Source: an optimization exercise on an open RTL-to-GDS flow (aim: small area, a short achievable clock period and few clock cycles). Production flows keep margins and buffers that such runs may drop. RTL that was checked went through simulation tests only; none was proved equivalent to the original. Some runs may be left out. An edit can pass the tests and still lose a function that they never use. No functional check of the RTL was part of runs 2 and 3. Power figures rest on the tool's default switching activity, not on a simulated workload.

--- flow/config.mk ---
export PLATFORM = sky130hd
export DESIGN_NAME = y86_pipe
export DESIGN_NICKNAME = y86_pipe
export VERILOG_FILES = /design/flow/design.v
export SDC_FILE = /design/flow/constraint.sdc
export NUM_CORES = 4
export LEC_CHECK = 0
export CAP_MARGIN = 20
export CORE_MARGIN = 2
export CORE_UTILIZATION = 40
export PLACE_DENSITY = 0.6
export SLEW_MARGIN = 20
--- flow/design.v ---
module F_pipe_reg(input clk_i,
	input rst_i,
	input F_stall_i,
	input F_bubble_i,
	input [63:0] f_predPC_i,
	output reg [63:0] F_predPC_o);
	always@ (posedge clk_i) begin
		if(rst_i | F_bubble_i) begin
			F_predPC_o <= 64'd0;
		end
		else if(~F_stall_i) begin
			F_predPC_o <= f_predPC_i;
		end
	end
endmodule
module select_pc(input wire [63:0] F_predPC_i,
	input wire [3:0] M_icode_i,
	input wire M_Cnd_i,
	input wire [63:0] M_valA_i,
	input wire [3:0] W_icode_i,
	input wire [63:0] W_valM_i,
	output reg [63:0] f_pc_o);
	always@ (*) begin
		if(M_icode_i == 4'h7 && !M_Cnd_i) begin
			f_pc_o = M_valA_i;
		end
		else if(W_icode_i == 4'h9) begin
			f_pc_o = W_valM_i;
		end
		else begin
			f_pc_o = F_predPC_i;
		end
	end
endmodule
module fetch (input wire [63:0] f_pc_i,
	input wire [79:0] nw_instr_i,
	output wire [3:0] f_icode_o,
	output wire [3:0] f_ifun_o,
	output wire [3:0] f_rA_o,
	output wire [3:0] f_rB_o,
	output wire [63:0] f_valC_o,
	output wire [63:0] f_valP_o,
	output wire [63:0] f_predPC_o,
	output wire [1:0] f_stat_o);
	wire [79:0] nw_instr = nw_instr_i;
	wire imem_error, instr_valid, valid_reg, valid_valc;
	wire [3:0] imem_icode = nw_instr[7:4];
	wire [3:0] imem_ifun = nw_instr[3:0];
	assign imem_error = (f_pc_i > 64'd1023);
	assign f_icode_o = imem_error ? 4'h1 : imem_icode;
	assign f_ifun_o = imem_error ? 4'h0 : imem_ifun;
	assign valid_reg = (f_icode_o == 4'h3) | (f_icode_o == 4'h4)
		| (f_icode_o == 4'h5) | (f_icode_o == 4'h6)| (f_icode_o == 4'h2)
		| (f_icode_o == 4'hA) | (f_icode_o == 4'hB);
	assign valid_valc = ((f_icode_o == 4'h3) | (f_icode_o == 4'h4)
		|(f_icode_o == 4'h5) | (f_icode_o == 4'h7) | (f_icode_o == 4'h8));
	assign f_rA_o = valid_reg ? nw_instr[15:12] : 4'hf;
	assign f_rB_o = valid_reg ? nw_instr[11:8] : 4'hf;
	assign f_valC_o = valid_reg ? nw_instr[79:16] : nw_instr[71:8];
	assign f_valP_o = f_pc_i + 64'd1 + {63'd0, valid_reg} + {60'd0, valid_valc, 3'd0};
	assign f_predPC_o = (f_icode_o == 4'h7 || f_icode_o == 4'h8) ? f_valC_o : f_valP_o;
	assign instr_valid = (f_icode_o <= 4'hb);
	assign f_stat_o = imem_error ? 2'd2 : (!instr_valid) ? 2'd3 : (f_icode_o == 4'h0) ? 2'd1 : 2'd0;
endmodule
module fetch_D_pipe_reg(input wire clk_i,
	input wire D_stall_i,
	input wire D_bubble_i,
	input wire [1:0] f_stat_i,
	input wire [63:0] f_pc_i,
	input wire [3:0] f_icode_i,
	input wire [3:0] f_ifun_i,
	input wire [3:0] f_rA_i,
	input wire [3:0] f_rB_i,
	input wire [63:0] f_valC_i,
	input wire [63:0] f_valP_i,
	output reg [1:0] D_stat_o,
	output reg [63:0] D_pc_o,
	output reg [3:0] D_icode_o,
	output reg [3:0] D_ifun_o,
	output reg [3:0] D_rA_o,
	output reg [3:0] D_rB_o,
	output reg [63:0] D_valC_o,
	output reg [63:0] D_valP_o);
	always@ (posedge clk_i) begin
		if(D_bubble_i) begin
			D_stat_o <= 2'd0;
			D_pc_o <= 64'd0;
			D_icode_o <= 4'h1;
			D_ifun_o <= 4'd0;
			D_rA_o <= 4'hf;
			D_rB_o <= 4'hf;
			D_valC_o <= 64'd0;
			D_valP_o <= 64'd0;
		end
		else if(~D_stall_i) begin
			D_stat_o <= f_stat_i;
			D_pc_o <= f_pc_i;
			D_icode_o <= f_icode_i;
			D_ifun_o <= f_ifun_i;
			D_rA_o <= f_rA_i;
			D_rB_o <= f_rB_i;
			D_valC_o <= f_valC_i;
			D_valP_o <= f_valP_i;
		end
	end
endmodule
module sel_fwd(input wire [3:0] D_icode_i,
	input wire [63:0] D_valP_i,
	input wire [3:0] d_srcA_i,
	input wire [3:0] e_dstE_i,
	input wire [63:0] e_valE_i,
	input wire [3:0] M_dstM_i,
	input wire [63:0] m_valM_i,
	input wire [3:0] M_dstE_i,
	input wire [63:0] M_valE_i,
	input wire [3:0] W_dstM_i,
	input wire [63:0] W_valM_i,
	input wire [3:0] W_dstE_i,
	input wire [63:0] W_valE_i,
	input wire [63:0] d_rvalA_i,
	output wire [63:0] fwdA_valA_o);
	assign fwdA_valA_o = ((D_icode_i == 4'h8 || D_icode_i == 4'h7)
		? D_valP_i : (d_srcA_i == 4'hf)
		? d_rvalA_i : (d_srcA_i == e_dstE_i)
		? e_valE_i : (d_srcA_i == M_dstM_i)
		? m_valM_i : (d_srcA_i == M_dstE_i)
		? M_valE_i : (d_srcA_i == W_dstM_i)
		? W_valM_i : (d_srcA_i == W_dstE_i)
		? W_valE_i : d_rvalA_i);
endmodule
module fwd(input wire [3:0] d_srcB_i,
	input wire [3:0] e_dstE_i,
	input wire [63:0] e_valE_i,
	input wire [3:0] M_dstM_i,
	input wire [63:0] m_valM_i,
	input wire [3:0] M_dstE_i,
	input wire [63:0] M_valE_i,
	input wire [3:0] W_dstM_i,
	input wire [63:0] W_valM_i,
	input wire [3:0] W_dstE_i,
	input wire [63:0] W_valE_i,
	input wire [63:0] d_rvalB_i,
	output wire [63:0] fwdB_valB_o);
	assign fwdB_valB_o = ((d_srcB_i == 4'hf)
		? d_rvalB_i : (d_srcB_i == e_dstE_i)
		? e_valE_i : (d_srcB_i == M_dstM_i)
		? m_valM_i : (d_srcB_i == M_dstE_i)
		? M_valE_i : (d_srcB_i == W_dstM_i)
		? W_valM_i : (d_srcB_i == W_dstE_i)
		? W_valE_i : d_rvalB_i);
endmodule
module access_register_file(input wire clk_i,
	input wire [3:0] D_icode_i,
	input wire [63:0] D_valP_i,
	input wire [3:0] e_dstE_i,
	input wire [63:0] e_valE_i,
	input wire [3:0] M_dstM_i,
	input wire [63:0] m_valM_i,
	input wire [3:0] M_dstE_i,
	input wire [63:0] M_valE_i,
	input wire [3:0] W_dstM_i,
	input wire [63:0] W_valM_i,
	input wire [3:0] W_dstE_i,
	input wire [63:0] W_valE_i,
	input wire [3:0] d_srcA_i,
	input wire [3:0] d_srcB_i,
	output wire [63:0] d_valA_o,
	output wire [63:0] d_valB_o);
	reg [63:0] reg_file [14:0];
	wire [63:0] d_rvalA;
	wire [63:0] d_rvalB;
	assign d_rvalA = (d_srcA_i == 4'hf) ? 64'd0 : reg_file[d_srcA_i];
	assign d_rvalB = (d_srcB_i == 4'hf) ? 64'd0 : reg_file[d_srcB_i];
	sel_fwd fwd_A(.D_icode_i(D_icode_i),
		.D_valP_i(D_valP_i),
		.d_srcA_i(d_srcA_i),
		.e_dstE_i(e_dstE_i),
		.e_valE_i(e_valE_i),
		.M_dstM_i(M_dstM_i),
		.m_valM_i(m_valM_i),
		.M_dstE_i(M_dstE_i),
		.M_valE_i(M_valE_i),
		.W_dstM_i(W_dstM_i),
		.W_valM_i(W_valM_i),
		.W_dstE_i(W_dstE_i),
		.W_valE_i(W_valE_i),
		.d_rvalA_i(d_rvalA),
		.fwdA_valA_o(d_valA_o));
	fwd fwd_B(.d_srcB_i(d_srcB_i),
		.e_dstE_i(e_dstE_i),
		.e_valE_i(e_valE_i),
		.M_dstM_i(M_dstM_i),
		.m_valM_i(m_valM_i),
		.M_dstE_i(M_dstE_i),
		.M_valE_i(M_valE_i),
		.W_dstM_i(W_dstM_i),
		.W_valM_i(W_valM_i),
		.W_dstE_i(W_dstE_i),
		.W_valE_i(W_valE_i),
		.d_rvalB_i(d_rvalB),
		.fwdB_valB_o(d_valB_o));
	always@ (posedge clk_i) begin
		if(W_dstE_i != 4'hf) begin
			reg_file[W_dstE_i] <= W_valE_i;
		end
		if(W_dstM_i != 4'hf) begin
			reg_file[W_dstM_i] <= W_valM_i;
		end
	end
endmodule
module decode(input wire clk_i,
	input wire [3:0] D_icode_i,
	input wire [3:0] D_rA_i,
	input wire [3:0] D_rB_i,
	input wire [63:0] D_valP_i,
	input wire [3:0] e_dstE_i,
	input wire [63:0] e_valE_i,
	input wire [3:0] M_dstM_i,
	input wire [63:0] m_valM_i,
	input wire [3:0] M_dstE_i,
	input wire [63:0] M_valE_i,
	input wire [3:0] W_dstM_i,
	input wire [63:0] W_valM_i,
	input wire [3:0] W_dstE_i,
	input wire [63:0] W_valE_i,
	output wire [63:0] d_valA_o,
	output wire [63:0] d_valB_o,
	output wire [3:0] d_dstE_o,
	output wire [3:0] d_dstM_o,
	output wire [3:0] d_srcA_o,
	output wire [3:0] d_srcB_o);
	assign d_srcA_o = (D_icode_i == 4'h2 || D_icode_i == 4'h4 || D_icode_i == 4'h6 || D_icode_i == 4'hA)
		 ? D_rA_i : (D_icode_i == 4'hB || D_icode_i == 4'h9)
		 ? 4'h4 : 4'hf;
	assign d_srcB_o = (D_icode_i == 4'h6 || D_icode_i == 4'h4 || D_icode_i == 4'h5)
		 ? D_rB_i : (D_icode_i == 4'h8 || D_icode_i == 4'hA || D_icode_i == 4'hB || D_icode_i == 4'h9)
		 ? 4'h4 : 4'hf;
	assign d_dstE_o = (D_icode_i == 4'h2 || D_icode_i == 4'h3 || D_icode_i == 4'h6)
		 ? D_rB_i : (D_icode_i == 4'hA || D_icode_i == 4'hB || D_icode_i == 4'h8 || D_icode_i == 4'h9)
		 ? 4'h4 : 4'hf;
	assign d_dstM_o = (D_icode_i == 4'h5 || D_icode_i == 4'hB) ? D_rA_i : 4'hf;
	access_register_file acc_reg_file(.clk_i(clk_i),
		.D_icode_i(D_icode_i),
		.D_valP_i(D_valP_i),
		.e_dstE_i(e_dstE_i),
		.e_valE_i(e_valE_i),
		.M_dstM_i(M_dstM_i),
		.m_valM_i(m_valM_i),
		.M_dstE_i(M_dstE_i),
		.M_valE_i(M_valE_i),
		.W_dstM_i(W_dstM_i),
		.W_valM_i(W_valM_i),
		.W_dstE_i(W_dstE_i),
		.W_valE_i(W_valE_i),
		.d_srcA_i(d_srcA_o),
		.d_srcB_i(d_srcB_o),
		.d_valA_o(d_valA_o),
		.d_valB_o(d_valB_o));
endmodule
module decode_E_pipe_reg(input wire clk_i,
	input wire E_stall_i,
	input wire E_bubble_i,
	input wire [1:0] d_stat_i,
	input wire [63:0] d_pc_i,
	input wire [3:0] d_icode_i,
	input wire [3:0] d_ifun_i,
	input wire [63:0] d_valC_i,
	input wire [63:0] d_valA_i,
	input wire [63:0] d_valB_i,
	input wire [3:0] d_dstE_i,
	input wire [3:0] d_dstM_i,
	input wire [3:0] d_srcA_i,
	input wire [3:0] d_srcB_i,
	output reg [1:0] E_stat_o,
	output reg [63:0] E_pc_o,
	output reg [3:0] E_icode_o,
	output reg [3:0] E_ifun_o,
	output reg [63:0] E_valC_o,
	output reg [63:0] E_valA_o,
	output reg [63:0] E_valB_o,
	output reg [3:0] E_dstE_o,
	output reg [3:0] E_dstM_o,
	output reg [3:0] E_srcA_o,
	output reg [3:0] E_srcB_o);
	always@ (posedge clk_i) begin
		if(E_bubble_i) begin
			E_stat_o <= 2'd0;
			E_pc_o <= 64'd0;
			E_icode_o <= 4'h1;
			E_ifun_o <= 4'd0;
			E_valC_o <= 64'd0;
			E_valA_o <= 64'd0;
			E_valB_o <= 64'd0;
			E_dstE_o <= 4'hf;
			E_dstM_o <= 4'hf;
			E_srcA_o <= 4'hf;
			E_srcB_o <= 4'hf;
		end
		else if(~E_stall_i) begin
			E_stat_o <= d_stat_i;
			E_pc_o <= d_pc_i;
			E_icode_o <= d_icode_i;
			E_ifun_o <= d_ifun_i;
			E_valC_o <= d_valC_i;
			E_valA_o <= d_valA_i;
			E_valB_o <= d_valB_i;
			E_dstE_o <= d_dstE_i;
			E_dstM_o <= d_dstM_i;
			E_srcA_o <= d_srcA_i;
			E_srcB_o <= d_srcB_i;
		end
	end
endmodule
module execute(input wire clk_i,
	input wire rst_i,
	input wire [3:0] E_icode_i,
	input wire [3:0] E_ifun_i,
	input wire [63:0] E_valA_i,
	input wire [63:0] E_valB_i,
	input wire [63:0] E_valC_i,
	input wire [3:0] E_dstE_i,
	input wire [1:0] m_stat_i,
	input wire [1:0] W_stat_i,
	output wire [63:0] e_valE_o,
	output wire [3:0] e_dstE_o,
	output wire e_Cnd_o);
	wire [63:0] aluA;
	wire [63:0] aluB;
	wire [3:0] alu_fun;
	wire [2:0] nw_cc;
	wire set_cc;
	reg [2:0] cc;
	wire zf = cc[2];
	wire sf = cc[1];
	wire of = cc[0];
	assign aluA = (E_icode_i == 4'h2 || E_icode_i == 4'h6)
		 ? E_valA_i : (E_icode_i == 4'h3 || E_icode_i == 4'h4 || E_icode_i == 4'h5)
		 ? E_valC_i : (E_icode_i == 4'h8 || E_icode_i == 4'hA)
		 ? -64'd8 : (E_icode_i == 4'h9 || E_icode_i == 4'hB) ? 64'd8 : 64'd0;
	assign aluB = (E_icode_i == 4'h4 || E_icode_i == 4'h5 || E_icode_i == 4'h6 || E_icode_i == 4'h8
		 || E_icode_i == 4'hA || E_icode_i == 4'h9 || E_icode_i == 4'hB)
		 ? E_valB_i : 64'd0;
	assign alu_fun = (E_icode_i == 4'h6) ? E_ifun_i : 4'h0;
	assign e_valE_o = (alu_fun == 4'h1)
		 ? (aluB - aluA) : (alu_fun == 4'h2)
		 ? (aluB & aluA) : (alu_fun == 4'h3)
		 ? (aluB ^ aluA) : (aluB + aluA);
	assign nw_cc = {(e_valE_o == 64'd0), e_valE_o[63],
		(alu_fun == 4'h0 && aluA[63] == aluB[63] && aluA[63] != e_valE_o[63]) ||
		(alu_fun == 4'h1 && aluA[63] != aluB[63] && aluB[63] != e_valE_o[63])};
	assign set_cc = (E_icode_i == 4'h6) && (m_stat_i == 2'd0) && (W_stat_i == 2'd0);
	always@ (posedge clk_i) begin
		if(rst_i) begin
			cc <= 3'b100;
		end
		else if(set_cc) begin
			cc <= nw_cc;
		end
	end
	assign e_Cnd_o =
		(E_ifun_i == 4'h0) |
		(E_ifun_i == 4'h1 & ((sf ^ of) | zf)) |
		(E_ifun_i == 4'h2 & (sf ^ of)) |
		(E_ifun_i == 4'h3 & zf) |
		(E_ifun_i == 4'h4 & ~zf) |
		(E_ifun_i == 4'h5 & ~(sf ^ of)) |
		(E_ifun_i == 4'h6 & (~(sf ^ of) & ~zf));
	assign e_dstE_o = (E_icode_i == 4'h2 && !e_Cnd_o) ? 4'hf : E_dstE_i;
endmodule
module execute_M_pipe_reg(input wire clk_i,
	input wire M_stall_i,
	input wire M_bubble_i,
	input wire [1:0] e_stat_i,
	input wire [63:0] e_pc_i,
	input wire [3:0] e_icode_i,
	input wire [3:0] e_ifun_i,
	input wire e_Cnd_i,
	input wire [63:0] e_valE_i,
	input wire [63:0] e_valA_i,
	input wire [3:0] e_dstE_i,
	input wire [3:0] e_dstM_i,
	output reg [1:0] M_stat_o,
	output reg [63:0] M_pc_o,
	output reg [3:0] M_icode_o,
	output reg [3:0] M_ifun_o,
	output reg M_Cnd_o,
	output reg [63:0] M_valE_o,
	output reg [63:0] M_valA_o,
	output reg [3:0] M_dstE_o,
	output reg [3:0] M_dstM_o);
	always@ (posedge clk_i) begin
		if(M_bubble_i) begin
			M_stat_o <= 2'd0;
			M_pc_o <= 64'd0;
			M_icode_o <= 4'h1;
			M_ifun_o <= 4'd0;
			M_Cnd_o <= 1'd0;
			M_valE_o <= 64'd0;
			M_valA_o <= 64'd0;
			M_dstE_o <= 4'hf;
			M_dstM_o <= 4'hf;
		end
		else if(~M_stall_i) begin
			M_stat_o <= e_stat_i;
			M_pc_o <= e_pc_i;
			M_icode_o <= e_icode_i;
			M_ifun_o <= e_ifun_i;
			M_Cnd_o <= e_Cnd_i;
			M_valE_o <= e_valE_i;
			M_valA_o <= e_valA_i;
			M_dstE_o <= e_dstE_i;
			M_dstM_o <= e_dstM_i;
		end
	end
endmodule
module memory_access(input wire clk_i,
	input wire [3:0] M_icode_i,
	input wire [63:0] M_valE_i,
	input wire [63:0] M_valA_i,
	input wire [1:0] M_stat_i,
	input wire [63:0] dmem_rdata_i,
	output wire [63:0] m_valM_o,
	output wire [1:0] m_stat_o,
	output wire [63:0] dmem_addr_o,
	output wire [63:0] dmem_wdata_o,
	output wire dmem_wen_o);
	reg r_en;
	reg w_en;
	reg [63:0] mem_addr;
	wire dmem_error;
	always@ (*) begin
		case (M_icode_i)
			4'h4, 4'hA, 4'h8: begin
				r_en = 1'b0;
				w_en = 1'b1;
				mem_addr = M_valE_i;
			end
			4'h5: begin
				r_en = 1'b1;
				w_en = 1'b0;
				mem_addr = M_valE_i;
			end
			4'hB, 4'h9: begin
				r_en = 1'b1;
				w_en = 1'b0;
				mem_addr = M_valA_i;
			end
			default: begin
				r_en = 1'b0;
				w_en = 1'b0;
				mem_addr = 64'd0;
			end
		endcase
	end
	assign dmem_error = (r_en | w_en) && (mem_addr > 64'd1016);
	assign m_stat_o = (dmem_error) ? 2'd2 : M_stat_i;
	assign dmem_addr_o = mem_addr;
	assign dmem_wdata_o = M_valA_i;
	assign dmem_wen_o = w_en & ~dmem_error;
	assign m_valM_o = r_en ? dmem_rdata_i : 64'd0;
endmodule
module memory_access_W_pipe_reg(input wire clk_i,
	input wire W_stall_i,
	input wire W_bubble_i,
	input wire [1:0] m_stat_i,
	input wire [63:0] m_pc_i,
	input wire [3:0] m_icode_i,
	input wire [63:0] M_valE_i,
	input wire [63:0] m_valM_i,
	input wire [3:0] M_dstE_i,
	input wire [3:0] M_dstM_i,
	output reg [1:0] W_stat_o,
	output reg [63:0] W_pc_o,
	output reg [3:0] W_icode_o,
	output reg [63:0] W_valE_o,
	output reg [63:0] W_valM_o,
	output reg [3:0] W_dstE_o,
	output reg [3:0] W_dstM_o);
	always@ (posedge clk_i) begin
		if(W_bubble_i) begin
			W_stat_o <= 2'd0;
			W_pc_o <= 64'h0;
			W_icode_o <= 4'h1;
			W_valE_o <= 64'h0;
			W_valM_o <= 64'h0;
			W_dstE_o <= 4'hf;
			W_dstM_o <= 4'hf;
		end
		else if(~W_stall_i) begin
			W_stat_o <= m_stat_i;
			W_pc_o <= m_pc_i;
			W_icode_o <= m_icode_i;
			W_valE_o <= M_valE_i;
			W_valM_o <= m_valM_i;
			W_dstE_o <= M_dstE_i;
			W_dstM_o <= M_dstM_i;
		end
	end
endmodule
module control(input wire rst_i,
	input wire [3:0] D_icode_i,
	input wire [3:0] d_srcA_i,
	input wire [3:0] d_srcB_i,
	input wire [3:0] E_icode_i,
	input wire [3:0] E_dstM_i,
	input wire e_Cnd_i,
	input wire [3:0] M_icode_i,
	input wire [1:0] m_stat_i,
	input wire [1:0] W_stat_i,
	output wire F_stall_o,
	output wire F_bubble_o,
	output wire D_bubble_o,
	output wire D_stall_o,
	output wire E_bubble_o,
	output wire E_stall_o,
	output wire M_bubble_o,
	output wire M_stall_o,
	output wire W_bubble_o,
	output wire W_stall_o);
	wire load_use = (E_icode_i == 4'h5 || E_icode_i == 4'hB) && (E_dstM_i == d_srcA_i || E_dstM_i == d_srcB_i);
	wire ret_in_flight = (D_icode_i == 4'h9 || E_icode_i == 4'h9 || M_icode_i == 4'h9);
	wire mispredict = (E_icode_i == 4'h7) && (~e_Cnd_i);
	assign F_bubble_o = rst_i;
	assign F_stall_o = load_use || ret_in_flight;
	assign D_stall_o = load_use;
	assign D_bubble_o = rst_i || mispredict || (~load_use && ret_in_flight);
	assign E_stall_o = 1'b0;
	assign E_bubble_o = rst_i || mispredict || load_use;
	assign M_stall_o = 1'b0;
	assign M_bubble_o = rst_i || (m_stat_i != 2'd0) || (W_stat_i != 2'd0);
	assign W_stall_o = (W_stat_i != 2'd0);
	assign W_bubble_o = rst_i;
endmodule
module y86_pipe(input wire clk,
	input wire rst,
	output wire [63:0] imem_addr,
	input wire [79:0] imem_data,
	output wire [63:0] dmem_addr,
	output wire [63:0] dmem_wdata,
	output wire dmem_wen,
	input wire [63:0] dmem_rdata,
	output wire [1:0] stat);
	wire F_stall;
	wire F_bubble;
	wire [63:0] F_predPC;
	wire [63:0] f_pc;
	wire [1:0] f_stat;
	wire [3:0] f_icode;
	wire [3:0] f_ifun;
	wire [3:0] f_rA;
	wire [3:0] f_rB;
	wire [63:0] f_valC;
	wire [63:0] f_valP;
	wire [63:0] f_predPC;
	wire D_stall;
	wire D_bubble;
	wire [1:0] D_stat;
	wire [63:0] D_pc;
	wire [3:0] D_icode;
	wire [3:0] D_ifun;
	wire [3:0] D_rA;
	wire [3:0] D_rB;
	wire [63:0] D_valC;
	wire [63:0] D_valP;
	wire [63:0] d_valA;
	wire [63:0] d_valB;
	wire [3:0] d_dstE;
	wire [3:0] d_dstM;
	wire [3:0] d_srcA;
	wire [3:0] d_srcB;
	wire E_stall;
	wire E_bubble;
	wire [1:0] E_stat;
	wire [63:0] E_pc;
	wire [3:0] E_icode;
	wire [3:0] E_ifun;
	wire [63:0] E_valC;
	wire [63:0] E_valA;
	wire [63:0] E_valB;
	wire [3:0] E_dstE;
	wire [3:0] E_dstM;
	wire [3:0] E_srcA;
	wire [3:0] E_srcB;
	wire [63:0] e_valE;
	wire [3:0] e_dstE;
	wire e_Cnd;
	wire M_stall;
	wire M_bubble;
	wire M_Cnd;
	wire [1:0] M_stat;
	wire [63:0] M_pc;
	wire [3:0] M_icode;
	wire [3:0] M_ifun;
	wire [63:0] M_valE;
	wire [63:0] M_valA;
	wire [3:0] M_dstE;
	wire [3:0] M_dstM;
	wire [63:0] m_valM;
	wire [1:0] m_stat;
	wire W_stall;
	wire W_bubble;
	wire [1:0] W_stat;
	wire [63:0] W_pc;
	wire [3:0] W_icode;
	wire [63:0] W_valE;
	wire [63:0] W_valM;
	wire [3:0] W_dstE;
	wire [3:0] W_dstM;
	F_pipe_reg F_stage(
		.clk_i(clk),
		.rst_i(rst),
		.F_stall_i(F_stall),
		.F_bubble_i(F_bubble),
		.f_predPC_i(f_predPC),
		.F_predPC_o(F_predPC)
	);
	select_pc select_stage(
		.F_predPC_i(F_predPC),
		.M_icode_i(M_icode),
		.M_Cnd_i(M_Cnd),
		.M_valA_i(M_valA),
		.W_icode_i(W_icode),
		.W_valM_i(W_valM),
		.f_pc_o(f_pc)
	);
	assign imem_addr = f_pc;
	fetch fetch_stage(
		.f_pc_i(f_pc),
		.nw_instr_i(imem_data),
		.f_icode_o(f_icode),
		.f_ifun_o(f_ifun),
		.f_rA_o(f_rA),
		.f_rB_o(f_rB),
		.f_valC_o(f_valC),
		.f_valP_o(f_valP),
		.f_predPC_o(f_predPC),
		.f_stat_o(f_stat)
	);
	fetch_D_pipe_reg f_D_stage(
		.clk_i(clk),
		.D_stall_i(D_stall),
		.D_bubble_i(D_bubble),
		.f_stat_i(f_stat),
		.f_pc_i(f_pc),
		.f_icode_i(f_icode),
		.f_ifun_i(f_ifun),
		.f_rA_i(f_rA),
		.f_rB_i(f_rB),
		.f_valC_i(f_valC),
		.f_valP_i(f_valP),
		.D_stat_o(D_stat),
		.D_pc_o(D_pc),
		.D_icode_o(D_icode),
		.D_ifun_o(D_ifun),
		.D_rA_o(D_rA),
		.D_rB_o(D_rB),
		.D_valC_o(D_valC),
		.D_valP_o(D_valP)
	);
	decode decode_stage(
		.clk_i(clk),
		.D_icode_i(D_icode),
		.D_rA_i(D_rA),
		.D_rB_i(D_rB),
		.D_valP_i(D_valP),
		.e_dstE_i(e_dstE),
		.e_valE_i(e_valE),
		.M_dstM_i(M_dstM),
		.m_valM_i(m_valM),
		.M_dstE_i(M_dstE),
		.M_valE_i(M_valE),
		.W_dstM_i(W_dstM),
		.W_valM_i(W_valM),
		.W_dstE_i(W_dstE),
		.W_valE_i(W_valE),
		.d_valA_o(d_valA),
		.d_valB_o(d_valB),
		.d_dstE_o(d_dstE),
		.d_dstM_o(d_dstM),
		.d_srcA_o(d_srcA),
		.d_srcB_o(d_srcB)
	);
	decode_E_pipe_reg d_E_stage(.clk_i(clk),
		.E_stall_i(E_stall),
		.E_bubble_i(E_bubble),
		.d_stat_i(D_stat),
		.d_pc_i(D_pc),
		.d_icode_i(D_icode),
		.d_ifun_i(D_ifun),
		.d_valC_i(D_valC),
		.d_valA_i(d_valA),
		.d_valB_i(d_valB),
		.d_dstE_i(d_dstE),
		.d_dstM_i(d_dstM),
		.d_srcA_i(d_srcA),
		.d_srcB_i(d_srcB),
		.E_stat_o(E_stat),
		.E_pc_o(E_pc),
		.E_icode_o(E_icode),
		.E_ifun_o(E_ifun),
		.E_valC_o(E_valC),
		.E_valA_o(E_valA),
		.E_valB_o(E_valB),
		.E_dstE_o(E_dstE),
		.E_dstM_o(E_dstM),
		.E_srcA_o(E_srcA),
		.E_srcB_o(E_srcB));
	execute execute_stage(.clk_i(clk),
		.rst_i(rst),
		.E_icode_i(E_icode),
		.E_ifun_i(E_ifun),
		.E_valA_i(E_valA),
		.E_valB_i(E_valB),
		.E_valC_i(E_valC),
		.E_dstE_i(E_dstE),
		.m_stat_i(m_stat),
		.W_stat_i(W_stat),
		.e_valE_o(e_valE),
		.e_dstE_o(e_dstE),
		.e_Cnd_o(e_Cnd));
	execute_M_pipe_reg e_M_stage(.clk_i(clk),
		.M_stall_i(M_stall),
		.M_bubble_i(M_bubble),
		.e_stat_i(E_stat),
		.e_pc_i(E_pc),
		.e_icode_i(E_icode),
		.e_ifun_i(E_ifun),
		.e_Cnd_i(e_Cnd),
		.e_valE_i(e_valE),
		.e_valA_i(E_valA),
		.e_dstE_i(e_dstE),
		.e_dstM_i(E_dstM),
		.M_stat_o(M_stat),
		.M_pc_o(M_pc),
		.M_icode_o(M_icode),
		.M_ifun_o(M_ifun),
		.M_Cnd_o(M_Cnd),
		.M_valE_o(M_valE),
		.M_valA_o(M_valA),
		.M_dstE_o(M_dstE),
		.M_dstM_o(M_dstM));
	memory_access memory_stage(.clk_i(clk),
		.M_icode_i(M_icode),
		.M_valE_i(M_valE),
		.M_valA_i(M_valA),
		.M_stat_i(M_stat),
		.dmem_rdata_i(dmem_rdata),
		.m_valM_o(m_valM),
		.m_stat_o(m_stat),
		.dmem_addr_o(dmem_addr),
		.dmem_wdata_o(dmem_wdata),
		.dmem_wen_o(dmem_wen));
	memory_access_W_pipe_reg m_W_stage(.clk_i(clk),
		.W_stall_i(W_stall),
		.W_bubble_i(W_bubble),
		.m_stat_i(m_stat),
		.m_pc_i(M_pc),
		.m_icode_i(M_icode),
		.M_valE_i(M_valE),
		.m_valM_i(m_valM),
		.M_dstE_i(M_dstE),
		.M_dstM_i(M_dstM),
		.W_stat_o(W_stat),
		.W_pc_o(W_pc),
		.W_icode_o(W_icode),
		.W_valE_o(W_valE),
		.W_valM_o(W_valM),
		.W_dstE_o(W_dstE),
		.W_dstM_o(W_dstM));
	control control_unit(.rst_i(rst),
		.D_icode_i(D_icode),
		.d_srcA_i(d_srcA),
		.d_srcB_i(d_srcB),
		.E_icode_i(E_icode),
		.E_dstM_i(E_dstM),
		.e_Cnd_i(e_Cnd),
		.M_icode_i(M_icode),
		.m_stat_i(m_stat),
		.W_stat_i(W_stat),
		.F_stall_o(F_stall),
		.F_bubble_o(F_bubble),
		.D_bubble_o(D_bubble),
		.D_stall_o(D_stall),
		.E_bubble_o(E_bubble),
		.E_stall_o(E_stall),
		.M_bubble_o(M_bubble),
		.M_stall_o(M_stall),
		.W_bubble_o(W_bubble),
		.W_stall_o(W_stall));
	assign stat = W_stat;
endmodule
--- flow/constraint.sdc ---
create_clock -name core_clock -period 9.0 [get_ports {clk}]
set_input_delay 1.8000 -clock core_clock [delete_from_list [all_inputs] [get_ports {clk}]]
set_output_delay 1.8000 -clock core_clock [all_outputs]
set_load 0.01 [all_outputs]
--- flow/run.sh ---
#!/bin/bash
# synth_recipe.tcl (not shown) runs the flow's synth.tcl, then flattens the netlist and writes it again
# the make line also repeats each setting of config.mk as NAME=value (left out here)
make -C /OpenROAD-flow-scripts/flow DESIGN_CONFIG=/design/flow/config.mk WORK_HOME=/design/flow/orfs CLKGATE_MAP_FILE= SYNTH_SCRIPT=/design/flow/synth_recipe.tcl finish
==> summary.md, run 1 <==
| Metric | Value |
|---|---|
| Post-synthesis register bit count | 1668 |
| Required @ worst endpoint | 9.79 ns |
| Number of flops mapped to enable cells by yosys | 960 |
| Synth Area in XOR/XNOR | 1.11% |
| Largest net degree at the start of global routing | 188 |
| Post-Synth Simple-Gate Area | 16.5% |
| Routed via count | 98700 |
| Most common cell after layout, fill and taps aside | nand2_1 |
| MaxCap Viol Count | 0 |
| Clock Sinks | 1668 |
| Most frequent cells in the layout | nand2_1 (1572), mux2_2 (974), edfxtp_1 (960) |
| Vias in the first global route | 92300 |
| H-tree depth | 4 |
| IO buf count | 340 |
| CTS Hold Bufs | 0 |
| Starting density of the core | 40.1% |
| Combinational fraction of design power | 32.8% |
| DR pass1 iterations | 7 |
| Critical Path Start Type | register |
| Gr usage total | 39.4% |
| Fmax achieved | 0.117 GHz |
| Setup violators final | 0 |
| CTS tree | built |
| Mapped Avg Cell Area | 9.21 um2 |
| Max power group | sequential cells |
| Post-CTS setup buffer count | 0 |
| Switching Share | 39.3% |
| Clock root buffer master | clkbuf_16 |
| Synth-to-layout area growth | 12.4% |
| CTS Buf Count | 187 |
| Mux cell area share after synthesis | 15.3% |
| Sequential share of power | 36.3% |
| Total Power | 26.4 mW |
| Reg-to-reg startpoint | d_E_stage.E_icode_o[0] |
| End of the worst hold path | e_M_stage.M_stat_o[0] |
| Clk buf depth | 3 |
| Peak VDD IR | 0.000354 V |
| Comb pwr | 8.65 mW |
| PwrDens | 228 nW/um2 |
| Die Y | 511 um |
| Clock transition at the registers of the reported paths | 0.07 ns |
| First-pass GRT wire length | 737000 um |
| Die Wd | 511 um |
| End point of the critical path | execute_stage.cc[2] |
| Clk latency of the worst-skew pair | 0.90 ns |
| Final max-slew violation count | 0 |
| Largest family of logic cells by synthesized area | compound AO/OA/AOI/OAI gates |
| Worst slack, placed | 1.10 ns |
| Non-filler cells, final | 14300 |
| Yosys cell types | 104 |
| HP Class | register to register |
| Placeable Area | 256000 um2 |
| Most used DFF post-synth | edfxtp_1 |
| Worst Path Arrival | 9.37 ns |
| Post-synth ARST share | 0% |
| Worst slew pin tran | 1.27 ns |
| GR Overflow Total | 0 |
| IO Pins | 341 |
| Power in sequential cells | 9.56 mW |
| Register-to-register setup slack | 0.42 ns |
| DRC Markers | 0 |
| Cells after Synth | 11200 |
| Detail Route Antenna Nets | 0 |
| Pleak | 41.0 nW |
| Reg-to-Reg End | execute_stage.cc[2] |
| Critical Path Fanout Max | 19 |
| Compound-Gate Fraction of Synth Area | 18.2% |
| Synth Warn # | 9 |
| Vias per Instance | 6.88 |
| Critical path class | register to register |
| DP Cell Count | 14000 |
| Net switching power | 10.4 mW |
| Register area share after synthesis | 41.9% |
| GPL Wtd Cong | 1.06 |
| Worst slew margin | 14.2% |
| Fin nets | 11100 |
| DP Area | 109000 um2 |
| Initial antenna violation count | 44 |
| Setup_tns | 0 ns |
| Synth Area in Adders | 1.63% |
| Post-synthesis cell area | 103000 um2 |
| Crit path launch | d_E_stage.E_icode_o[0] |
| Status | timing/DRC/antenna clean |
| Post-CTS resize count | 0 |
| Worst hold path depth | 1 |
| Post-DP HPWL | 367000 um |
| Wire per inst | 37.5 um |
| Hold slack final | 0.432 ns |
| Cell Rows | 186 |
| Worst Setup Slack, final | 0.423 ns |
| WL final | 538000 um |
| RSZ-0062 raised after global routing | no |
| Min-Delay Startpoint | d_E_stage.E_stat_o[0] |
| Worst setup EP type | register |
| Int Pwr | 16.0 mW |
| Min Tclk post-route | 8.58 ns |
| Final hold vios | 0 |
Testbench counts for the RTL of run 1, summed over its fixed seeds: cycles 25,097.
[run 1: layout make-up]
cell class	instances	area (um2)
well taps	3384	4230
fillers	24400	141000
diodes	21	52.6
repair buffers	661	6130
multi-input cells	8081	54900
clock inverters	79	1050
inverters	181	679
clock buffers	268	5390
flip-flops and latches	1668	43000
[run 1: per-layer routing]
layer	vias to the layer above	wire length, um	global-route usage [%]
met2	7483	229000	58.2
li1	40700	-	-
met5	-	165	0.164
met4	18	38500	24.3
met1	49000	208000	52.1
met3	1554	62200	9.20
[run 1: registers in the layout (all words and copies together), names as in the netlist, 64 cells and up]
signal	count
e_M_stage.M_valE_o	64
decode_stage.acc_reg_file.reg_file	960
d_E_stage.E_valB_o	64
d_E_stage.E_valA_o	64
f_D_stage.D_valC_o	64
m_W_stage.W_valE_o	64
f_D_stage.D_valP_o	64
d_E_stage.E_valC_o	64
e_M_stage.M_valA_o	64
F_stage.F_predPC_o	64
m_W_stage.W_valM_o	64
[run 1: worst max-delay path, cell delays in order (launching register included)]
cell and delay, ns:
dfxtp_1 0.57, nand2_1 0.20, mux2i_1 0.26, nor2b_1 0.46, nor2_4 0.25, buf_4 0.25
o21ai_0 0.43, ha_1 0.60, nand4_1 0.39, nor4_1 0.35, a32oi_1 0.31, a31oi_1 0.66
o21ai_0 0.28, buf_4 0.22, o21ai_0 0.51, a21boi_0 0.26, o211ai_1 0.23, nor4bb_1 1.04
nand3_1 0.45, nor4_1 0.44, nand4_1 0.18, nand2_1 0.10
[run 1: synthesized netlist by cell type (87+ instances only)]
cell      number  area share, %
nand2_1     1577            5.8
clkbuf_1    1014            3.7
mux2_2       974             11
edfxtp_1     960             28
nor2_1       937            3.4
dfxtp_1      708             14
a21oi_1      588            2.9
nand3_1      525            2.6
a211oi_1     368            2.7
o21ai_0      309            1.5
a31oi_1      231            1.4
a221oi_1     215            1.8
mux2i_1      178            1.7
inv_1        174           0.64
and3_1       163           0.99
o311ai_0     140            1.2
buf_1        139           0.51
ha_1         131            1.6
mux4_2       131            2.9
nor3_1       111           0.54
xnor2_1      109           0.93
o22ai_1       96           0.58
and2_1        94           0.57
nor2b_1       87           0.53
### Flops by top-level scope, run 1

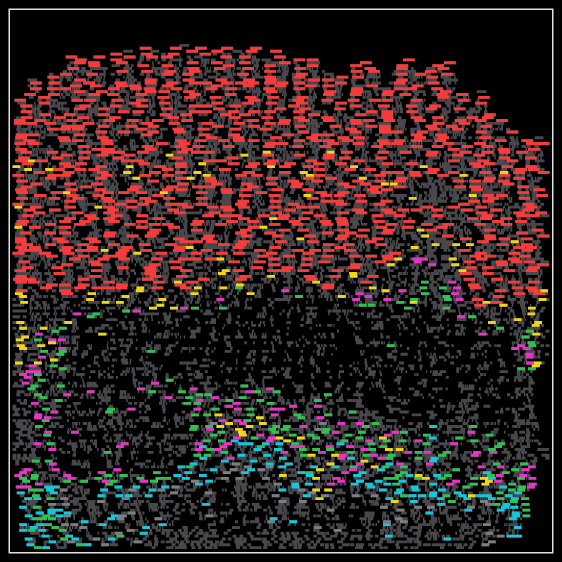
| color | scope | placed flops |
|---|---|---|
| magenta | e_M_stage | 143 |
| yellow | m_W_stage | 142 |
| green | d_E_stage | 210 |
| cyan | f_D_stage | 146 |
| red | decode_stage | 960 |
fin util: 45.1%
DIE AREA: 261000 um2

### Track usage over the die, run 1

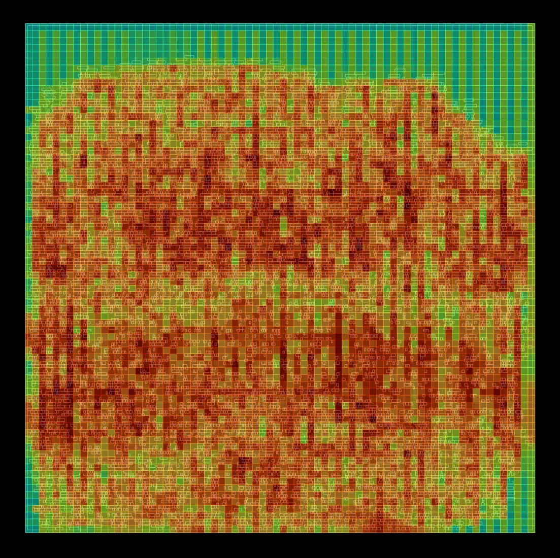
met1 usage: 52.1%
grt met2 use: 58.2%
GR peak layer: met2
GR Layer Usage met3: 9.20%

### Routed clock nets over the placement, run 1

The bar under the picture is 200 um long.
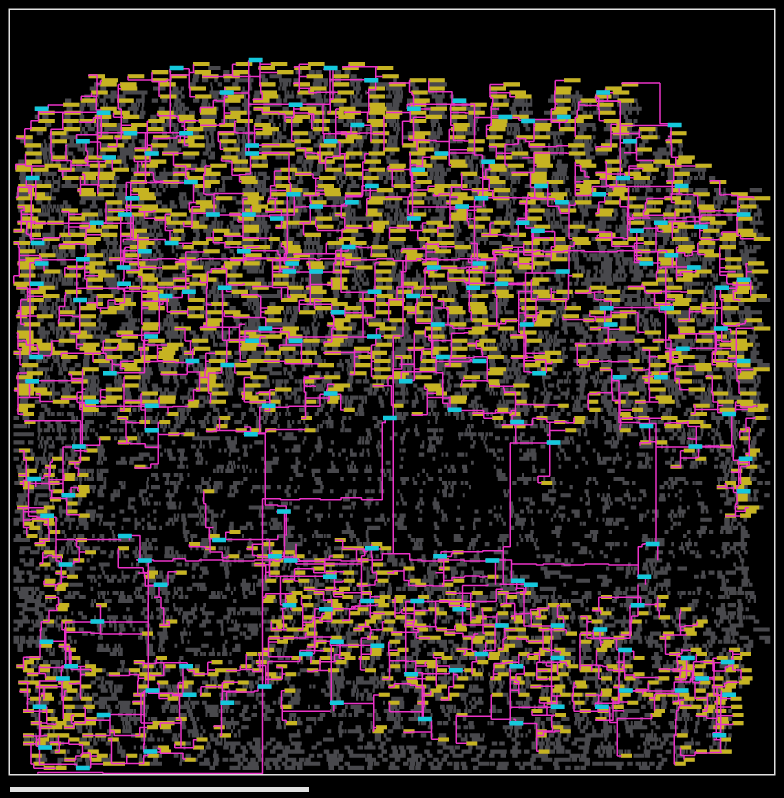
[cyan] clock drivers | count: 187
[magenta] clock wires | length: 23.9 mm
[yellow] flip-flops | count: 1668
flops lie: spread over the die
clk pwr: 8.16 mW
worst clock skew: 0.0718 ns

## Run 2: files that changed since run 1, shown whole
==> flow/design.v <==
module y86_pipe(input wire clk,
	input wire rst,
	output wire [63:0] imem_addr,
	input wire [79:0] imem_data,
	output wire [63:0] dmem_addr,
	output wire [63:0] dmem_wdata,
	output wire dmem_wen,
	input wire [63:0] dmem_rdata,
	output wire [1:0] stat);
	reg [9:0] pc;           
	reg pc_bad;             
	reg [2:0] cc;           
	reg [1:0] stop_stat;    
	reg [63:0] rf [0:14];
	reg [10:0] ras0, ras1;  
	reg e_v;                
	reg [1:0] e_fstat;      
	reg [1:0] e_alu;        
	reg [1:0] e_ofm;        
	reg e_setcc;
	reg e_cmov;
	reg [3:0] e_ifun;
	reg e_rd, e_wr;         
	reg e_aB;               
	reg e_ret;
	reg [3:0] e_wdst;       
	reg e_wM;
	reg e_rspE;             
	reg [63:0] e_opA, e_opB, e_data;
	wire [63:0] opAx = (e_alu == 2'd1) ? ~e_opA : e_opA;
	wire [63:0] sum = e_opB + opAx + {63'd0, e_alu == 2'd1};
	wire [63:0] valE = (e_alu == 2'd2) ? (e_opB & e_opA) :
		(e_alu == 2'd3) ? (e_opB ^ e_opA) : sum;
	wire zf = cc[2], sf = cc[1], of = cc[0];
	wire e_cnd =
		(e_ifun == 4'h0) |
		(e_ifun == 4'h1 & ((sf ^ of) | zf)) |
		(e_ifun == 4'h2 & (sf ^ of)) |
		(e_ifun == 4'h3 & zf) |
		(e_ifun == 4'h4 & ~zf) |
		(e_ifun == 4'h5 & ~(sf ^ of)) |
		(e_ifun == 4'h6 & (~(sf ^ of) & ~zf));
	wire [2:0] nw_cc = {valE == 64'd0, valE[63],
		(e_ofm == 2'd1 && e_opA[63] == e_opB[63] && sum[63] != e_opB[63]) ||
		(e_ofm == 2'd2 && e_opA[63] != e_opB[63] && sum[63] != e_opB[63])};
	wire [10:0] sum10 = {1'b0, e_opB[9:0]} + {1'b0, opAx[9:0]} + {10'd0, e_alu == 2'd1};
	wire [53:0] hx = e_opB[63:10] ^ opAx[63:10];
	wire [53:0] ho = e_opB[63:10] | opAx[63:10];
	wire hi_zero = (&(hx[53:1] ~^ ho[52:0])) & (hx[0] == sum10[10]);
	wire [9:0] maddr = e_aB ? e_opB[9:0] : sum10[9:0];
	wire hi_bad = e_aB ? (e_opB[63:10] != 54'd0) : ~hi_zero;
	wire merr = (e_rd | e_wr) & (hi_bad | (maddr[9:3] == 7'h7f && maddr[2:0] != 3'd0));
	wire [1:0] e_code = (e_fstat != 2'd0) ? e_fstat : merr ? 2'd2 : 2'd0;
	wire stopping = e_v & (e_code != 2'd0);
	assign dmem_addr = {54'd0, maddr};
	assign dmem_wdata = e_data;
	assign dmem_wen = e_v & e_wr & ~merr;
	assign stat = stop_stat | (e_v ? e_code : 2'd0);
	wire [63:0] w = e_wM ? dmem_rdata : valE;
	wire wen = e_v & (~e_cmov | e_cnd);
	wire [3:0] wdst = wen ? e_wdst : 4'hf;
	wire rspE = e_v & e_rspE;
	always @(posedge clk) begin
		if (wdst != 4'hf && wdst != 4'd4)
			rf[wdst] <= w;
		if (wdst == 4'd4)
			rf[4] <= w;
		else if (rspE)
			rf[4] <= valE;
	end
	always @(posedge clk) begin
		if (rst)
			cc <= 3'b100;
		else if (e_v & e_setcc)
			cc <= nw_cc;
	end
	wire [3:0] icode = imem_data[7:4];
	wire [3:0] ifun = imem_data[3:0];
	wire [3:0] rA = imem_data[15:12];
	wire [3:0] rB = imem_data[11:8];
	wire i_halt = icode == 4'h0;
	wire i_cmov = icode == 4'h2;
	wire i_irmov = icode == 4'h3;
	wire i_rmmov = icode == 4'h4;
	wire i_mrmov = icode == 4'h5;
	wire i_op = icode == 4'h6;
	wire i_jxx = icode == 4'h7;
	wire i_call = icode == 4'h8;
	wire i_ret = icode == 4'h9;
	wire i_push = icode == 4'hA;
	wire i_pop = icode == 4'hB;
	wire i_bad = icode > 4'hb;
	wire need_reg = i_cmov | i_irmov | i_rmmov | i_mrmov | i_op | i_push | i_pop;
	wire need_valC = i_irmov | i_rmmov | i_mrmov | i_jxx | i_call;
	wire [63:0] valC = need_reg ? imem_data[79:16] : imem_data[71:8];
	wire [10:0] valP = {1'b0, pc} + {7'd0, need_valC, 1'b0, need_reg, ~need_reg};
	wire [1:0] d_fstat = pc_bad ? 2'd2 : i_bad ? 2'd3 : i_halt ? 2'd1 : 2'd0;
	function [63:0] rdreg(input [3:0] r);
		case (r)
			4'd0: rdreg = rf[0];
			4'd1: rdreg = rf[1];
			4'd2: rdreg = rf[2];
			4'd3: rdreg = rf[3];
			4'd4: rdreg = rf[4];
			4'd5: rdreg = rf[5];
			4'd6: rdreg = rf[6];
			4'd7: rdreg = rf[7];
			4'd8: rdreg = rf[8];
			4'd9: rdreg = rf[9];
			4'd10: rdreg = rf[10];
			4'd11: rdreg = rf[11];
			4'd12: rdreg = rf[12];
			4'd13: rdreg = rf[13];
			4'd14: rdreg = rf[14];
			default: rdreg = 64'd0;
		endcase
	endfunction
	wire [63:0] rdA = (rA != 4'hf && rA == wdst) ? w : (rA == 4'd4 && rspE) ? valE : rdreg(rA);
	wire [63:0] rdB = (rB != 4'hf && rB == wdst) ? w : (rB == 4'd4 && rspE) ? valE : rdreg(rB);
	wire [63:0] rsp = (wdst == 4'd4) ? w : rspE ? valE : rf[4];
	wire [2:0] ccf = (e_v & e_setcc) ? nw_cc : cc;
	wire d_cnd =
		(ifun == 4'h0) |
		(ifun == 4'h1 & ((ccf[1] ^ ccf[0]) | ccf[2])) |
		(ifun == 4'h2 & (ccf[1] ^ ccf[0])) |
		(ifun == 4'h3 & ccf[2]) |
		(ifun == 4'h4 & ~ccf[2]) |
		(ifun == 4'h5 & ~(ccf[1] ^ ccf[0])) |
		(ifun == 4'h6 & (~(ccf[1] ^ ccf[0]) & ~ccf[2]));
	wire ok = ~pc_bad;
	wire stk = i_push | i_pop | i_call | i_ret;
	wire e_miss = e_v & e_ret & ((dmem_rdata[63:10] != 54'd0) | (dmem_rdata[9:0] != pc) | pc_bad);
	wire d_real = ~e_miss;
	always @(posedge clk) begin
		if (rst) begin
			pc <= 10'd0;
			pc_bad <= 1'b0;
		end else if (e_miss) begin
			pc <= dmem_rdata[9:0];
			pc_bad <= dmem_rdata[63:10] != 54'd0;
		end else if ((i_jxx & d_cnd) | i_call) begin
			pc <= valC[9:0];
			pc_bad <= valC[63:10] != 54'd0;
		end else if (i_ret) begin
			pc <= ras0[9:0];
			pc_bad <= ras0[10];
		end else begin
			pc <= valP[9:0];
			pc_bad <= valP[10];
		end
	end
	always @(posedge clk) begin
		if (d_real & ok & i_call) begin
			ras0 <= valP;
			ras1 <= ras0;
		end else if (d_real & ok & i_ret) begin
			ras0 <= ras1;
		end
	end
	always @(posedge clk) begin
		if (rst)
			stop_stat <= 2'd0;
		else
			stop_stat <= stat;
	end
	always @(posedge clk) begin
		e_v <= ~rst & ~stopping & (stop_stat == 2'd0) & d_real;
		e_fstat <= d_fstat;
		e_alu <= (ok & i_op & ifun == 4'd1) ? 2'd1 :
			(ok & i_op & ifun == 4'd2) ? 2'd2 :
			(ok & i_op & ifun == 4'd3) ? 2'd3 : 2'd0;
		e_ofm <= (ok & i_op & ifun == 4'd0) ? 2'd1 : (ok & i_op & ifun == 4'd1) ? 2'd2 : 2'd0;
		e_setcc <= ok & i_op;
		e_cmov <= i_cmov;
		e_ifun <= ifun;
		e_rd <= ok & (i_mrmov | i_pop | i_ret);
		e_wr <= ok & (i_rmmov | i_push | i_call);
		e_aB <= i_pop | i_ret;
		e_ret <= ok & i_ret;
		e_wdst <= ~ok ? 4'hf : (i_cmov | i_irmov | i_op) ? rB : (i_mrmov | i_pop) ? rA : 4'hf;
		e_wM <= i_mrmov | i_pop;
		e_rspE <= ok & stk;
		e_opA <= (i_cmov | i_op) ? rdA :
			(i_irmov | i_rmmov | i_mrmov) ? valC :
			(i_push | i_call) ? -64'd8 :
			(i_pop | i_ret) ? 64'd8 : 64'd0;
		e_opB <= (i_op | i_rmmov | i_mrmov) ? rdB : stk ? rsp : 64'd0;
		e_data <= i_call ? {53'd0, valP} : rdA;
	end
	assign imem_addr = {54'd0, pc};
endmodule
==> flow/config.mk <==
export PLATFORM = sky130hd
export DESIGN_NAME = y86_pipe
export DESIGN_NICKNAME = y86_pipe
export VERILOG_FILES = /design/flow/design.v
export SDC_FILE = /design/flow/constraint.sdc
export NUM_CORES = 4
export LEC_CHECK = 0
export ABC_CLOCK_PERIOD_IN_PS = 4000
export CAP_MARGIN = 20
export CORE_MARGIN = 2
export CORE_UTILIZATION = 40
export PLACE_DENSITY = 0.6
export SETUP_SLACK_MARGIN = 5
export SLEW_MARGIN = 20
### Wiring heat map, run 2

The die is cut into 20 by 20 equal tiles; dark blue is low, red is high, scaled to the fullest tile. Values are wire area over tile area, all layers added.
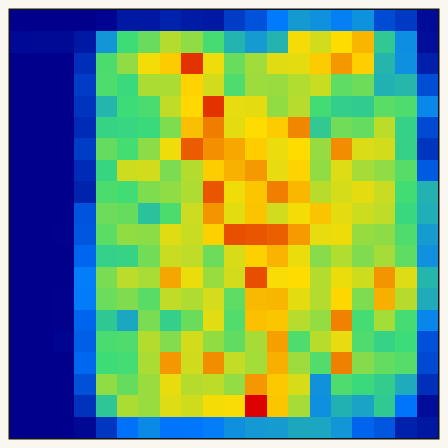
tiles over half the peak: 58%
nearly empty tiles: 15%
mean over tiles: 0.38
densest ninth of the die: center
fullest tile: 0.82
emptiest ninth of the die: north-west
routed via count: 62200
wire per inst: 38.3 um
gr usage total: 39.1%
WL final: 334000 um

==> run 2 against run 1 <==
Net effect:
- critical path depth fell by 5
- final cell count fell by 39%
- via count fell by 37%
- synthesized cell count fell by 47%
- first-iteration DRC count fell by 21%
- count of clock-buffer cells in the layout fell by 115
- non-clock buffer count rose by 286
- fmax rose by 35%
- global-route usage fell by 0.33 points
- area after synthesis fell by 38%
- largest power group unchanged
- highest routed layer unchanged
==> summary.md, run 2 <==
| Metric | Value |
|---|---|
| GR Layer Usage met3 | 15.7% (was 9.20%) |
| Top cells by count, synth | edfxtp_1 (982), a22oi_1 (662), o21ai_0 (433) (was nand2_1 (1577), clkbuf_1 (1014), mux2_2 (974)) |
| Combinational fraction of design power | 26.8% (was 32.8%) |
| Yosys cell types | 99 (was 104) |
| Top reg by flops | rf (was decode_stage.acc_reg_file.reg_file) |
| Top sig layer | met5 (unchanged) |
| Clk latency of the worst-skew pair | 0.81 ns (was 0.90 ns) |
| DR pass1 iterations | 14 (was 7) |
| DP Area | 69500 um2 (was 109000 um2) |
| Worst slew margin | 19.3% (was 14.2%) |
| H-tree depth | 4 (unchanged) |
| Reg-to-reg startpoint | e_alu[1] (was d_E_stage.E_icode_o[0]) |
| Peak VDD IR | 0.000227 V (was 0.000354 V) |
| Placeable Area | 159000 um2 (was 256000 um2) |
| Pleak | 29.7 nW (was 41.0 nW) |
| Grt met2 use | 55.7% (was 58.2%) |
| Reg-to-Reg End | e_v (was execute_stage.cc[2]) |
| Detail Route Antenna Nets | 0 (unchanged) |
| Switching Share | 31.8% (was 39.3%) |
| CTS Buf Count | 131 (was 187) |
| Dominant cell type by area after synthesis | edfxtp_1 (unchanged) |
| Met3 routed wirelength | 53800 um (was 62200 um) |
| Met1 usage | 48.4% (was 52.1%) |
| Post-synth ARST share | 0% (unchanged) |
| Fin util | 53.6% (was 45.1%) |
| First-pass GRT wire length | 451000 um (was 737000 um) |
| DRC Markers | 0 (unchanged) |
| Register-to-register setup slack | 2.81 ns (was 0.42 ns) |
| GR peak layer | met2 (unchanged) |
| HP Class | register to register (unchanged) |
| PwrDens | 195 nW/um2 (was 228 nW/um2) |
| Min Tclk post-route | 6.35 ns (was 8.58 ns) |
| Setup violators final | 0 (unchanged) |
| Vias per Instance | 7.12 (was 6.88) |
| DIE AREA | 163000 um2 (was 261000 um2) |
| Sequential share of power | 40.3% (was 36.3%) |
| Cell Rows | 146 (was 186) |
| Worst clock skew | 0.0222 ns (was 0.0718 ns) |
| Net switching power | 5.28 mW (was 10.4 mW) |
| Worst setup EP type | output pin (was register) |
| Synth Warn # | 1 (was 9) |
| Post-DP HPWL | 203000 um (was 367000 um) |
| Starting density of the core | 40.4% (was 40.1%) |
| Min-Delay Startpoint | ras0[6] (was d_E_stage.E_stat_o[0]) |
| Share of the synthesized area in the top cell type | 46.0% (was 28.1%) |
| Cells after Synth | 5929 (was 11200) |
| Clock transition at the registers of the reported paths | 0.06 ns (was 0.07 ns) |
| Critical Path Start Type | register (unchanged) |
| Register area share after synthesis | 53.2% (was 41.9%) |
| Largest net degree at the start of global routing | 85 (was 188) |
| Most frequent cells in the layout | edfxtp_1 (982), a22oi_1 (660), buf_4 (377) (was nand2_1 (1572), mux2_2 (974), edfxtp_1 (960)) |
| Setup_tns | 0 ns (unchanged) |
| CP peak stage delay | 0.54 ns (was 1.04 ns) |
| Critical Path Fanout Max | 10 (was 19) |
| IO Pins | 341 (unchanged) |
| Status | timing/DRC/antenna clean (unchanged) |
### I/O pins on the die edge, run 2

The bar under the picture is 100 um long. Pins as bars across the die edge, other pins in gray.
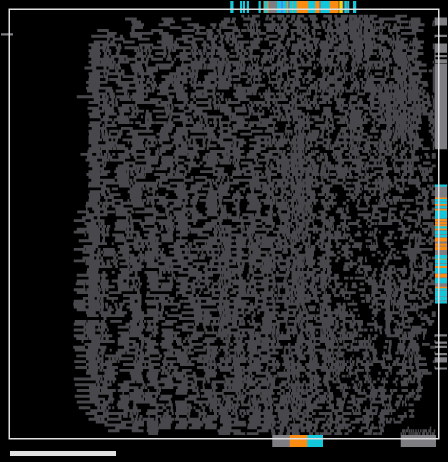
| color | port | pins | direction | edge |
|---|---|---|---|---|
| cyan | imem_data | 80 | input | 34 north, 31 east, 15 south |
| yellow | stat | 2 | output | north |
| blue | rst | 1 | input | north |
| orange | dmem_wdata | 64 | output | 28 north, 18 east, 18 south |
IO buf count: 232
Die Wd: 404 um
Die Y: 404 um

## run 2: cell types whose count changed after synthesis, sizes merged, moves of 326 or more
cell / delta
a211oi: -326
a21oi: -356
a22oi: +583
clkbuf: -631
dfxtp: -477
mux2: -924
nand2: -1217
nand3: -342
nor2: -591
## run 2: worst max path at each step
stage,start,endpoint,slack (ns),cells past startpoint
final,e_alu[1],stat[1],2.65,16
after floorplan,cc[1],rf[10][0],4.12,8
after global routing,e_alu[1],stat[1],2.66,16
after global placement,e_alu[0],pc[0],1.53,17
after CTS,e_alu[1],stat[1],2.85,17
after detailed placement,e_alu[1],stat[1],1.56,15
## run 2: logic make-up after synthesis
group / count (synthesis) / synth area share, %
other: 1 / 0.00585
adders and majority gates: 185 / 3.64
muxes: 133 / 2.18
and+or+nand+nor: 1405 / 10.7
xor gates and xnor gates: 158 / 2.16
buffers and inverters: 721 / 4.92
AOI/OAI and AO/OA: 2113 / 23.2
DFF: 1213 / 53.2
## run 2: critical path: cells and delay by family, from the launching register on
kind | cells | cell delay [ns]
simple gates | 4 | 1.25
compound gates | 4 | 0.80
buf+inv | 5 | 0.63
flops | 1 | 0.36
fa+ha+maj | 1 | 0.36
xor+xnor | 2 | 0.32
## run 2: power groups by stage
stage                     sequential (mW)  combinational (mW)  clock [mW]
after floorplan                      6.71                1.57           0
after global placement               6.77                2.86           0
after detailed placement             6.77                2.88           0
after CTS                            6.66                3.74        5.46
after global routing                 6.68                4.53        5.67
final                                6.68                4.44        5.47
## run 2: what timing repair did
action | CTS | global route
cloned | 24 | 7
hold endpoints to repair | 0 | 0
pin swaps | 196 | 190
setup endpoints to repair | 1852 | 1123
buffers inserted | 344 | 161
gates resized for setup | 1058 | 481
## run 2: per-stage QoR
stage	hold WS [ns]	setup slack (ns)	power [mW]	instances
2_1_floorplan	0.424	4.12	8.27	6036
3_3_place_gp	0.435	1.53	9.64	7952
3_5_place_dp	0.450	1.56	9.65	7952
4_1_cts	0.455	2.85	15.9	8555
5_1_grt	0.480	2.66	16.9	8731
6_report	0.459	2.65	16.6	8736
## run 2: layout make-up
type	count	area, um2
well taps	2072	2590
flip-flops and latches	1213	34100
repair buffers	947	10400
fillers	13400	73700
inverters	148	563
multi-input cells	4109	33100
diodes	12	30.0
clock buffers	153	3400
clock inverters	82	842
==> run 3: changes to the inputs <==
--- a/flow/design.v
+++ b/flow/design.v
@@ -22,5 +22,6 @@
 	reg [3:0] e_ifun;
 	reg e_rd, e_wr;         
-	reg e_aB;               
+	reg [9:0] e_maddr;      
+	reg e_merr;             
 	reg e_ret;
 	reg [3:0] e_wdst;       
@@ -44,14 +45,8 @@
 		(e_ofm == 2'd1 && e_opA[63] == e_opB[63] && sum[63] != e_opB[63]) ||
 		(e_ofm == 2'd2 && e_opA[63] != e_opB[63] && sum[63] != e_opB[63])};
-	wire [10:0] sum10 = {1'b0, e_opB[9:0]} + {1'b0, opAx[9:0]} + {10'd0, e_alu == 2'd1};
-	wire [53:0] hx = e_opB[63:10] ^ opAx[63:10];
-	wire [53:0] ho = e_opB[63:10] | opAx[63:10];
-	wire hi_zero = (&(hx[53:1] ~^ ho[52:0])) & (hx[0] == sum10[10]);
-	wire [9:0] maddr = e_aB ? e_opB[9:0] : sum10[9:0];
-	wire hi_bad = e_aB ? (e_opB[63:10] != 54'd0) : ~hi_zero;
-	wire merr = (e_rd | e_wr) & (hi_bad | (maddr[9:3] == 7'h7f && maddr[2:0] != 3'd0));
+	wire merr = e_merr;
 	wire [1:0] e_code = (e_fstat != 2'd0) ? e_fstat : merr ? 2'd2 : 2'd0;
 	wire stopping = e_v & (e_code != 2'd0);
-	assign dmem_addr = {54'd0, maddr};
+	assign dmem_addr = {54'd0, e_maddr};
 	assign dmem_wdata = e_data;
 	assign dmem_wen = e_v & e_wr & ~merr;
@@ -164,4 +159,12 @@
 			stop_stat <= stat;
 	end
+	wire [63:0] d_opB = (i_op | i_rmmov | i_mrmov) ? rdB : stk ? rsp : 64'd0;
+	wire [63:0] d_disp = (i_rmmov | i_mrmov) ? valC : (i_push | i_call) ? -64'd8 : 64'd0;
+	wire [10:0] sum10 = {1'b0, d_opB[9:0]} + {1'b0, d_disp[9:0]};
+	wire [53:0] hx = d_opB[63:10] ^ d_disp[63:10];
+	wire [53:0] ho = d_opB[63:10] | d_disp[63:10];
+	wire hi_zero = (&(hx[53:1] ~^ ho[52:0])) & (hx[0] == sum10[10]);
+	wire [9:0] d_maddr = sum10[9:0];
+	wire d_merr = ~hi_zero | (d_maddr[9:3] == 7'h7f && d_maddr[2:0] != 3'd0);
 	always @(posedge clk) begin
 		e_v <= ~rst & ~stopping & (stop_stat == 2'd0) & d_real;
@@ -176,5 +179,6 @@
 		e_rd <= ok & (i_mrmov | i_pop | i_ret);
 		e_wr <= ok & (i_rmmov | i_push | i_call);
-		e_aB <= i_pop | i_ret;
+		e_maddr <= d_maddr;
+		e_merr <= ok & (i_rmmov | i_mrmov | stk) & d_merr;
 		e_ret <= ok & i_ret;
 		e_wdst <= ~ok ? 4'hf : (i_cmov | i_irmov | i_op) ? rB : (i_mrmov | i_pop) ? rA : 4'hf;
@@ -185,5 +189,5 @@
 			(i_push | i_call) ? -64'd8 :
 			(i_pop | i_ret) ? 64'd8 : 64'd0;
-		e_opB <= (i_op | i_rmmov | i_mrmov) ? rdB : stk ? rsp : 64'd0;
+		e_opB <= d_opB;
 		e_data <= i_call ? {53'd0, valP} : rdA;
 	end
### Track usage over the die, run 3

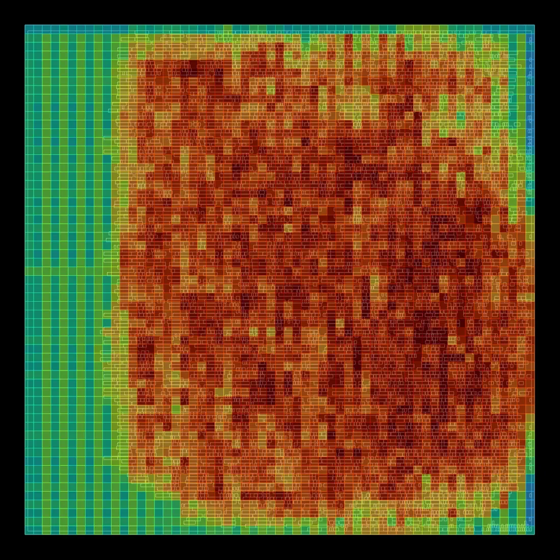
GR Layer Usage met3: 16.1%
fin util: 56.4%

==> run 3 against run 2 <==
Net effect:
- clock skew up 0.012 ns
- first-iteration DRC count up 20%
- register-to-register slack better by 0.08 ns
- flip-flop and latch count up 9
- critical path type is now register to register
- still clean on timing, DRC and antenna
- total power up 4.3%
- wire length up 8.6%
- global-route usage up 1.3 points
==> summary.md, run 3 <==
| Metric | Value |
|---|---|
| Status | timing/DRC/antenna clean (unchanged) |
| Yosys cell types | 96 (was 99) |
| Clk latency of the worst-skew pair | 0.81 ns (about the same) |
| # fillers | 13000 (was 13400) |
| Most common cell after layout, fill and taps aside | edfxtp_1 (unchanged) |
| Register area share after synthesis | 52.7% (was 53.2%) |
| Worst slew pin tran | 1.15 ns (was 1.18 ns) |
| Mapped Avg Cell Area | 10.8 um2 (about the same) |
| Total Power | 17.3 mW (was 16.6 mW) |
| Starting density of the core | 40.4% (about the same) |
| Non-filler cells, final | 9253 (was 8736) |
| Fin crit share | 67.9% (was 70.5%) |
| Post-synthesis register bit count | 1222 (was 1213) |
| Critical path class | register to register (was register to output pin) |
| Pleak | 32.6 nW (was 29.7 nW) |
| GR Overflow Total | 0 (unchanged) |
| GPL Wtd Cong | 1.13 (was 1.07) |
| Clock transition at the registers of the reported paths | 0.06 ns (about the same) |
| Fmax achieved | 0.164 GHz (was 0.158 GHz) |
| DRC Markers | 0 (unchanged) |
| Synth top area cells | edfxtp_1 (45%), dfxtp_1 (7.4%), a22oi_1 (7.1%), ha_1 (3.9%), a21oi_1 (3.1%) (was edfxtp_1 (46%), a22oi_1 (7.8%), dfxtp_1 (7.2%), ha_1 (3.6%), o21ai_0 (3.4%)) |
| Most frequent cell after synthesis | edfxtp_1 (unchanged) |
| DP Cell Count | 8219 (was 7952) |
| Die Wd | 407 um (was 404 um) |
| Cells after Synth | 6026 (was 5929) |
| Dominant cell type by area after synthesis | edfxtp_1 (unchanged) |
| Post-DP HPWL | 214000 um (was 203000 um) |
| Cell Rows | 147 (was 146) |
| RSZ-0062 raised after global routing | yes (unchanged) |
| Final hold vios | 0 (unchanged) |
| Worst path most repeated cell | nand4_1 |
| Number of flops mapped to enable cells by yosys | 982 (unchanged) |
| Synth-to-layout area growth | 39.7% (was 32.8%) |
| DIE AREA | 166000 um2 (was 163000 um2) |
| Max FFs per register | 960 (unchanged) |
| DP Area | 71000 um2 (was 69500 um2) |
| Post-synthesis cell area | 65000 um2 (was 64100 um2) |
| Setup_tns | 0 ns (unchanged) |
| Fin nets | 7334 (was 6881) |
| Clock Sinks | 1222 (was 1213) |
| IO Pins | 341 (unchanged) |
| MaxCap Viol Count | 0 (unchanged) |
| CTS Hold Bufs | 0 (unchanged) |
| Worst clock skew | 0.0337 ns (was 0.0222 ns) |
| Final max-slew violation count | 0 (unchanged) |
| H-tree depth | 4 (unchanged) |
| Vias in the first global route | 60900 (was 57900) |
| Peak VDD IR | 0.000219 V (was 0.000227 V) |
| PwrDens | 191 nW/um2 (was 195 nW/um2) |
| Worst slew margin | 23.3% (was 19.3%) |
| Post-synth ARST share | 0% (unchanged) |
| HP Class | register to register (unchanged) |
| Largest net degree at the start of global routing | 112 (was 85) |
| Clk buf depth | 3 (unchanged) |
| Critical Path Fanout Max | 8 (was 10) |
| Top reg by flops | rf (unchanged) |
| Top cells by count, synth | edfxtp_1 (982), a22oi_1 (615), nor2_1 (472) (was edfxtp_1 (982), a22oi_1 (662), o21ai_0 (433)) |
| Synth Warn # | 1 (unchanged) |
| Min Tclk post-route | 6.11 ns (was 6.35 ns) |
| Required @ worst endpoint | 9.67 ns (was 7.20 ns) |
| Share of the synthesized area in the top cell type | 45.3% (was 46.0%) |
| Clock root buffer master | clkbuf_16 (unchanged) |
| Slowest CP cell | nand4_1 (was nor4_4) |
| CTS tree | built (unchanged) |
| Critical Path Start Type | register (unchanged) |
| CTS Buf Count | 131 (unchanged) |
| Setup violators final | 0 (unchanged) |
| CP peak stage delay | 0.52 ns (was 0.54 ns) |
| IO buf count | 232 (unchanged) |
| First-pass GRT wire length | 475000 um (was 451000 um) |
| Placeable Area | 161000 um2 (was 159000 um2) |
| Worst Path Arrival | 6.79 ns (was 4.55 ns) |
| Most used DFF post-synth | edfxtp_1 (unchanged) |
| Initial antenna violation count | 12 (was 21) |
| Vias per Instance | 7.18 (was 7.12) |
| Worst setup EP type | register (was output pin) |
| DR pass1 iterations | 22 (was 14) |
| Critical path buffers and inverters | 6 (was 5) |
| Most frequent cells in the layout | edfxtp_1 (982), a22oi_1 (610), buf_4 (528) (was edfxtp_1 (982), a22oi_1 (660), buf_4 (377)) |
| Die Y | 407 um (was 404 um) |
| Detail Route Antenna Nets | 0 (unchanged) |
### Wiring heat map, run 3

The die is cut into 20 by 20 equal tiles; dark blue is low, red is high, scaled to the fullest tile. Values are wire area over tile area, all layers added.
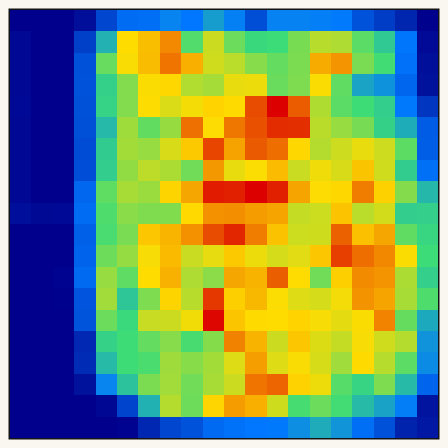
nearly empty tiles: 16%
emptiest ninth of the die: south-west
fullest tile: 0.86
densest ninth of the die: center
gr usage total: 40.4%
routed via count: 66400
WL final: 363000 um
wire per inst: 39.3 um

run 3: cell types whose count changed in the layout (fill, tap and decap cells not counted), moves of 39 or more:
cell      delta
o221ai_1    +44
buf_4      +151
buf_12      +39
mux2i_4     +62
a21oi_2     +41
o22ai_1     +65
a21oi_1    +126
a22oi_1     -50
nor2_1      +74
o21ai_1     -39
buf_6      +111
o211ai_1    -80
o21ai_0     -74
run 3: final timing paths:
check,start,end,slack (ns),cells after the start
min reg2reg,ras0[5],ras1[5],0.44,0
max reg2reg,e_alu[1],e_merr,2.89,26
max,e_alu[1],e_merr,2.89,26
min,ras0[5],ras1[5],0.44,0
run 3: cell families (layout without fill, tap and decap cells):
group	count (synthesis)	count (layout)	synth area share (%)
AO/OA/AOI/OAI	2102	2103	22.8
AND/OR/NAND/NOR	1429	1435	10.3
flip-flops	1222	1222	52.7
buffers and inverters	697	1643	4.74
adder cells (fa/ha/maj)	205	205	3.98
multiplexers	190	190	3.01
XOR/XNOR	180	180	2.45
other	1	115	0.00577
run 3: metal layers:
| metal | track usage [%] | share of wire (%) |
|---|---|---|
| met5 | 0 | 0.052 |
| met4 | 32.3 | 11 |
| met3 | 16.1 | 17 |
| met2 | 58.0 | 40 |
| met1 | 47.8 | 32 |
run 3: area by class of cell:
class                      instances  area (um2)  area share, %
antenna                            7        17.5         0.0193
clock buffer                     165        3610           3.98
clock inverter                    70         668          0.736
inverter                         119         478          0.526
multi-input combinational       4221       34700           38.2
sequential                      1222       34300           37.8
tap                             2160        2700           2.98
timing repair buffer            1289       14400           15.8
run 3: power by group:
group / internal (mW) / total [mW] / switching, mW / leakage, nW
logic: 2.00 / 5.02 / 3.01 / 19.5
clock network: 3.14 / 5.57 / 2.43 / 2.10
registers: 6.55 / 6.72 / 0.165 / 10.9
total: 11.7 / 17.3 / 5.61 / 32.6
run 3: metrics by stage:
stage / hold WS (ns) / worst slack (ns)
2_1_floorplan: 0.421 / 3.60
3_3_place_gp: 0.430 / 0.917
3_5_place_dp: 0.438 / 0.995
4_1_cts: 0.437 / 3.18
5_1_grt: 0.453 / 2.86
6_report: 0.441 / 2.89
run 3: repair_timing:
item	in CTS	in global routing
gates resized for setup	1121	741
pin swaps	195	254
setup endpoints to repair	1318	1293
gates cloned	28	39
buffers inserted	472	253
==> run 4: a larger rewrite; changed files in full <==
==> flow/design.v <==
module y86_pipe(input wire clk,
	input wire rst,
	output wire [63:0] imem_addr,
	input wire [79:0] imem_data,
	output wire [63:0] dmem_addr,
	output wire [63:0] dmem_wdata,
	output wire dmem_wen,
	input wire [63:0] dmem_rdata,
	output wire [1:0] stat);
	reg [9:0] pc;           
	reg pc_bad;             
	reg [2:0] cc;           
	reg [1:0] stop_stat;    
	reg [63:0] rf [0:14];
	reg [10:0] ras0, ras1;  
	reg a_v;                
	reg [1:0] a_fstat;      
	reg [9:0] a_pc;         
	reg a_pcbad;
	reg [1:0] a_alu;        
	reg a_ofm;              
	reg a_setcc;
	reg a_cmov;
	reg [3:0] a_ifun;
	reg a_jp;               
	reg [10:0] a_valP;      
	reg a_rd, a_wr;         
	reg a_aB;               
	reg a_ret;
	reg [3:0] a_wdst;       
	reg a_wM;
	reg a_rspE;             
	reg [1:0] a_sA, a_sB, a_sD;  
	reg [63:0] a_opA, a_opB, a_data;
	reg m_v;
	reg [1:0] m_fstat;
	reg m_merr;             
	reg m_rd, m_wr;
	reg m_ret;
	reg [9:0] m_addr;
	reg [3:0] m_wdst;
	reg m_wM;
	reg m_rspE;
	reg [63:0] m_valE, m_data;
	wire [1:0] m_code = (m_fstat != 2'd0) ? m_fstat : m_merr ? 2'd2 : 2'd0;
	wire stopping = m_v & (m_code != 2'd0);
	wire halted = stop_stat != 2'd0;
	assign dmem_addr = {54'd0, m_addr};
	assign dmem_wdata = m_data;
	assign dmem_wen = m_v & m_wr & ~m_merr;
	assign stat = stop_stat | (m_v ? m_code : 2'd0);
	wire [63:0] w = m_wM ? dmem_rdata : m_valE;
	wire [3:0] wdst = m_v ? m_wdst : 4'hf;
	wire rspE = m_v & m_rspE;
	always @(posedge clk) begin
		if (wdst != 4'hf && wdst != 4'd4)
			rf[wdst] <= w;
		if (wdst == 4'd4)
			rf[4] <= w;
		else if (rspE)
			rf[4] <= m_valE;
	end
	wire ret_miss = m_v & m_ret & ((dmem_rdata[63:10] != 54'd0) | (dmem_rdata[9:0] != a_pc) | a_pcbad);
	always @(posedge clk) begin
		if (rst)
			stop_stat <= 2'd0;
		else
			stop_stat <= stat;
	end
	wire [63:0] inv = {64{a_alu == 2'd1}};
	wire [63:0] opA = (a_sA == 2'd1) ? (m_valE ^ inv) : (a_sA == 2'd2) ? (dmem_rdata ^ inv) : a_opA;
	wire [63:0] opB = (a_sB == 2'd1) ? m_valE : (a_sB == 2'd2) ? dmem_rdata : a_opB;
	wire [63:0] data = (a_sD == 2'd1) ? m_valE : (a_sD == 2'd2) ? dmem_rdata : a_data;
	wire [64:0] sum_c = {opB, 1'b1} + {opA, a_alu == 2'd1};
	wire [63:0] sum = sum_c[64:1];
	wire [63:0] ax = opB ^ opA;
	wire [63:0] ao = opB | opA;
	wire [63:0] valE = (a_alu == 2'd2) ? (opB & opA) : (a_alu == 2'd3) ? ax : sum;
	wire sum_zero = (&(ax[63:1] ~^ ao[62:0])) & (ax[0] == (a_alu == 2'd1));
	wire alu_zero = (a_alu == 2'd2) ? ((opB & opA) == 64'd0) :
		(a_alu == 2'd3) ? (ax == 64'd0) : sum_zero;
	wire [2:0] nw_cc = {alu_zero, valE[63],
		a_ofm & (opA[63] == opB[63]) & (sum[63] != opB[63])};
	function cond(input [3:0] fn, input [2:0] c);
		cond = (fn == 4'h0) |
			(fn == 4'h1 & ((c[1] ^ c[0]) | c[2])) |
			(fn == 4'h2 & (c[1] ^ c[0])) |
			(fn == 4'h3 & c[2]) |
			(fn == 4'h4 & ~c[2]) |
			(fn == 4'h5 & ~(c[1] ^ c[0])) |
			(fn == 4'h6 & (~(c[1] ^ c[0]) & ~c[2]));
	endfunction
	wire a_cnd = cond(a_ifun, cc);
	wire [63:0] disp = a_aB ? 64'd0 : a_opA;
	wire [10:0] addr_c = {1'b0, opB[9:0]} + {1'b0, disp[9:0]};
	wire [53:0] hx = opB[63:10] ^ disp[63:10];
	wire [53:0] ho = opB[63:10] | disp[63:10];
	wire hi_zero = (&(hx[53:1] ~^ ho[52:0])) & (hx[0] == addr_c[10]);
	wire a_merr = ~hi_zero | (addr_c[9:3] == 7'h7f && addr_c[2:0] != 3'd0);
	wire jmis = a_v & a_jp & ~a_cnd;
	wire a_go = a_v & ~ret_miss & ~stopping & ~halted;
	always @(posedge clk) begin
		if (rst)
			cc <= 3'b100;
		else if (a_go & a_setcc)
			cc <= nw_cc;
	end
	always @(posedge clk) begin
		m_v <= ~rst & a_go;
		m_fstat <= a_fstat;
		m_merr <= (a_rd | a_wr) & a_merr;
		m_rd <= a_rd;
		m_wr <= a_wr;
		m_ret <= a_ret;
		m_addr <= addr_c[9:0];
		m_wdst <= (a_cmov & ~a_cnd) ? 4'hf : a_wdst;
		m_wM <= a_wM;
		m_rspE <= a_rspE;
		m_valE <= valE;
		m_data <= data;
	end
	wire [3:0] icode = imem_data[7:4];
	wire [3:0] ifun = imem_data[3:0];
	wire [3:0] rA = imem_data[15:12];
	wire [3:0] rB = imem_data[11:8];
	wire ok = ~pc_bad;
	wire i_halt = icode == 4'h0;
	wire i_cmov = icode == 4'h2;
	wire i_irmov = icode == 4'h3;
	wire i_rmmov = icode == 4'h4;
	wire i_mrmov = icode == 4'h5;
	wire i_op = icode == 4'h6;
	wire i_jxx = icode == 4'h7;
	wire i_call = icode == 4'h8;
	wire i_ret = icode == 4'h9;
	wire i_push = icode == 4'hA;
	wire i_pop = icode == 4'hB;
	wire i_bad = icode > 4'hb;
	wire stk = i_push | i_pop | i_call | i_ret;
	wire need_reg = i_cmov | i_irmov | i_rmmov | i_mrmov | i_op | i_push | i_pop;
	wire need_valC = i_irmov | i_rmmov | i_mrmov | i_jxx | i_call;
	wire [63:0] valC = need_reg ? imem_data[79:16] : imem_data[71:8];
	wire [10:0] valP = {1'b0, pc} + {7'd0, need_valC, 1'b0, need_reg, ~need_reg};
	wire [1:0] d_fstat = pc_bad ? 2'd2 : i_bad ? 2'd3 : i_halt ? 2'd1 : 2'd0;
	wire i_sub = i_op & (ifun == 4'd1);
	function [63:0] rdreg(input [3:0] r);
		case (r)
			4'd0: rdreg = rf[0];
			4'd1: rdreg = rf[1];
			4'd2: rdreg = rf[2];
			4'd3: rdreg = rf[3];
			4'd4: rdreg = rf[4];
			4'd5: rdreg = rf[5];
			4'd6: rdreg = rf[6];
			4'd7: rdreg = rf[7];
			4'd8: rdreg = rf[8];
			4'd9: rdreg = rf[9];
			4'd10: rdreg = rf[10];
			4'd11: rdreg = rf[11];
			4'd12: rdreg = rf[12];
			4'd13: rdreg = rf[13];
			4'd14: rdreg = rf[14];
			default: rdreg = 64'd0;
		endcase
	endfunction
	wire [3:0] a_wd = (a_v & ~(a_cmov & ~a_cnd)) ? a_wdst : 4'hf;
	wire a_rE = a_v & a_rspE;
	function [1:0] pend(input [3:0] r);
		pend = (r != 4'hf && r == a_wd) ? (a_wM ? 2'd2 : 2'd1) :
			(r == 4'd4 && a_rE) ? 2'd1 : 2'd0;
	endfunction
	wire [1:0] pA = pend(rA);
	wire [1:0] pB = pend(rB);
	wire [1:0] pS = pend(4'd4);
	wire [63:0] rdA = (rA != 4'hf && rA == wdst) ? w : (rA == 4'd4 && rspE) ? m_valE : rdreg(rA);
	wire [63:0] rdB = (rB != 4'hf && rB == wdst) ? w : (rB == 4'd4 && rspE) ? m_valE : rdreg(rB);
	wire [63:0] rsp = (wdst == 4'd4) ? w : rspE ? m_valE : rf[4];
	wire cc_busy = a_v & a_setcc;
	wire d_cnd = cond(ifun, cc);
	wire d_jp = i_jxx & cc_busy;
	wire d_take = i_call | (i_jxx & (cc_busy | d_cnd));
	wire d_go = ~jmis & ~ret_miss & ~stopping & ~halted;
	always @(posedge clk) begin
		if (rst) begin
			pc <= 10'd0;
			pc_bad <= 1'b0;
		end else if (ret_miss) begin
			pc <= dmem_rdata[9:0];
			pc_bad <= dmem_rdata[63:10] != 54'd0;
		end else if (jmis) begin
			pc <= a_valP[9:0];
			pc_bad <= a_valP[10];
		end else if (d_take) begin
			pc <= valC[9:0];
			pc_bad <= valC[63:10] != 54'd0;
		end else if (i_ret) begin
			pc <= ras0[9:0];
			pc_bad <= ras0[10];
		end else begin
			pc <= valP[9:0];
			pc_bad <= valP[10];
		end
	end
	always @(posedge clk) begin
		if (d_go & ok & i_call) begin
			ras0 <= valP;
			ras1 <= ras0;
		end else if (d_go & ok & i_ret) begin
			ras0 <= ras1;
		end
	end
	always @(posedge clk) begin
		a_v <= ~rst & d_go;
		a_fstat <= d_fstat;
		a_pc <= pc;
		a_pcbad <= pc_bad;
		a_alu <= (ok & i_op & ifun == 4'd1) ? 2'd1 :
			(ok & i_op & ifun == 4'd2) ? 2'd2 :
			(ok & i_op & ifun == 4'd3) ? 2'd3 : 2'd0;
		a_ofm <= ok & i_op & (ifun == 4'd0 || ifun == 4'd1);
		a_setcc <= ok & i_op;
		a_cmov <= i_cmov;
		a_ifun <= ifun;
		a_jp <= ok & d_jp;
		a_valP <= valP;
		a_rd <= ok & (i_mrmov | i_pop | i_ret);
		a_wr <= ok & (i_rmmov | i_push | i_call);
		a_aB <= i_pop | i_ret;
		a_ret <= ok & i_ret;
		a_wdst <= ~ok ? 4'hf : (i_cmov | i_irmov | i_op) ? rB : (i_mrmov | i_pop) ? rA : 4'hf;
		a_wM <= i_mrmov | i_pop;
		a_rspE <= ok & stk;
		a_sA <= (i_cmov | i_op) ? pA : 2'd0;
		a_sB <= (i_op | i_rmmov | i_mrmov) ? pB : stk ? pS : 2'd0;
		a_sD <= (i_rmmov | i_push) ? pA : 2'd0;
		a_opA <= i_sub ? ~rdA : (i_cmov | i_op) ? rdA :
			(i_irmov | i_rmmov | i_mrmov) ? valC :
			(i_push | i_call) ? -64'd8 :
			(i_pop | i_ret) ? 64'd8 : 64'd0;
		a_opB <= (i_op | i_rmmov | i_mrmov) ? rdB : stk ? rsp : 64'd0;
		a_data <= i_call ? {53'd0, valP} : rdA;
	end
	assign imem_addr = {54'd0, pc};
endmodule
==> flow/config.mk <==
export PLATFORM = sky130hd
export DESIGN_NAME = y86_pipe
export DESIGN_NICKNAME = y86_pipe
export VERILOG_FILES = /design/flow/design.v
export SDC_FILE = /design/flow/constraint.sdc
export NUM_CORES = 4
export LEC_CHECK = 0
export ABC_CLOCK_PERIOD_IN_PS = 2500
export CAP_MARGIN = 20
export CORE_MARGIN = 2
export CORE_UTILIZATION = 40
export PLACE_DENSITY = 0.6
export SETUP_SLACK_MARGIN = 5
export SLEW_MARGIN = 20
### Wiring heat map, run 4

The die is cut into 22 by 22 equal tiles; dark blue is low, red is high, scaled to the fullest tile. Values are wire area over tile area, all layers added.
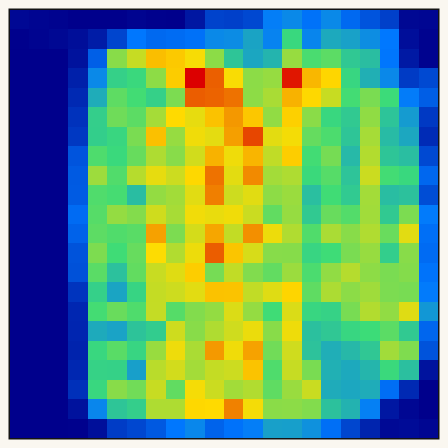
mean over tiles: 0.36
tiles over half the peak: 49%
fullest tile: 0.85
routed via count: 68000
gr usage total: 37.6%
wire per inst: 38.0 um
WL final: 375000 um

==> run 4 against run 3 <==
Net effect:
- register-to-register slack improved by 1.9 ns
- worst hold slack got worse by 0.11 ns
- flip-flop and latch count rose by 169
- total power rose by 8.3%
- utilization fell by 7.9 points
- clock skew fell by 0.0075 ns
- design area fell by 0.78%
- sequential power rose by about 20%
- highest routed layer unchanged
- global-route usage fell by 2.8 points
- largest cell class is now flip-flops and latches
- via count rose by 2.4%
- synthesized cell count rose by 18%
- combinational power fell by 16%
==> summary.md, run 4 <==
| Metric | Value |
|---|---|
| Starting density of the core | 40.4% (about the same) |
| Critical path buffers and inverters | 1 (was 6) |
| Worst slew pin tran | 1.22 ns (was 1.15 ns) |
| DP Area | 80200 um2 (was 71000 um2) |
| Post-synthesis register bit count | 1391 (was 1222) |
| HP Class | register to register (unchanged) |
| Net switching power | 6.08 mW (was 5.61 mW) |
| Critical Path Start Type | input port (was register) |
| Sequential share of power | 43.0% (was 38.8%) |
| Placeable Area | 186000 um2 (was 161000 um2) |
| DR pass1 iterations | 9 (was 22) |
| Synth-to-layout area growth | 20.1% (was 39.7%) |
| Dominant cell type by area after synthesis | edfxtp_1 (unchanged) |
| Crit-path cells | clkdlybuf4s50_1 -> nor3_4 -> nand3_2 -> a21oi_4 -> nand4_1 -> nor4_1 -> nand4_1 -> o221ai_2 -> a221oi_1 |
| Mapped Avg Cell Area | 10.6 um2 (was 10.8 um2) |
| Clock Sinks | 1391 (was 1222) |
| Crit-path leading delay family | simple AND/OR/NAND/NOR gates (unchanged) |
| CTS Hold Bufs | 0 (unchanged) |
| Combinational fraction of design power | 22.4% (was 29.0%) |
| Worst setup EP type | register (unchanged) |
| Vias per Instance | 6.91 (was 7.18) |
| Synth Warn # | 1 (unchanged) |
| Min-Delay Startpoint | a_fstat[1] (was ras0[5]) |
| IO Pins | 341 (unchanged) |
| Worst hold path depth | 0 (unchanged) |
| Hold slack final | 0.327 ns (was 0.441 ns) |
| Power in sequential cells | 8.05 mW (was 6.72 mW) |
| Setup violators final | 0 (unchanged) |
| Worst slew margin | 18.9% (was 23.3%) |
| RSZ-0062 raised after global routing | yes (unchanged) |
| H-tree depth | 4 (unchanged) |
| Power share of the clock group | 34.6% (was 32.2%) |
| Reg-to-Reg End | m_valE[48] (was e_merr) |
| Clock root buffer master | clkbuf_16 (unchanged) |
| Critical path class | input port to register (was register to register) |
| End of the worst hold path | m_fstat[1] (was ras1[5]) |
| Register-to-register setup slack | 4.81 ns (was 2.89 ns) |
| Final hold vios | 0 (unchanged) |
| Final max-slew violation count | 0 (unchanged) |
| Max power group | sequential cells (unchanged) |
| Max FFs per register | 960 (unchanged) |
| Comb pwr | 4.21 mW (was 5.02 mW) |
| IO buf count | 232 (unchanged) |
| CTS tree | built (unchanged) |
| Most frequent cell after synthesis | edfxtp_1 (unchanged) |
| Yosys cell types | 93 (was 96) |
| Int Pwr | 12.7 mW (was 11.7 mW) |
| Fin crit share | 48.8% (was 67.9%) |
| Post-synth ARST share | 0% (unchanged) |
| Status | timing/DRC/antenna clean (unchanged) |
| PwrDens | 208 nW/um2 (was 191 nW/um2) |
| Share of the synthesized area in the top cell type | 39.3% (was 45.3%) |
| # fillers | 16600 (was 13000) |
| Slowest CP cell | nand4_1 (unchanged) |
| Most common cell after layout, fill and taps aside | edfxtp_1 (unchanged) |
| Fmax achieved | 0.228 GHz (was 0.164 GHz) |
| Min Tclk post-route | 4.39 ns (was 6.11 ns) |
| Vias in the first global route | 63300 (was 60900) |
| Worst clock skew | 0.0262 ns (was 0.0337 ns) |
| Synth top area cells | edfxtp_1 (39%), dfxtp_1 (11%), a22oi_1 (4.6%), mux2i_1 (3.8%), ha_1 (3.2%) (was edfxtp_1 (45%), dfxtp_1 (7.4%), a22oi_1 (7.1%), ha_1 (3.9%), a21oi_1 (3.1%)) |
| Required @ worst endpoint | 9.68 ns (was 9.67 ns) |
| Die Wd | 437 um (was 407 um) |
| Post-synthesis cell area | 75000 um2 (was 65000 um2) |
| CTS Buf Count | 149 (was 131) |
| First-pass GRT wire length | 506000 um (was 475000 um) |
| MaxCap Viol Count | 0 (unchanged) |
| Worst Setup Slack, final | 4.61 ns (was 2.89 ns) |
| Fin nets | 7567 (was 7334) |
| Critical Path Fanout Max | 3 (was 8) |
| Detail Route Antenna Nets | 0 (unchanged) |
| GR Overflow Total | 0 (unchanged) |
| GPL Wtd Cong | 1.03 (was 1.13) |
| Initial antenna violation count | 25 (was 12) |
| DRC Markers | 0 (unchanged) |
| Clk latency of the worst-skew pair | 0.83 ns (was 0.81 ns) |
| Worst path most repeated cell | nand4_1 (unchanged) |
| Worst slack, placed | 2.10 ns (was 0.995 ns) |
| Clk pwr | 6.49 mW (was 5.57 mW) |
Testbench counts for the RTL of run 4, summed over its fixed seeds: cycles 20,243.
### Track usage over the die, run 4

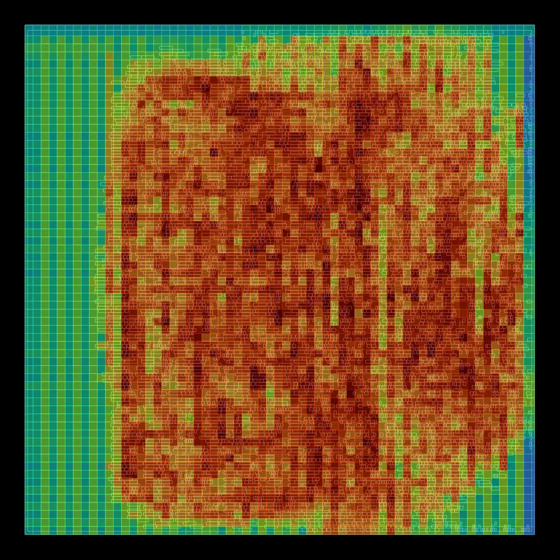
fin util: 48.5%
GR Layer Usage met3: 13.6%

run 4: kinds of logic after synthesis:
group | after synthesis | share of synthesized area [%]
AND/OR/NAND/NOR | 1498 | 10.3
other | 1 | 0.00500
AO/OA/AOI/OAI | 2318 | 21.8
adder cells (fa/ha/maj) | 196 | 3.30
multiplexers | 372 | 5.11
buffers and inverters | 996 | 5.61
XOR/XNOR | 317 | 3.70
flip-flops | 1391 | 50.2
run 4: stage by stage:
step / util, % / total power, mW / cells
5_1_grt: 48.5 / 19.1 / 9829
3_3_place_gp: 43.1 / 11.6 / 9331
2_1_floorplan: - / 9.92 / 7196
6_report: 48.5 / 18.7 / 9844
4_1_cts: 47.8 / 18.4 / 9754
3_5_place_dp: 43.2 / 11.7 / 9333
run 4: routing by layer:
| metal | vias to the layer above | track usage [%] | wire length, um |
|---|---|---|---|
| met3 | 1581 | 13.6 | 54200 |
| met5 | - | 0 | 126 |
| met1 | 33000 | 45.2 | 129000 |
| met2 | 5945 | 54.3 | 155000 |
| met4 | 18 | 29.3 | 35700 |
| li1 | 27400 | - | - |
run 4: layout make-up:
class | count | area [um2] | area share [%]
tap | 2480 | 3100 | 3.44
timing repair buffer | 634 | 6460 | 7.17
antenna | 18 | 45.0 | 0.0500
sequential | 1391 | 37700 | 41.8
inverter | 232 | 897 | 0.995
clock buffer | 183 | 3950 | 4.38
multi-input combinational | 4816 | 36800 | 40.9
timing repair inverter | 1 | 16.3 | 0.0180
clock inverter | 89 | 1100 | 1.22
run 4: how the worst max path moves through the flow:
stage / endpoint / from / cells past startpoint / slack (ns)
after floorplan: m_valE[56] / dmem_rdata[7] / 15 / 4.15
after global placement: pc_bad / imem_data[6] / 13 / 2.15
after detailed placement: pc_bad / imem_data[6] / 13 / 2.10
after CTS: m_valE[56] / dmem_rdata[6] / 16 / 4.72
after global routing: m_valE[48] / dmem_rdata[6] / 17 / 4.66
final: pc_bad / imem_data[60] / 9 / 4.61
run 4: repair_timing:
| action | in CTS | in global routing |
|---|---|---|
| endpoints found under the setup margin | 343 | 271 |
| cloned | 23 | 3 |
| buffers inserted | 126 | 69 |
| gates resized for setup | 686 | 244 |
| pin swaps | 126 | 110 |
==> run 5: changes to the inputs <==
--- a/flow/design.v
+++ b/flow/design.v
@@ -38,19 +38,35 @@
 	reg m_rd, m_wr;
 	reg m_ret;
+	reg m_aB;               
 	reg [9:0] m_addr;
 	reg [3:0] m_wdst;
 	reg m_wM;
 	reg m_rspE;
-	reg [63:0] m_valE, m_data;
+	reg m_setcc;            
+	reg m_of;
+	reg [63:0] m_val;       
+	reg r_miss;             
+	reg [9:0] r_pc;         
+	reg r_bad;
+	wire mv = m_v & ~r_miss;
 	wire [1:0] m_code = (m_fstat != 2'd0) ? m_fstat : m_merr ? 2'd2 : 2'd0;
-	wire stopping = m_v & (m_code != 2'd0);
+	wire stopping = mv & (m_code != 2'd0);
 	wire halted = stop_stat != 2'd0;
 	assign dmem_addr = {54'd0, m_addr};
-	assign dmem_wdata = m_data;
-	assign dmem_wen = m_v & m_wr & ~m_merr;
-	assign stat = stop_stat | (m_v ? m_code : 2'd0);
-	wire [63:0] w = m_wM ? dmem_rdata : m_valE;
-	wire [3:0] wdst = m_v ? m_wdst : 4'hf;
-	wire rspE = m_v & m_rspE;
+	assign dmem_wdata = m_val;
+	assign dmem_wen = mv & m_wr & ~m_merr;
+	assign stat = stop_stat | (mv ? m_code : 2'd0);
+	wire [10:0] rsp_m = {1'b0, m_addr} + {7'd0, m_aB, 3'd0};
+	wire [63:0] m_valE = m_rspE ? {53'd0, rsp_m} : m_val;
+	wire [63:0] w = m_wM ? dmem_rdata : m_val;
+	wire [3:0] wdst = mv ? m_wdst : 4'hf;
+	wire rspE = mv & m_rspE;
+	wire [2:0] cc_now = (mv & m_setcc) ? {m_val == 64'd0, m_val[63], m_of} : cc;
+	always @(posedge clk) begin
+		if (rst)
+			cc <= 3'b100;
+		else
+			cc <= cc_now;
+	end
 	always @(posedge clk) begin
 		if (wdst != 4'hf && wdst != 4'd4)
@@ -59,7 +75,12 @@
 			rf[4] <= w;
 		else if (rspE)
-			rf[4] <= m_valE;
-	end
-	wire ret_miss = m_v & m_ret & ((dmem_rdata[63:10] != 54'd0) | (dmem_rdata[9:0] != a_pc) | a_pcbad);
+			rf[4] <= {53'd0, rsp_m};
+	end
+	always @(posedge clk) begin
+		r_miss <= ~rst & mv & m_ret & ((dmem_rdata[63:10] != 54'd0) | (dmem_rdata[9:0] != a_pc) | a_pcbad);
+		r_pc <= dmem_rdata[9:0];
+		r_bad <= dmem_rdata[63:10] != 54'd0;
+	end
+	wire ret_miss = r_miss;
 	always @(posedge clk) begin
 		if (rst)
@@ -75,11 +96,6 @@
 	wire [63:0] sum = sum_c[64:1];
 	wire [63:0] ax = opB ^ opA;
-	wire [63:0] ao = opB | opA;
 	wire [63:0] valE = (a_alu == 2'd2) ? (opB & opA) : (a_alu == 2'd3) ? ax : sum;
-	wire sum_zero = (&(ax[63:1] ~^ ao[62:0])) & (ax[0] == (a_alu == 2'd1));
-	wire alu_zero = (a_alu == 2'd2) ? ((opB & opA) == 64'd0) :
-		(a_alu == 2'd3) ? (ax == 64'd0) : sum_zero;
-	wire [2:0] nw_cc = {alu_zero, valE[63],
-		a_ofm & (opA[63] == opB[63]) & (sum[63] != opB[63])};
+	wire a_of = a_ofm & (opA[63] == opB[63]) & (sum[63] != opB[63]);
 	function cond(input [3:0] fn, input [2:0] c);
 		cond = (fn == 4'h0) |
@@ -91,5 +107,5 @@
 			(fn == 4'h6 & (~(c[1] ^ c[0]) & ~c[2]));
 	endfunction
-	wire a_cnd = cond(a_ifun, cc);
+	wire a_cnd = cond(a_ifun, cc_now);
 	wire [63:0] disp = a_aB ? 64'd0 : a_opA;
 	wire [10:0] addr_c = {1'b0, opB[9:0]} + {1'b0, disp[9:0]};
@@ -101,10 +117,4 @@
 	wire a_go = a_v & ~ret_miss & ~stopping & ~halted;
 	always @(posedge clk) begin
-		if (rst)
-			cc <= 3'b100;
-		else if (a_go & a_setcc)
-			cc <= nw_cc;
-	end
-	always @(posedge clk) begin
 		m_v <= ~rst & a_go;
 		m_fstat <= a_fstat;
@@ -113,10 +123,12 @@
 		m_wr <= a_wr;
 		m_ret <= a_ret;
+		m_aB <= a_aB;
 		m_addr <= addr_c[9:0];
 		m_wdst <= (a_cmov & ~a_cnd) ? 4'hf : a_wdst;
 		m_wM <= a_wM;
 		m_rspE <= a_rspE;
-		m_valE <= valE;
-		m_data <= data;
+		m_setcc <= a_setcc;
+		m_of <= a_of;
+		m_val <= a_wr ? data : valE;
 	end
 	wire [3:0] icode = imem_data[7:4];
@@ -143,5 +155,4 @@
 	wire [10:0] valP = {1'b0, pc} + {7'd0, need_valC, 1'b0, need_reg, ~need_reg};
 	wire [1:0] d_fstat = pc_bad ? 2'd2 : i_bad ? 2'd3 : i_halt ? 2'd1 : 2'd0;
-	wire i_sub = i_op & (ifun == 4'd1);
 	function [63:0] rdreg(input [3:0] r);
 		case (r)
@@ -173,9 +184,9 @@
 	wire [1:0] pB = pend(rB);
 	wire [1:0] pS = pend(4'd4);
-	wire [63:0] rdA = (rA != 4'hf && rA == wdst) ? w : (rA == 4'd4 && rspE) ? m_valE : rdreg(rA);
-	wire [63:0] rdB = (rB != 4'hf && rB == wdst) ? w : (rB == 4'd4 && rspE) ? m_valE : rdreg(rB);
-	wire [63:0] rsp = (wdst == 4'd4) ? w : rspE ? m_valE : rf[4];
+	wire [63:0] rdA = (rA != 4'hf && rA == wdst) ? w : (rA == 4'd4 && rspE) ? {53'd0, rsp_m} : rdreg(rA);
+	wire [63:0] rdB = (rB != 4'hf && rB == wdst) ? w : (rB == 4'd4 && rspE) ? {53'd0, rsp_m} : rdreg(rB);
+	wire [63:0] rsp = (wdst == 4'd4) ? w : rspE ? {53'd0, rsp_m} : rf[4];
 	wire cc_busy = a_v & a_setcc;
-	wire d_cnd = cond(ifun, cc);
+	wire d_cnd = cond(ifun, cc_now);
 	wire d_jp = i_jxx & cc_busy;
 	wire d_take = i_call | (i_jxx & (cc_busy | d_cnd));
@@ -186,6 +197,6 @@
 			pc_bad <= 1'b0;
 		end else if (ret_miss) begin
-			pc <= dmem_rdata[9:0];
-			pc_bad <= dmem_rdata[63:10] != 54'd0;
+			pc <= r_pc;
+			pc_bad <= r_bad;
 		end else if (jmis) begin
 			pc <= a_valP[9:0];
@@ -234,5 +245,5 @@
 		a_sB <= (i_op | i_rmmov | i_mrmov) ? pB : stk ? pS : 2'd0;
 		a_sD <= (i_rmmov | i_push) ? pA : 2'd0;
-		a_opA <= i_sub ? ~rdA : (i_cmov | i_op) ? rdA :
+		a_opA <= (i_op & ifun == 4'd1) ? ~rdA : (i_cmov | i_op) ? rdA :
 			(i_irmov | i_rmmov | i_mrmov) ? valC :
 			(i_push | i_call) ? -64'd8 :
--- a/flow/config.mk
+++ b/flow/config.mk
@@ -6,5 +6,4 @@
 export NUM_CORES = 4
 export LEC_CHECK = 0
-export ABC_CLOCK_PERIOD_IN_PS = 2500
 export CAP_MARGIN = 20
 export CORE_MARGIN = 2
@@ -13,2 +12,3 @@
 export SETUP_SLACK_MARGIN = 5
 export SLEW_MARGIN = 20
+export TNS_END_PERCENT = 10
### I/O pins on the die edge, run 5

The bar under the picture is 100 um long. Pins as bars across the die edge, other pins in gray.
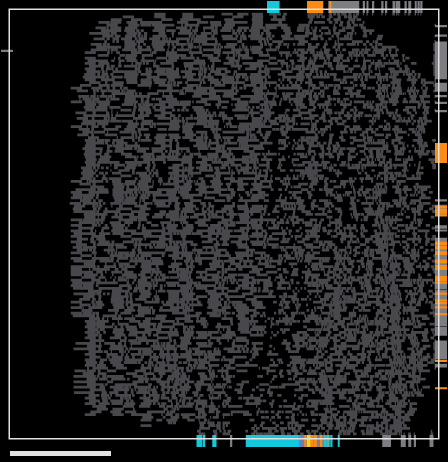
| color | port | pins | direction | edge |
|---|---|---|---|---|
| blue | rst | 1 | input | south |
| yellow | stat | 2 | output | south |
| cyan | imem_data | 80 | input | 68 south, 12 north |
| orange | dmem_wdata | 64 | output | 41 east, 16 north, 7 south |
all pins by edge: 150 east, 116 south, 74 north, 1 west
Die Wd: 424 um
Die Y: 424 um

==> run 5 against run 4 <==
Net effect:
- still clean on timing, DRC and antenna
- wire length down 5.2%
- critical path depth up 1
- sequential power down 4.3%
==> summary.md, run 5 <==
| Metric | Value |
|---|---|
| Status | timing/DRC/antenna clean (unchanged) |
| Synth Area in XOR/XNOR | 3.07% (was 3.70%) |
| GR Overflow Total | 0 (unchanged) |
| Setup_tns | 0 ns (unchanged) |
| Worst clock skew | 0.0287 ns (was 0.0262 ns) |
| Fmax achieved | 0.218 GHz (was 0.228 GHz) |
| Peak VDD IR | 0.000218 V (was 0.000222 V) |
| CTS Hold Bufs | 0 (unchanged) |
| Post-synthesis cell area | 70700 um2 (was 75000 um2) |
| Post-CTS setup buffer count | 84 (was 126) |
| Worst hold path depth | 0 (unchanged) |
| Synth top area cells | edfxtp_1 (42%), dfxtp_1 (10%), a22oi_1 (6.0%), mux2i_1 (2.9%), nor2_1 (2.4%) (was edfxtp_1 (39%), dfxtp_1 (11%), a22oi_1 (4.6%), mux2i_1 (3.8%), ha_1 (3.2%)) |
| Setup violators final | 0 (unchanged) |
| First-pass GRT wire length | 480000 um (was 506000 um) |
| Worst setup EP type | register (unchanged) |
| MaxCap Viol Count | 0 (unchanged) |
| Dominant cell type by area after synthesis | edfxtp_1 (unchanged) |
| Most common cell after layout, fill and taps aside | edfxtp_1 (unchanged) |
| CTS tree | built (unchanged) |
| GR peak layer | met2 (unchanged) |
| Largest family of logic cells by synthesized area | compound AO/OA/AOI/OAI gates (unchanged) |
| Vias in the first global route | 60100 (was 63300) |
| Pleak | 28.4 nW (was 31.2 nW) |
| Met1 usage | 47.1% (was 45.2%) |
| Post-Synth Simple-Gate Area | 11.0% (was 10.3%) |
| Worst slew pin tran | 1.27 ns (was 1.22 ns) |
| DRC Markers | 0 (unchanged) |
| Top cells by count, synth | edfxtp_1 (982), a22oi_1 (563), nor2_1 (459) (was edfxtp_1 (982), clkbuf_1 (525), a21oi_1 (478)) |
| Most frequent cells in the layout | edfxtp_1 (982), a22oi_1 (562), nor2_1 (419) (was edfxtp_1 (982), a22oi_1 (458), a21oi_1 (441)) |
| Worst slack, placed | 2.30 ns (was 2.10 ns) |
| HP Class | register to register (unchanged) |
| Clock Sinks | 1342 (was 1391) |
| Top reg by flops | rf (unchanged) |
| GPL Wtd Cong | 1.05 (was 1.03) |
| Critical Path Fanout Max | 11 (was 3) |
| Mapped Avg Cell Area | 10.8 um2 (was 10.6 um2) |
| Footprint of the multi-input gates | 33600 um2 (was 36800 um2) |
| Register area | 36700 um2 (was 37700 um2) |
| Clk buf depth | 3 (unchanged) |
| Min Tclk post-route | 4.58 ns (was 4.39 ns) |
| Worst Path Arrival | 5.30 ns (was 5.07 ns) |
| Grt met2 use | 55.2% (was 54.3%) |
| Most used DFF post-synth | edfxtp_1 (unchanged) |
| IO Pins | 341 (unchanged) |
| Post-DP HPWL | 218000 um (was 231000 um) |
| Synth-to-layout area growth | 19.0% (was 20.1%) |
| Compound-Gate Fraction of Synth Area | 21.9% (was 21.8%) |
| IO buf count | 232 (unchanged) |
| Yosys cell types | 100 (was 93) |
| DR pass1 iterations | 10 (was 9) |
| Mux cell area share after synthesis | 4.82% (was 5.11%) |
| Register area share after synthesis | 51.9% (was 50.2%) |
| Required @ worst endpoint | 9.72 ns (was 9.68 ns) |
| DIE AREA | 180000 um2 (was 191000 um2) |
| Largest net degree at the start of global routing | 124 (was 129) |
| Clock root buffer master | clkbuf_16 (unchanged) |
| Post-CTS resize count | 555 (was 686) |
| Fin nets | 6997 (was 7567) |
| # fillers | 15700 (was 16600) |
| Critical path buffers and inverters | 1 (unchanged) |
| Clock transition at the registers of the reported paths | 0.07 ns (about the same) |
| Vias per Instance | 6.98 (was 6.91) |
| Cells after Synth | 6559 (was 7089) |
| Post-synthesis register bit count | 1342 (was 1391) |
| Starting density of the core | 40.2% (was 40.4%) |
| Final hold vios | 0 (unchanged) |
| Slowest CP cell | nor4_1 (was nand4_1) |
| Max FFs per register | 960 (unchanged) |
| Worst slew margin | 13.2% (was 18.9%) |
| Number of flops mapped to enable cells by yosys | 982 (unchanged) |
| Synth Warn # | 1 (unchanged) |
| H-tree depth | 4 (unchanged) |
| Final max-slew violation count | 0 (unchanged) |
| Worst Setup Slack, final | 4.42 ns (was 4.61 ns) |
| Initial antenna violation count | 22 (was 25) |
| Cell Rows | 154 (was 158) |
| Crit-path leading delay family | simple AND/OR/NAND/NOR gates (unchanged) |
| GR Layer Usage met3 | 12.5% (was 13.6%) |
| RSZ-0062 raised after global routing | yes (unchanged) |
| Clk latency of the worst-skew pair | 0.82 ns (was 0.83 ns) |
| Critical Path Start Type | register (was input port) |
| Fin crit share | 50.9% (was 48.8%) |
| Critical path class | register to register (was input port to register) |
| Placeable Area | 176000 um2 (was 186000 um2) |
Testbench counts for the RTL of run 5, summed over its fixed seeds: cycles 20,243.
### Wiring heat map, run 5

The die is cut into 21 by 21 equal tiles; dark blue is low, red is high, scaled to the fullest tile. Values are wire area over tile area, all layers added.
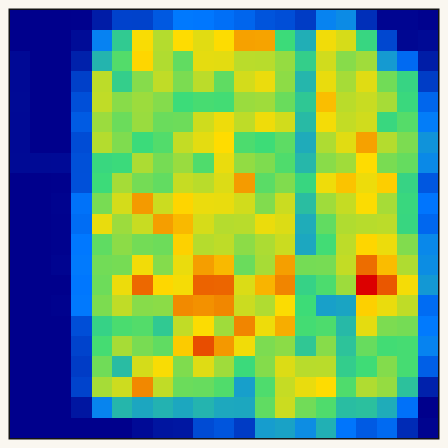
fullest tile: 0.80
tiles over half the peak: 56%
mean over tiles: 0.36
nearly empty tiles: 16%
densest ninth of the die: center
WL final: 355000 um
gr usage total: 37.8%
routed via count: 64100
wire per inst: 38.7 um

run 5: cell count changes in the layout (fill, tap and decap cells not counted), sizes merged, moves of 84 or more:
cell,before,now
o211ai,14,135
a21oi,478,325
a31oi,11,121
nor2,303,464
buf,438,306
xnor2,263,179
a221oi,227,120
a22oi,459,563
run 5: metal layers:
| metal | up-vias | routed length, um |
|---|---|---|
| met1 | 31000 | 125000 |
| met3 | 1437 | 51300 |
| li1 | 25800 | - |
| met4 | 6 | 30000 |
| met2 | 5915 | 149000 |
| met5 | - | 50 |
run 5: layout make-up:
cell class              instances  share of cell area, %
inverters                     156                  0.728
multi-input cells            4538                   39.9
clock inverters                80                  0.896
clock buffers                 178                   4.63
repair inverters                3                 0.0432
well taps                    2340                   3.48
repair buffers                533                   6.53
flip-flops and latches       1342                   43.7
diodes                         14                 0.0417
run 5: power breakdown:
group	leakage [nW]	internal (mW)	switching, mW
Sequential	11.9	7.22	0.477
Clock	2.27	3.35	2.63
Combinational	14.2	1.28	2.48
run 5: path summary, 6_finish.rpt:
path / startpoint / endpoint / slack (ns)
worst max-delay path: m_val[35] / pc[9] / 4.42
worst min-delay path: a_fstat[0] / m_fstat[0] / 0.33
worst max register to register: m_val[35] / pc[9] / 4.42
worst min register to register: a_fstat[0] / m_fstat[0] / 0.33
run 5: worst reg2reg max path, stage by stage, from the launching register on:
cell,delay [ns]
dfxtp_1,0.42
nor4_1,0.98
nand4_1,0.60
nor4_1,0.64
a31oi_1,0.33
a2111oi_0,0.42
o21ai_0,0.16
o211ai_1,0.12
buf_4,0.27
mux2_2,0.38
o21ai_0,0.15
run 5: cells by family (layout without fill, tap and decap cells):
family / Yosys count / count (layout)
muxes: 321 / 321
adders and majority gates: 135 / 135
buffers and inverters: 796 / 950
and+or+nand+nor: 1545 / 1554
DFF: 1342 / 1342
other: 1 / 122
AOI/OAI and AO/OA: 2172 / 2173
xor gates and xnor gates: 247 / 247
run 5: stage by stage:
stage               instance area [um2]  power [mW]  hold slack (ns)  cells  util (%)
global route                      84000        17.8            0.338   9175      47.8
global placement                  75500        11.0            0.311   8760      42.9
detailed placement                75500        11.0            0.314   8760      42.9
floorplan                         71100        9.37            0.310   6666         -
CTS                               83000        17.1            0.329   9119      47.2
finish                            84100        17.4            0.327   9184      47.8
==> run 6: changes to the inputs <==
--- a/flow/design.v
+++ b/flow/design.v
@@ -38,7 +38,8 @@
 	reg m_rd, m_wr;
 	reg m_ret;
-	reg m_aB;               
 	reg [9:0] m_addr;
-	reg [3:0] m_wdst;
+	reg [10:0] m_rsp;       
+	reg [14:0] m_fw;        
+	reg m_rs;               
 	reg m_wM;
 	reg m_rspE;
@@ -49,5 +50,5 @@
 	reg [9:0] r_pc;         
 	reg r_bad;
-	wire mv = m_v & ~r_miss;
+	wire mv = m_v;
 	wire [1:0] m_code = (m_fstat != 2'd0) ? m_fstat : m_merr ? 2'd2 : 2'd0;
 	wire stopping = mv & (m_code != 2'd0);
@@ -57,9 +58,10 @@
 	assign dmem_wen = mv & m_wr & ~m_merr;
 	assign stat = stop_stat | (mv ? m_code : 2'd0);
-	wire [10:0] rsp_m = {1'b0, m_addr} + {7'd0, m_aB, 3'd0};
+	wire [10:0] rsp_m = m_rsp;
 	wire [63:0] m_valE = m_rspE ? {53'd0, rsp_m} : m_val;
+	wire [14:0] fw = m_fw & {15{~r_miss}};
+	wire rs = m_rs & ~r_miss;
+	wire [14:0] m_mk = fw | {10'd0, rs, 4'd0};
 	wire [63:0] w = m_wM ? dmem_rdata : m_val;
-	wire [3:0] wdst = mv ? m_wdst : 4'hf;
-	wire rspE = mv & m_rspE;
 	wire [2:0] cc_now = (mv & m_setcc) ? {m_val == 64'd0, m_val[63], m_of} : cc;
 	always @(posedge clk) begin
@@ -69,14 +71,15 @@
 			cc <= cc_now;
 	end
-	always @(posedge clk) begin
-		if (wdst != 4'hf && wdst != 4'd4)
-			rf[wdst] <= w;
-		if (wdst == 4'd4)
-			rf[4] <= w;
-		else if (rspE)
-			rf[4] <= {53'd0, rsp_m};
-	end
-	always @(posedge clk) begin
-		r_miss <= ~rst & mv & m_ret & ((dmem_rdata[63:10] != 54'd0) | (dmem_rdata[9:0] != a_pc) | a_pcbad);
+	integer i;
+	always @(posedge clk) begin
+		for (i = 0; i < 15; i = i + 1)
+			if (fw[i])
+				rf[i] <= w;
+			else if (i == 4 && rs)
+				rf[i] <= {53'd0, rsp_m};
+	end
+	wire ret_bad = mv & m_ret & ((dmem_rdata[63:10] != 54'd0) | (dmem_rdata[9:0] != a_pc) | a_pcbad);
+	always @(posedge clk) begin
+		r_miss <= ~rst & ret_bad;
 		r_pc <= dmem_rdata[9:0];
 		r_bad <= dmem_rdata[63:10] != 54'd0;
@@ -117,5 +120,5 @@
 	wire a_go = a_v & ~ret_miss & ~stopping & ~halted;
 	always @(posedge clk) begin
-		m_v <= ~rst & a_go;
+		m_v <= ~rst & a_go & ~ret_bad;
 		m_fstat <= a_fstat;
 		m_merr <= (a_rd | a_wr) & a_merr;
@@ -123,7 +126,9 @@
 		m_wr <= a_wr;
 		m_ret <= a_ret;
-		m_aB <= a_aB;
 		m_addr <= addr_c[9:0];
-		m_wdst <= (a_cmov & ~a_cnd) ? 4'hf : a_wdst;
+		m_rsp <= {1'b0, addr_c[9:0]} + {7'd0, a_aB, 3'd0};
+		for (i = 0; i < 15; i = i + 1)
+			m_fw[i] <= ~rst & a_go & ~(a_cmov & ~a_cnd) & (a_wdst == i);
+		m_rs <= ~rst & a_go & a_rspE & ~(a_wdst == 4'd4 & ~(a_cmov & ~a_cnd));
 		m_wM <= a_wM;
 		m_rspE <= a_rspE;
@@ -153,26 +158,10 @@
 	wire need_valC = i_irmov | i_rmmov | i_mrmov | i_jxx | i_call;
 	wire [63:0] valC = need_reg ? imem_data[79:16] : imem_data[71:8];
-	wire [10:0] valP = {1'b0, pc} + {7'd0, need_valC, 1'b0, need_reg, ~need_reg};
+	wire [10:0] pc1 = {1'b0, pc} + 11'd1;
+	wire [10:0] pc2 = {1'b0, pc} + 11'd2;
+	wire [10:0] pc9 = {1'b0, pc} + 11'd9;
+	wire [10:0] pc10 = {1'b0, pc} + 11'd10;
+	wire [10:0] valP = need_valC ? (need_reg ? pc10 : pc9) : (need_reg ? pc2 : pc1);
 	wire [1:0] d_fstat = pc_bad ? 2'd2 : i_bad ? 2'd3 : i_halt ? 2'd1 : 2'd0;
-	function [63:0] rdreg(input [3:0] r);
-		case (r)
-			4'd0: rdreg = rf[0];
-			4'd1: rdreg = rf[1];
-			4'd2: rdreg = rf[2];
-			4'd3: rdreg = rf[3];
-			4'd4: rdreg = rf[4];
-			4'd5: rdreg = rf[5];
-			4'd6: rdreg = rf[6];
-			4'd7: rdreg = rf[7];
-			4'd8: rdreg = rf[8];
-			4'd9: rdreg = rf[9];
-			4'd10: rdreg = rf[10];
-			4'd11: rdreg = rf[11];
-			4'd12: rdreg = rf[12];
-			4'd13: rdreg = rf[13];
-			4'd14: rdreg = rf[14];
-			default: rdreg = 64'd0;
-		endcase
-	endfunction
 	wire [3:0] a_wd = (a_v & ~(a_cmov & ~a_cnd)) ? a_wdst : 4'hf;
 	wire a_rE = a_v & a_rspE;
@@ -184,7 +173,19 @@
 	wire [1:0] pB = pend(rB);
 	wire [1:0] pS = pend(4'd4);
-	wire [63:0] rdA = (rA != 4'hf && rA == wdst) ? w : (rA == 4'd4 && rspE) ? {53'd0, rsp_m} : rdreg(rA);
-	wire [63:0] rdB = (rB != 4'hf && rB == wdst) ? w : (rB == 4'd4 && rspE) ? {53'd0, rsp_m} : rdreg(rB);
-	wire [63:0] rsp = (wdst == 4'd4) ? w : rspE ? {53'd0, rsp_m} : rf[4];
+	function [63:0] rdreg(input [3:0] r);
+		reg [63:0] v;
+		integer k;
+		begin
+			v = 64'd0;
+			for (k = 0; k < 15; k = k + 1)
+				v = v | ({64{r == k && !m_mk[k]}} & rf[k]);
+			v = v | ({64{r != 4'hf && fw[r]}} & w);
+			v = v | ({64{r == 4'd4 && rs}} & {53'd0, rsp_m});
+			rdreg = v;
+		end
+	endfunction
+	wire [63:0] rdA = rdreg(rA);
+	wire [63:0] rdB = rdreg(rB);
+	wire [63:0] rsp = fw[4] ? w : rs ? {53'd0, rsp_m} : rf[4];
 	wire cc_busy = a_v & a_setcc;
 	wire d_cnd = cond(ifun, cc_now);
### Track usage over the die, run 6

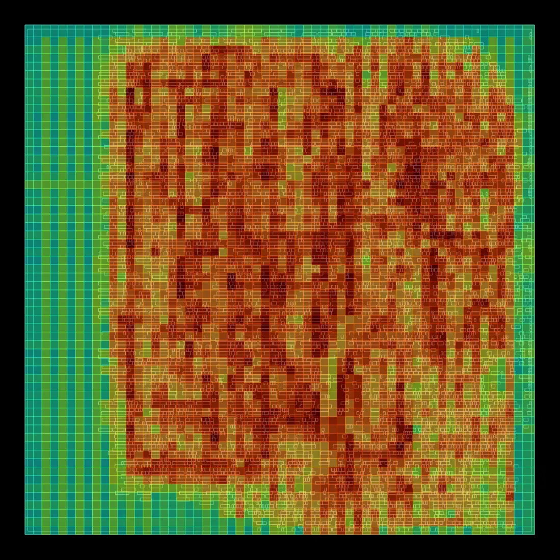
wire per inst: 39.1 um
gr usage total: 37.2%
GR Layer Usage met3: 12.6%

==> run 6 against run 5 <==
Net effect:
- flip-flop and latch count up 19
- combinational power up 1%
- wire length down 5.1%
- die area down 3.5%
- synthesized cell count down 6.8%
- fmax down 3.6%
- sequential power up 1%
- first-iteration DRC count down 4.8%
- clock skew up 0.0097 ns
- still clean on timing, DRC and antenna
- count of clock-buffer cells in the layout up 5
==> summary.md, run 6 <==
| Metric | Value |
|---|---|
| Critical path class | input port to register (was register to register) |
| Synth top area cells | edfxtp_1 (40%), dfxtp_1 (13%), a22oi_1 (7.2%), ha_1 (2.4%), clkbuf_1 (2.2%) (was edfxtp_1 (42%), dfxtp_1 (10%), a22oi_1 (6.0%), mux2i_1 (2.9%), nor2_1 (2.4%)) |
| Worst slew margin | 15.5% (was 13.2%) |
| Post-synth ARST share | 0% (unchanged) |
| Hold slack final | 0.329 ns (was 0.327 ns) |
| CTS Buf Count | 144 (was 142) |
| Vias per Instance | 7.03 (was 6.98) |
| CTS tree | built (unchanged) |
| Cells after Synth | 6113 (was 6559) |
| Synth Warn # | 2 (was 1) |
| WP depth | 10 (unchanged) |
| GPL Wtd Cong | 1.04 (was 1.05) |
| MaxCap Viol Count | 0 (unchanged) |
| Status | timing/DRC/antenna clean (unchanged) |
| Critical Path Fanout Max | 5 (was 11) |
| Most used DFF post-synth | edfxtp_1 (unchanged) |
| Mux cell area share after synthesis | 4.01% (was 4.82%) |
| PwrDens | 221 nW/um2 (was 207 nW/um2) |
| Largest net degree at the start of global routing | 66 (was 124) |
| Fin crit share | 52.8% (was 50.9%) |
| Cell Rows | 151 (was 154) |
| Post-Synth Simple-Gate Area | 10.0% (was 11.0%) |
| Placeable Area | 169000 um2 (was 176000 um2) |
| Vias in the first global route | 56400 (was 60100) |
| Pleak | 27.3 nW (was 28.4 nW) |
| Most frequent cell after synthesis | edfxtp_1 (unchanged) |
| Fmax achieved | 0.210 GHz (was 0.218 GHz) |
| Post-synthesis cell area | 68200 um2 (was 70700 um2) |
| Share of the synthesized area in the top cell type | 40.4% (was 41.7%) |
| Max FFs per register | 960 (unchanged) |
| Detail Route Antenna Nets | 0 (unchanged) |
| Worst hold path depth | 0 (unchanged) |
| IO buf count | 232 (unchanged) |
| Worst clock skew | 0.0384 ns (was 0.0287 ns) |
| Worst setup EP type | register (unchanged) |
| Required @ worst endpoint | 9.69 ns (was 9.72 ns) |
| GR Overflow Total | 0 (unchanged) |
| Number of flops mapped to enable cells by yosys | 918 (was 982) |
| Critical path buffers and inverters | 2 (was 1) |
| Post-DP HPWL | 199000 um (was 218000 um) |
| DR pass1 iterations | 10 (unchanged) |
| Most frequent cells in the layout | edfxtp_1 (918), a22oi_1 (655), dfxtp_1 (433) (was edfxtp_1 (982), a22oi_1 (562), nor2_1 (419)) |
| DP Cell Count | 8213 (was 8760) |
| Most common cell after layout, fill and taps aside | edfxtp_1 (unchanged) |
| Synth Area in Adders | 2.48% (was 2.42%) |
| Crit-path cells | clkdlybuf4s50_1 -> o221a_2 -> inv_1 -> ha_1 -> xor2_1 -> nand4_1 -> nor4_2 -> nand4_1 -> o32a_1 -> a31o_2 (was nor4_1 -> nand4_1 -> nor4_1 -> a31oi_1 -> a2111oi_0 -> o21ai_0 -> o211ai_1 -> buf_4 -> mux2_2 -> o21ai_0) |
| Clock Sinks | 1361 (was 1342) |
| Worst Path Arrival | 5.44 ns (was 5.30 ns) |
| Worst Setup Slack, final | 4.25 ns (was 4.42 ns) |
| CP peak stage delay | 0.68 ns (was 0.98 ns) |
| DP Area | 72800 um2 (was 75500 um2) |
| Min Tclk post-route | 4.75 ns (was 4.58 ns) |
| Synth Area in XOR/XNOR | 3.33% (was 3.07%) |
| Dominant cell type by area after synthesis | edfxtp_1 (unchanged) |
| Setup violators final | 0 (unchanged) |
| Compound-Gate Fraction of Synth Area | 22.2% (was 21.9%) |
| Slowest CP cell | clkdlybuf4s50_1 (was nor4_1) |
| Post-synthesis register bit count | 1361 (was 1342) |
| RSZ-0062 raised after global routing | yes (unchanged) |
| Clock transition at the registers of the reported paths | 0.06 ns (was 0.07 ns) |
| Final max-slew violation count | 0 (unchanged) |
| Initial antenna violation count | 18 (was 22) |
| DRC Markers | 0 (unchanged) |
| Starting density of the core | 40.3% (was 40.2%) |
| Peak VDD IR | 0.000212 V (was 0.000218 V) |
| Final Instance Area | 81100 um2 (was 84100 um2) |
| HP Class | register to register (unchanged) |
| Largest family of logic cells by synthesized area | compound AO/OA/AOI/OAI gates (unchanged) |
| Final hold vios | 0 (unchanged) |
| Clock root buffer master | clkbuf_16 (unchanged) |
| Non-filler cells, final | 8621 (was 9184) |
| Yosys cell types | 92 (was 100) |
| Fin nets | 6558 (was 6997) |
| Crit-path leading delay family | simple AND/OR/NAND/NOR gates (unchanged) |
| Mapped Avg Cell Area | 11.2 um2 (was 10.8 um2) |
| Clk latency of the worst-skew pair | 0.82 ns (about the same) |
| DIE AREA | 174000 um2 (was 180000 um2) |
| Register area share after synthesis | 53.4% (was 51.9%) |
| Critical Path Start Type | input port (was register) |
| Worst Reg-to-Reg Cells | 9 (was 10) |
| Routed via count | 60600 (was 64100) |
| Top cells by count, synth | edfxtp_1 (918), a22oi_1 (655), dfxtp_1 (443) (was edfxtp_1 (982), a22oi_1 (563), nor2_1 (459)) |
| Worst slew pin tran | 1.26 ns (was 1.27 ns) |
| Top reg by flops | rf (unchanged) |
| Clk buf depth | 3 (unchanged) |
| Drt initial violations | 12100 (was 12700) |
| Layout cells sized above 1 | 16.4% (was 15.6%) |
| Synth-to-layout area growth | 19.0% (about the same) |
| H-tree depth | 4 (unchanged) |
| WL final | 337000 um (was 355000 um) |
| Worst slack, placed | 1.86 ns (was 2.30 ns) |
| Setup_tns | 0 ns (unchanged) |
| IO Pins | 341 (unchanged) |
| First-pass GRT wire length | 455000 um (was 480000 um) |
| Worst path most repeated cell | nand4_1 |
Testbench counts for the RTL of run 6, summed over its fixed seeds: cycles 20,243.
### I/O pins on the die edge, run 6

The bar under the picture is 100 um long. Pins as bars across the die edge, other pins in gray.
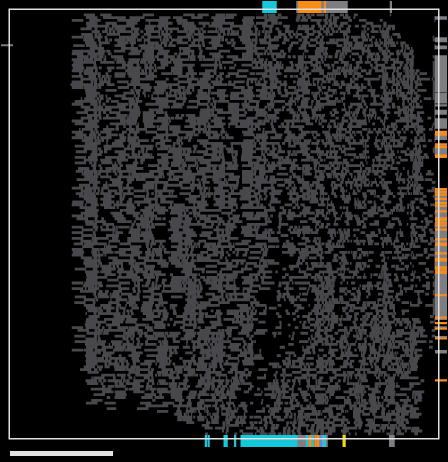
| color | port | pins | direction | edge |
|---|---|---|---|---|
| blue | rst | 1 | input | south |
| orange | dmem_wdata | 64 | output | 35 east, 23 north, 6 south |
| yellow | stat | 2 | output | south |
| cyan | imem_data | 80 | input | 66 south, 14 north |
Die Y: 417 um
Die Wd: 417 um

-- run 6: stage by stage --
stage / utilization [%] / total power, mW
6_report: 47.9 / 17.9
5_1_grt: 47.9 / 18.3
4_1_cts: 47.7 / 17.6
3_5_place_dp: 43.0 / 11.1
3_3_place_gp: 43.0 / 11.1
2_1_floorplan: - / 9.44
-- run 6: repair_timing --
item	in CTS	in global routing
pin swaps	115	26
endpoints found under the setup margin	324	203
buffers inserted	100	13
gates resized for setup	565	76
cloned	22	3
endpoints found under the hold margin	0	0
hold buffers	0	0
-- run 6: worst reg2reg max path, cell delays in order, from the launching register on --
cell	delay, ns
dfxtp_1	0.39
nor4_1	0.64
nand4_1	0.56
nor3_4	0.70
nand3_1	0.23
a211oi_2	0.75
o22ai_1	0.20
a22oi_1	0.33
mux2i_1	0.13
o32ai_1	0.48
-- run 6: cell families (layout without fill, tap and decap cells) --
group | after synthesis | count (layout)
fa+ha+maj | 134 | 134
xor+xnor | 259 | 259
other cells | 1 | 112
simple gates | 1387 | 1389
flops | 1361 | 1361
buf+inv | 700 | 876
mux | 256 | 256
compound gates | 2015 | 2016
-- run 6: report_power, final --
part           internal, mW  switching, mW  total [mW]
logic                  1.30           2.51        3.81
registers              7.30          0.507        7.80
clock network          3.62           2.69        6.31
-- run 6: cell type report --
class | instances | area, um2
antenna | 4 | 10.0
clock buffer | 183 | 3940
inverter | 102 | 387
multi-input combinational | 4162 | 31100
fill | 15000 | 88200
tap | 2218 | 2780
clock inverter | 83 | 996
sequential | 1361 | 36500
timing repair buffer | 508 | 5400
-- run 6: per-layer routing --
metal  wire length, um  GRT usage (%)
met1            120000           47.2
met4             26700           23.8
met2            140000           54.1
met5                85              0
met3             50400           12.6
-- run 6: worst paths after layout --
kind	slack, ns	to	from
max reg2reg	4.36	a_sB[0]	m_val[7]
min	0.33	m_fstat[0]	a_fstat[0]
max	4.25	m_merr	dmem_rdata[43]
min reg2reg	0.33	m_fstat[0]	a_fstat[0]
==> run 7: changes to the inputs <==
--- a/flow/config.mk
+++ b/flow/config.mk
@@ -8,6 +8,6 @@
 export CAP_MARGIN = 20
 export CORE_MARGIN = 2
-export CORE_UTILIZATION = 40
-export PLACE_DENSITY = 0.6
+export CORE_UTILIZATION = 55
+export PLACE_DENSITY = 0.7
 export SETUP_SLACK_MARGIN = 5
 export SLEW_MARGIN = 20
### I/O pins on the die edge, run 7

The bar under the picture is 100 um long. Pins as bars across the die edge, other pins in gray.
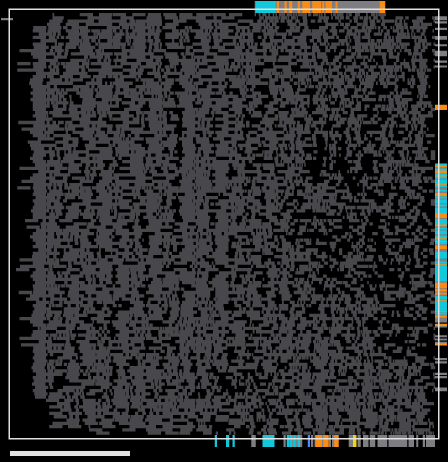
| color | port | pins | direction | edge |
|---|---|---|---|---|
| blue | rst | 1 | input | south |
| yellow | stat | 2 | output | south |
| orange | dmem_wdata | 64 | output | 29 east, 26 north, 9 south |
| cyan | imem_data | 80 | input | 48 east, 17 south, 15 north |
all pins by edge: 124 east, 117 north, 99 south, 1 west
Die Y: 356 um
Die Wd: 356 um

==> run 7 against run 6 <==
Net effect:
- still clean
- total power decreased by 2.2%
- via count grew 1.3%
- area after synthesis unchanged
- critical path depth rose by 1
- clock power is 4.4% lower
- flip-flop and latch count unchanged
- final cell count shrank 7.3%
- non-clock buffer count shrank 47
- register-to-register slack worse by 0.10 ns
- count of clock-buffer cells in the layout rose by 9
- critical path type unchanged
- critical endpoint unchanged
- largest power group unchanged
==> summary.md, run 7 <==
| Metric | Value |
|---|---|
| Status | timing/DRC/antenna clean (unchanged) |
| Starting density of the core | 55.3% (was 40.3%) |
| Clk buf depth | 3 (unchanged) |
| Vias per Instance | 7.69 (was 7.03) |
| Largest net degree at the start of global routing | 70 (was 66) |
| Number of flops mapped to enable cells by yosys | 918 (unchanged) |
| GR Overflow Total | 0 (unchanged) |
| Final max-slew violation count | 0 (unchanged) |
| Cells after Synth | 6113 (unchanged) |
| Post-synthesis register bit count | 1361 (unchanged) |
| Critical Path Fanout Max | 5 (unchanged) |
| Register-to-register setup slack | 4.26 ns (was 4.36 ns) |
| Pleak | 26.8 nW (was 27.3 nW) |
| MaxCap Viol Count | 0 (unchanged) |
| Worst clock skew | 0.0548 ns (was 0.0384 ns) |
| Initial antenna violation count | 16 (was 18) |
| Worst setup EP type | register (unchanged) |
| Fin nets | 6509 (was 6558) |
| IO Pins | 341 (unchanged) |
| Dominant cell type by area after synthesis | edfxtp_1 (unchanged) |
| DIE AREA | 127000 um2 (was 174000 um2) |
| HP Class | register to register (unchanged) |
| Reg-to-reg startpoint | a_sA[1] (was m_val[7]) |
| Fin crit share | 53.4% (was 52.8%) |
| Fmax achieved | 0.208 GHz (was 0.210 GHz) |
| Final Instance Area | 79100 um2 (was 81100 um2) |
| WP depth | 11 (was 10) |
| Most common cell after layout, fill and taps aside | edfxtp_1 (unchanged) |
| RSZ-0062 raised after global routing | yes (unchanged) |
| Post-DP HPWL | 193000 um (was 199000 um) |
| Most used DFF post-synth | edfxtp_1 (unchanged) |
| Worst Path Arrival | 5.49 ns (was 5.44 ns) |
| CP peak stage delay | 0.62 ns (was 0.68 ns) |
| Register area share after synthesis | 53.4% (unchanged) |
| Setup_tns | 0 ns (unchanged) |
| Max FFs per register | 960 (unchanged) |
| Worst Reg-to-Reg Cells | 20 (was 9) |
| PwrDens | 222 nW/um2 (was 221 nW/um2) |
| DR pass1 iterations | 10 (unchanged) |
| Synth top area cells | edfxtp_1 (40%), dfxtp_1 (13%), a22oi_1 (7.2%), ha_1 (2.4%), clkbuf_1 (2.2%) (unchanged) |
| Min Tclk post-route | 4.80 ns (was 4.75 ns) |
| Post-synth ARST share | 0% (unchanged) |
| H-tree depth | 4 (unchanged) |
| Clock Sinks | 1361 (unchanged) |
| Drt initial violations | 14100 (was 12100) |
| Clk latency of the worst-skew pair | 0.82 ns (about the same) |
| Critical path class | input port to register (unchanged) |
| Hold slack final | 0.328 ns (was 0.329 ns) |
| Mapped Avg Cell Area | 11.2 um2 (unchanged) |
| Top reg by flops | rf (unchanged) |
| End of the worst hold path | m_fstat[1] (was m_fstat[0]) |
| Top cells by count, synth | edfxtp_1 (918), a22oi_1 (655), dfxtp_1 (443) (unchanged) |
| GPL Wtd Cong | 1.09 (was 1.04) |
| Final hold vios | 0 (unchanged) |
| DRC Markers | 0 (unchanged) |
| Layout cells sized above 1 | 14.9% (was 16.4%) |
| # fillers | 9495 (was 15000) |
| Detail Route Antenna Nets | 0 (unchanged) |
| Post-synthesis cell area | 68200 um2 (unchanged) |
| Setup violators final | 0 (unchanged) |
| Worst hold path depth | 0 (unchanged) |
| Min-Delay Startpoint | a_fstat[1] (was a_fstat[0]) |
| WL final | 316000 um (was 337000 um) |
| CTS Buf Count | 142 (was 144) |
| Peak VDD IR | 0.000200 V (was 0.000212 V) |
| Slowest CP cell | clkdlybuf4s50_1 (unchanged) |
| Reg-to-Reg End | m_val[51] (was a_sB[0]) |
| CTS tree | built (unchanged) |
| Cell Rows | 129 (was 151) |
| DP Area | 72000 um2 (was 72800 um2) |
| Synth Warn # | 2 (unchanged) |
| First-pass GRT wire length | 432000 um (was 455000 um) |
| CTS Hold Bufs | 0 (unchanged) |
| Clock transition at the registers of the reported paths | 0.06 ns (about the same) |
| Worst slew margin | 18.2% (was 15.5%) |
| Crit-path cells | clkdlybuf4s50_1 -> o221a_2 -> inv_1 -> ha_1 -> xnor2_1 -> a2111oi_0 -> o2111ai_1 -> nor4_2 -> nand4_1 -> o32a_1 -> a31o_2 (was clkdlybuf4s50_1 -> o221a_2 -> inv_1 -> ha_1 -> xor2_1 -> nand4_1 -> nor4_2 -> nand4_1 -> o32a_1 -> a31o_2) |
| Routed via count | 61400 (was 60600) |
| Most frequent cells in the layout | edfxtp_1 (918), a22oi_1 (654), dfxtp_1 (436) (was edfxtp_1 (918), a22oi_1 (655), dfxtp_1 (433)) |
| Critical Path Start Type | input port (unchanged) |
| Required @ worst endpoint | 9.69 ns (about the same) |
| Yosys cell types | 92 (unchanged) |
| Worst slew pin tran | 1.22 ns (was 1.26 ns) |
| Critical path buffers and inverters | 2 (unchanged) |
| Share of the synthesized area in the top cell type | 40.4% (unchanged) |
| Clock root buffer master | clkbuf_16 (unchanged) |
| Synth-to-layout area growth | 16.0% (was 19.0%) |
| Most frequent cell after synthesis | edfxtp_1 (unchanged) |
| Crit-path leading delay family | compound AO/OA/AOI/OAI gates (was simple AND/OR/NAND/NOR gates) |
| Placeable Area | 123000 um2 (was 169000 um2) |
| IO buf count | 232 (unchanged) |
| Vias in the first global route | 57100 (was 56400) |
### Track usage over the die, run 7

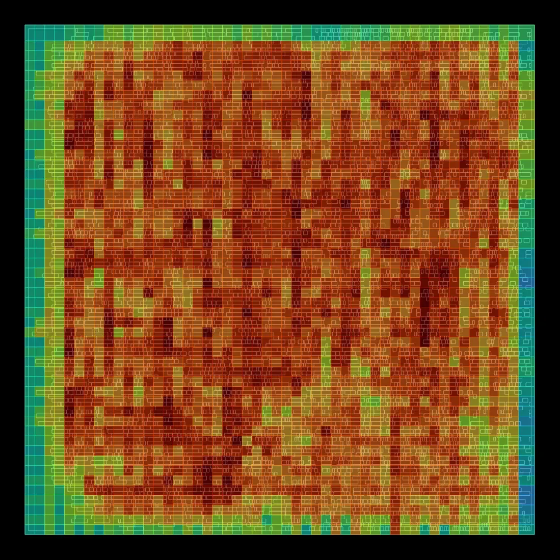
wire per inst: 39.6 um
met1 usage: 61.8%
gr usage total: 48.2%
grt met2 use: 65.7%

-- run 7: cell counts after synthesis --
No cell type changed its count.
-- run 7: what timing repair did --
action                                  CTS  global route
hold endpoints to repair                  0             0
setup buffers                            56            30
pin swaps                                69            49
endpoints found under the setup margin  327           276
resized for setup                       389           127
gates cloned                              9             1
-- run 7: how the worst max path moves through the flow --
stage / start / endpoint / slack (ns)
global placement: dmem_rdata[10] / m_val[55] / 2.15
floorplan: dmem_rdata[7] / m_val[57] / 4.12
CTS: dmem_rdata[9] / m_val[63] / 4.24
finish: dmem_rdata[52] / m_merr / 4.20
detailed placement: dmem_rdata[10] / m_val[55] / 2.17
global route: dmem_rdata[8] / m_val[63] / 4.21
-- run 7: stage by stage --
stage	total power, mW	cells	util [%]	worst slack [ns]
3_5_place_dp	11.1	7627	58.4	2.17
6_report	17.5	7989	64.1	4.20
2_1_floorplan	9.44	6220	-	4.12
4_1_cts	17.1	7953	63.7	4.24
3_3_place_gp	11.0	7626	58.3	2.15
5_1_grt	17.8	7985	64.1	4.21
-- run 7: per-layer routing --
metal	track usage, %	wire [um]	vias up	share of wire [%]
met5	0	119	-	0.038
met1	61.8	108000	29300	34
met4	28.6	23500	18	7.4
met3	23.2	59700	1526	19
met2	65.7	125000	6408	40
li1	-	-	24100	-
-- run 7: layout make-up --
type | instances | area (um2) | area share (%)
inverter | 102 | 389 | 0.492
clock inverter | 69 | 749 | 0.948
multi-input combinational | 4162 | 30700 | 38.9
timing repair buffer | 461 | 4710 | 5.96
tap | 1637 | 2050 | 2.59
sequential | 1361 | 36500 | 46.1
clock buffer | 192 | 3950 | 5.00
antenna | 5 | 12.5 | 0.0158
-- run 7: where the power goes --
| group | total (mW) | switching [mW] | leakage [nW] | internal (mW) |
|---|---|---|---|---|
| logic | 3.68 | 2.44 | 12.6 | 1.24 |
| clock network | 6.03 | 2.60 | 2.31 | 3.42 |
| registers | 7.83 | 0.532 | 12.0 | 7.30 |
-- run 7: cells by family after synthesis --
family          count (synthesis)  synth area share [%]
compound gates               2015                  22.2
simple gates                 1387                  10.0
flops                        1361                  53.4
buf+inv                       700                  4.51
xor+xnor                      259                  3.33
mux                           256                  4.01
fa+ha+maj                     134                  2.48
other cells                     1               0.00550

==> afterwards: timing with drivers on the ports <==
Ports are ideal in the flow. The routed layouts listed here were re-timed in OpenROAD.
Step 1: set_driving_cell puts a clkbuf_16 on clk and a buf_2 on each other input, an assumption about the parent block.
Step 2 also shifts input and output timing later by t, the mid clock arrival at the registers, as if the neighbouring blocks saw the same clock.
Slacks: no drivers / after step 1 / after step 2; pairs: no drivers / after step 1.
| run | shift t [ns] | setup slack, ns | worst register clock-pin slew, ns |
|---|---|---|---|
| run 1 | 0.967 | 0.423 / 0.341 / 0.423 | 0.07 / 0.07 |
| run 2 | 0.883 | 2.651 / 2.562 / 2.814 | 0.08 / 0.08 |
| run 3 | 0.872 | 2.886 / 2.886 / 2.647 | 0.07 / 0.07 |
| run 4 | 0.922 | 4.611 / 4.673 / 3.751 | 0.07 / 0.07 |
| run 5 | 0.887 | 4.419 / 4.419 / 3.636 | 0.07 / 0.07 |
| run 6 | 0.888 | 4.248 / 4.292 / 3.404 | 0.07 / 0.07 |
| run 7 | 0.879 | 4.198 / 4.252 / 3.373 | 0.07 / 0.07 |
After both steps setup and hold are still met in every run listed. For run 4, which loses most, drivers alone change the setup slack by +0.062 ns; drivers and shift together by -0.860 ns.
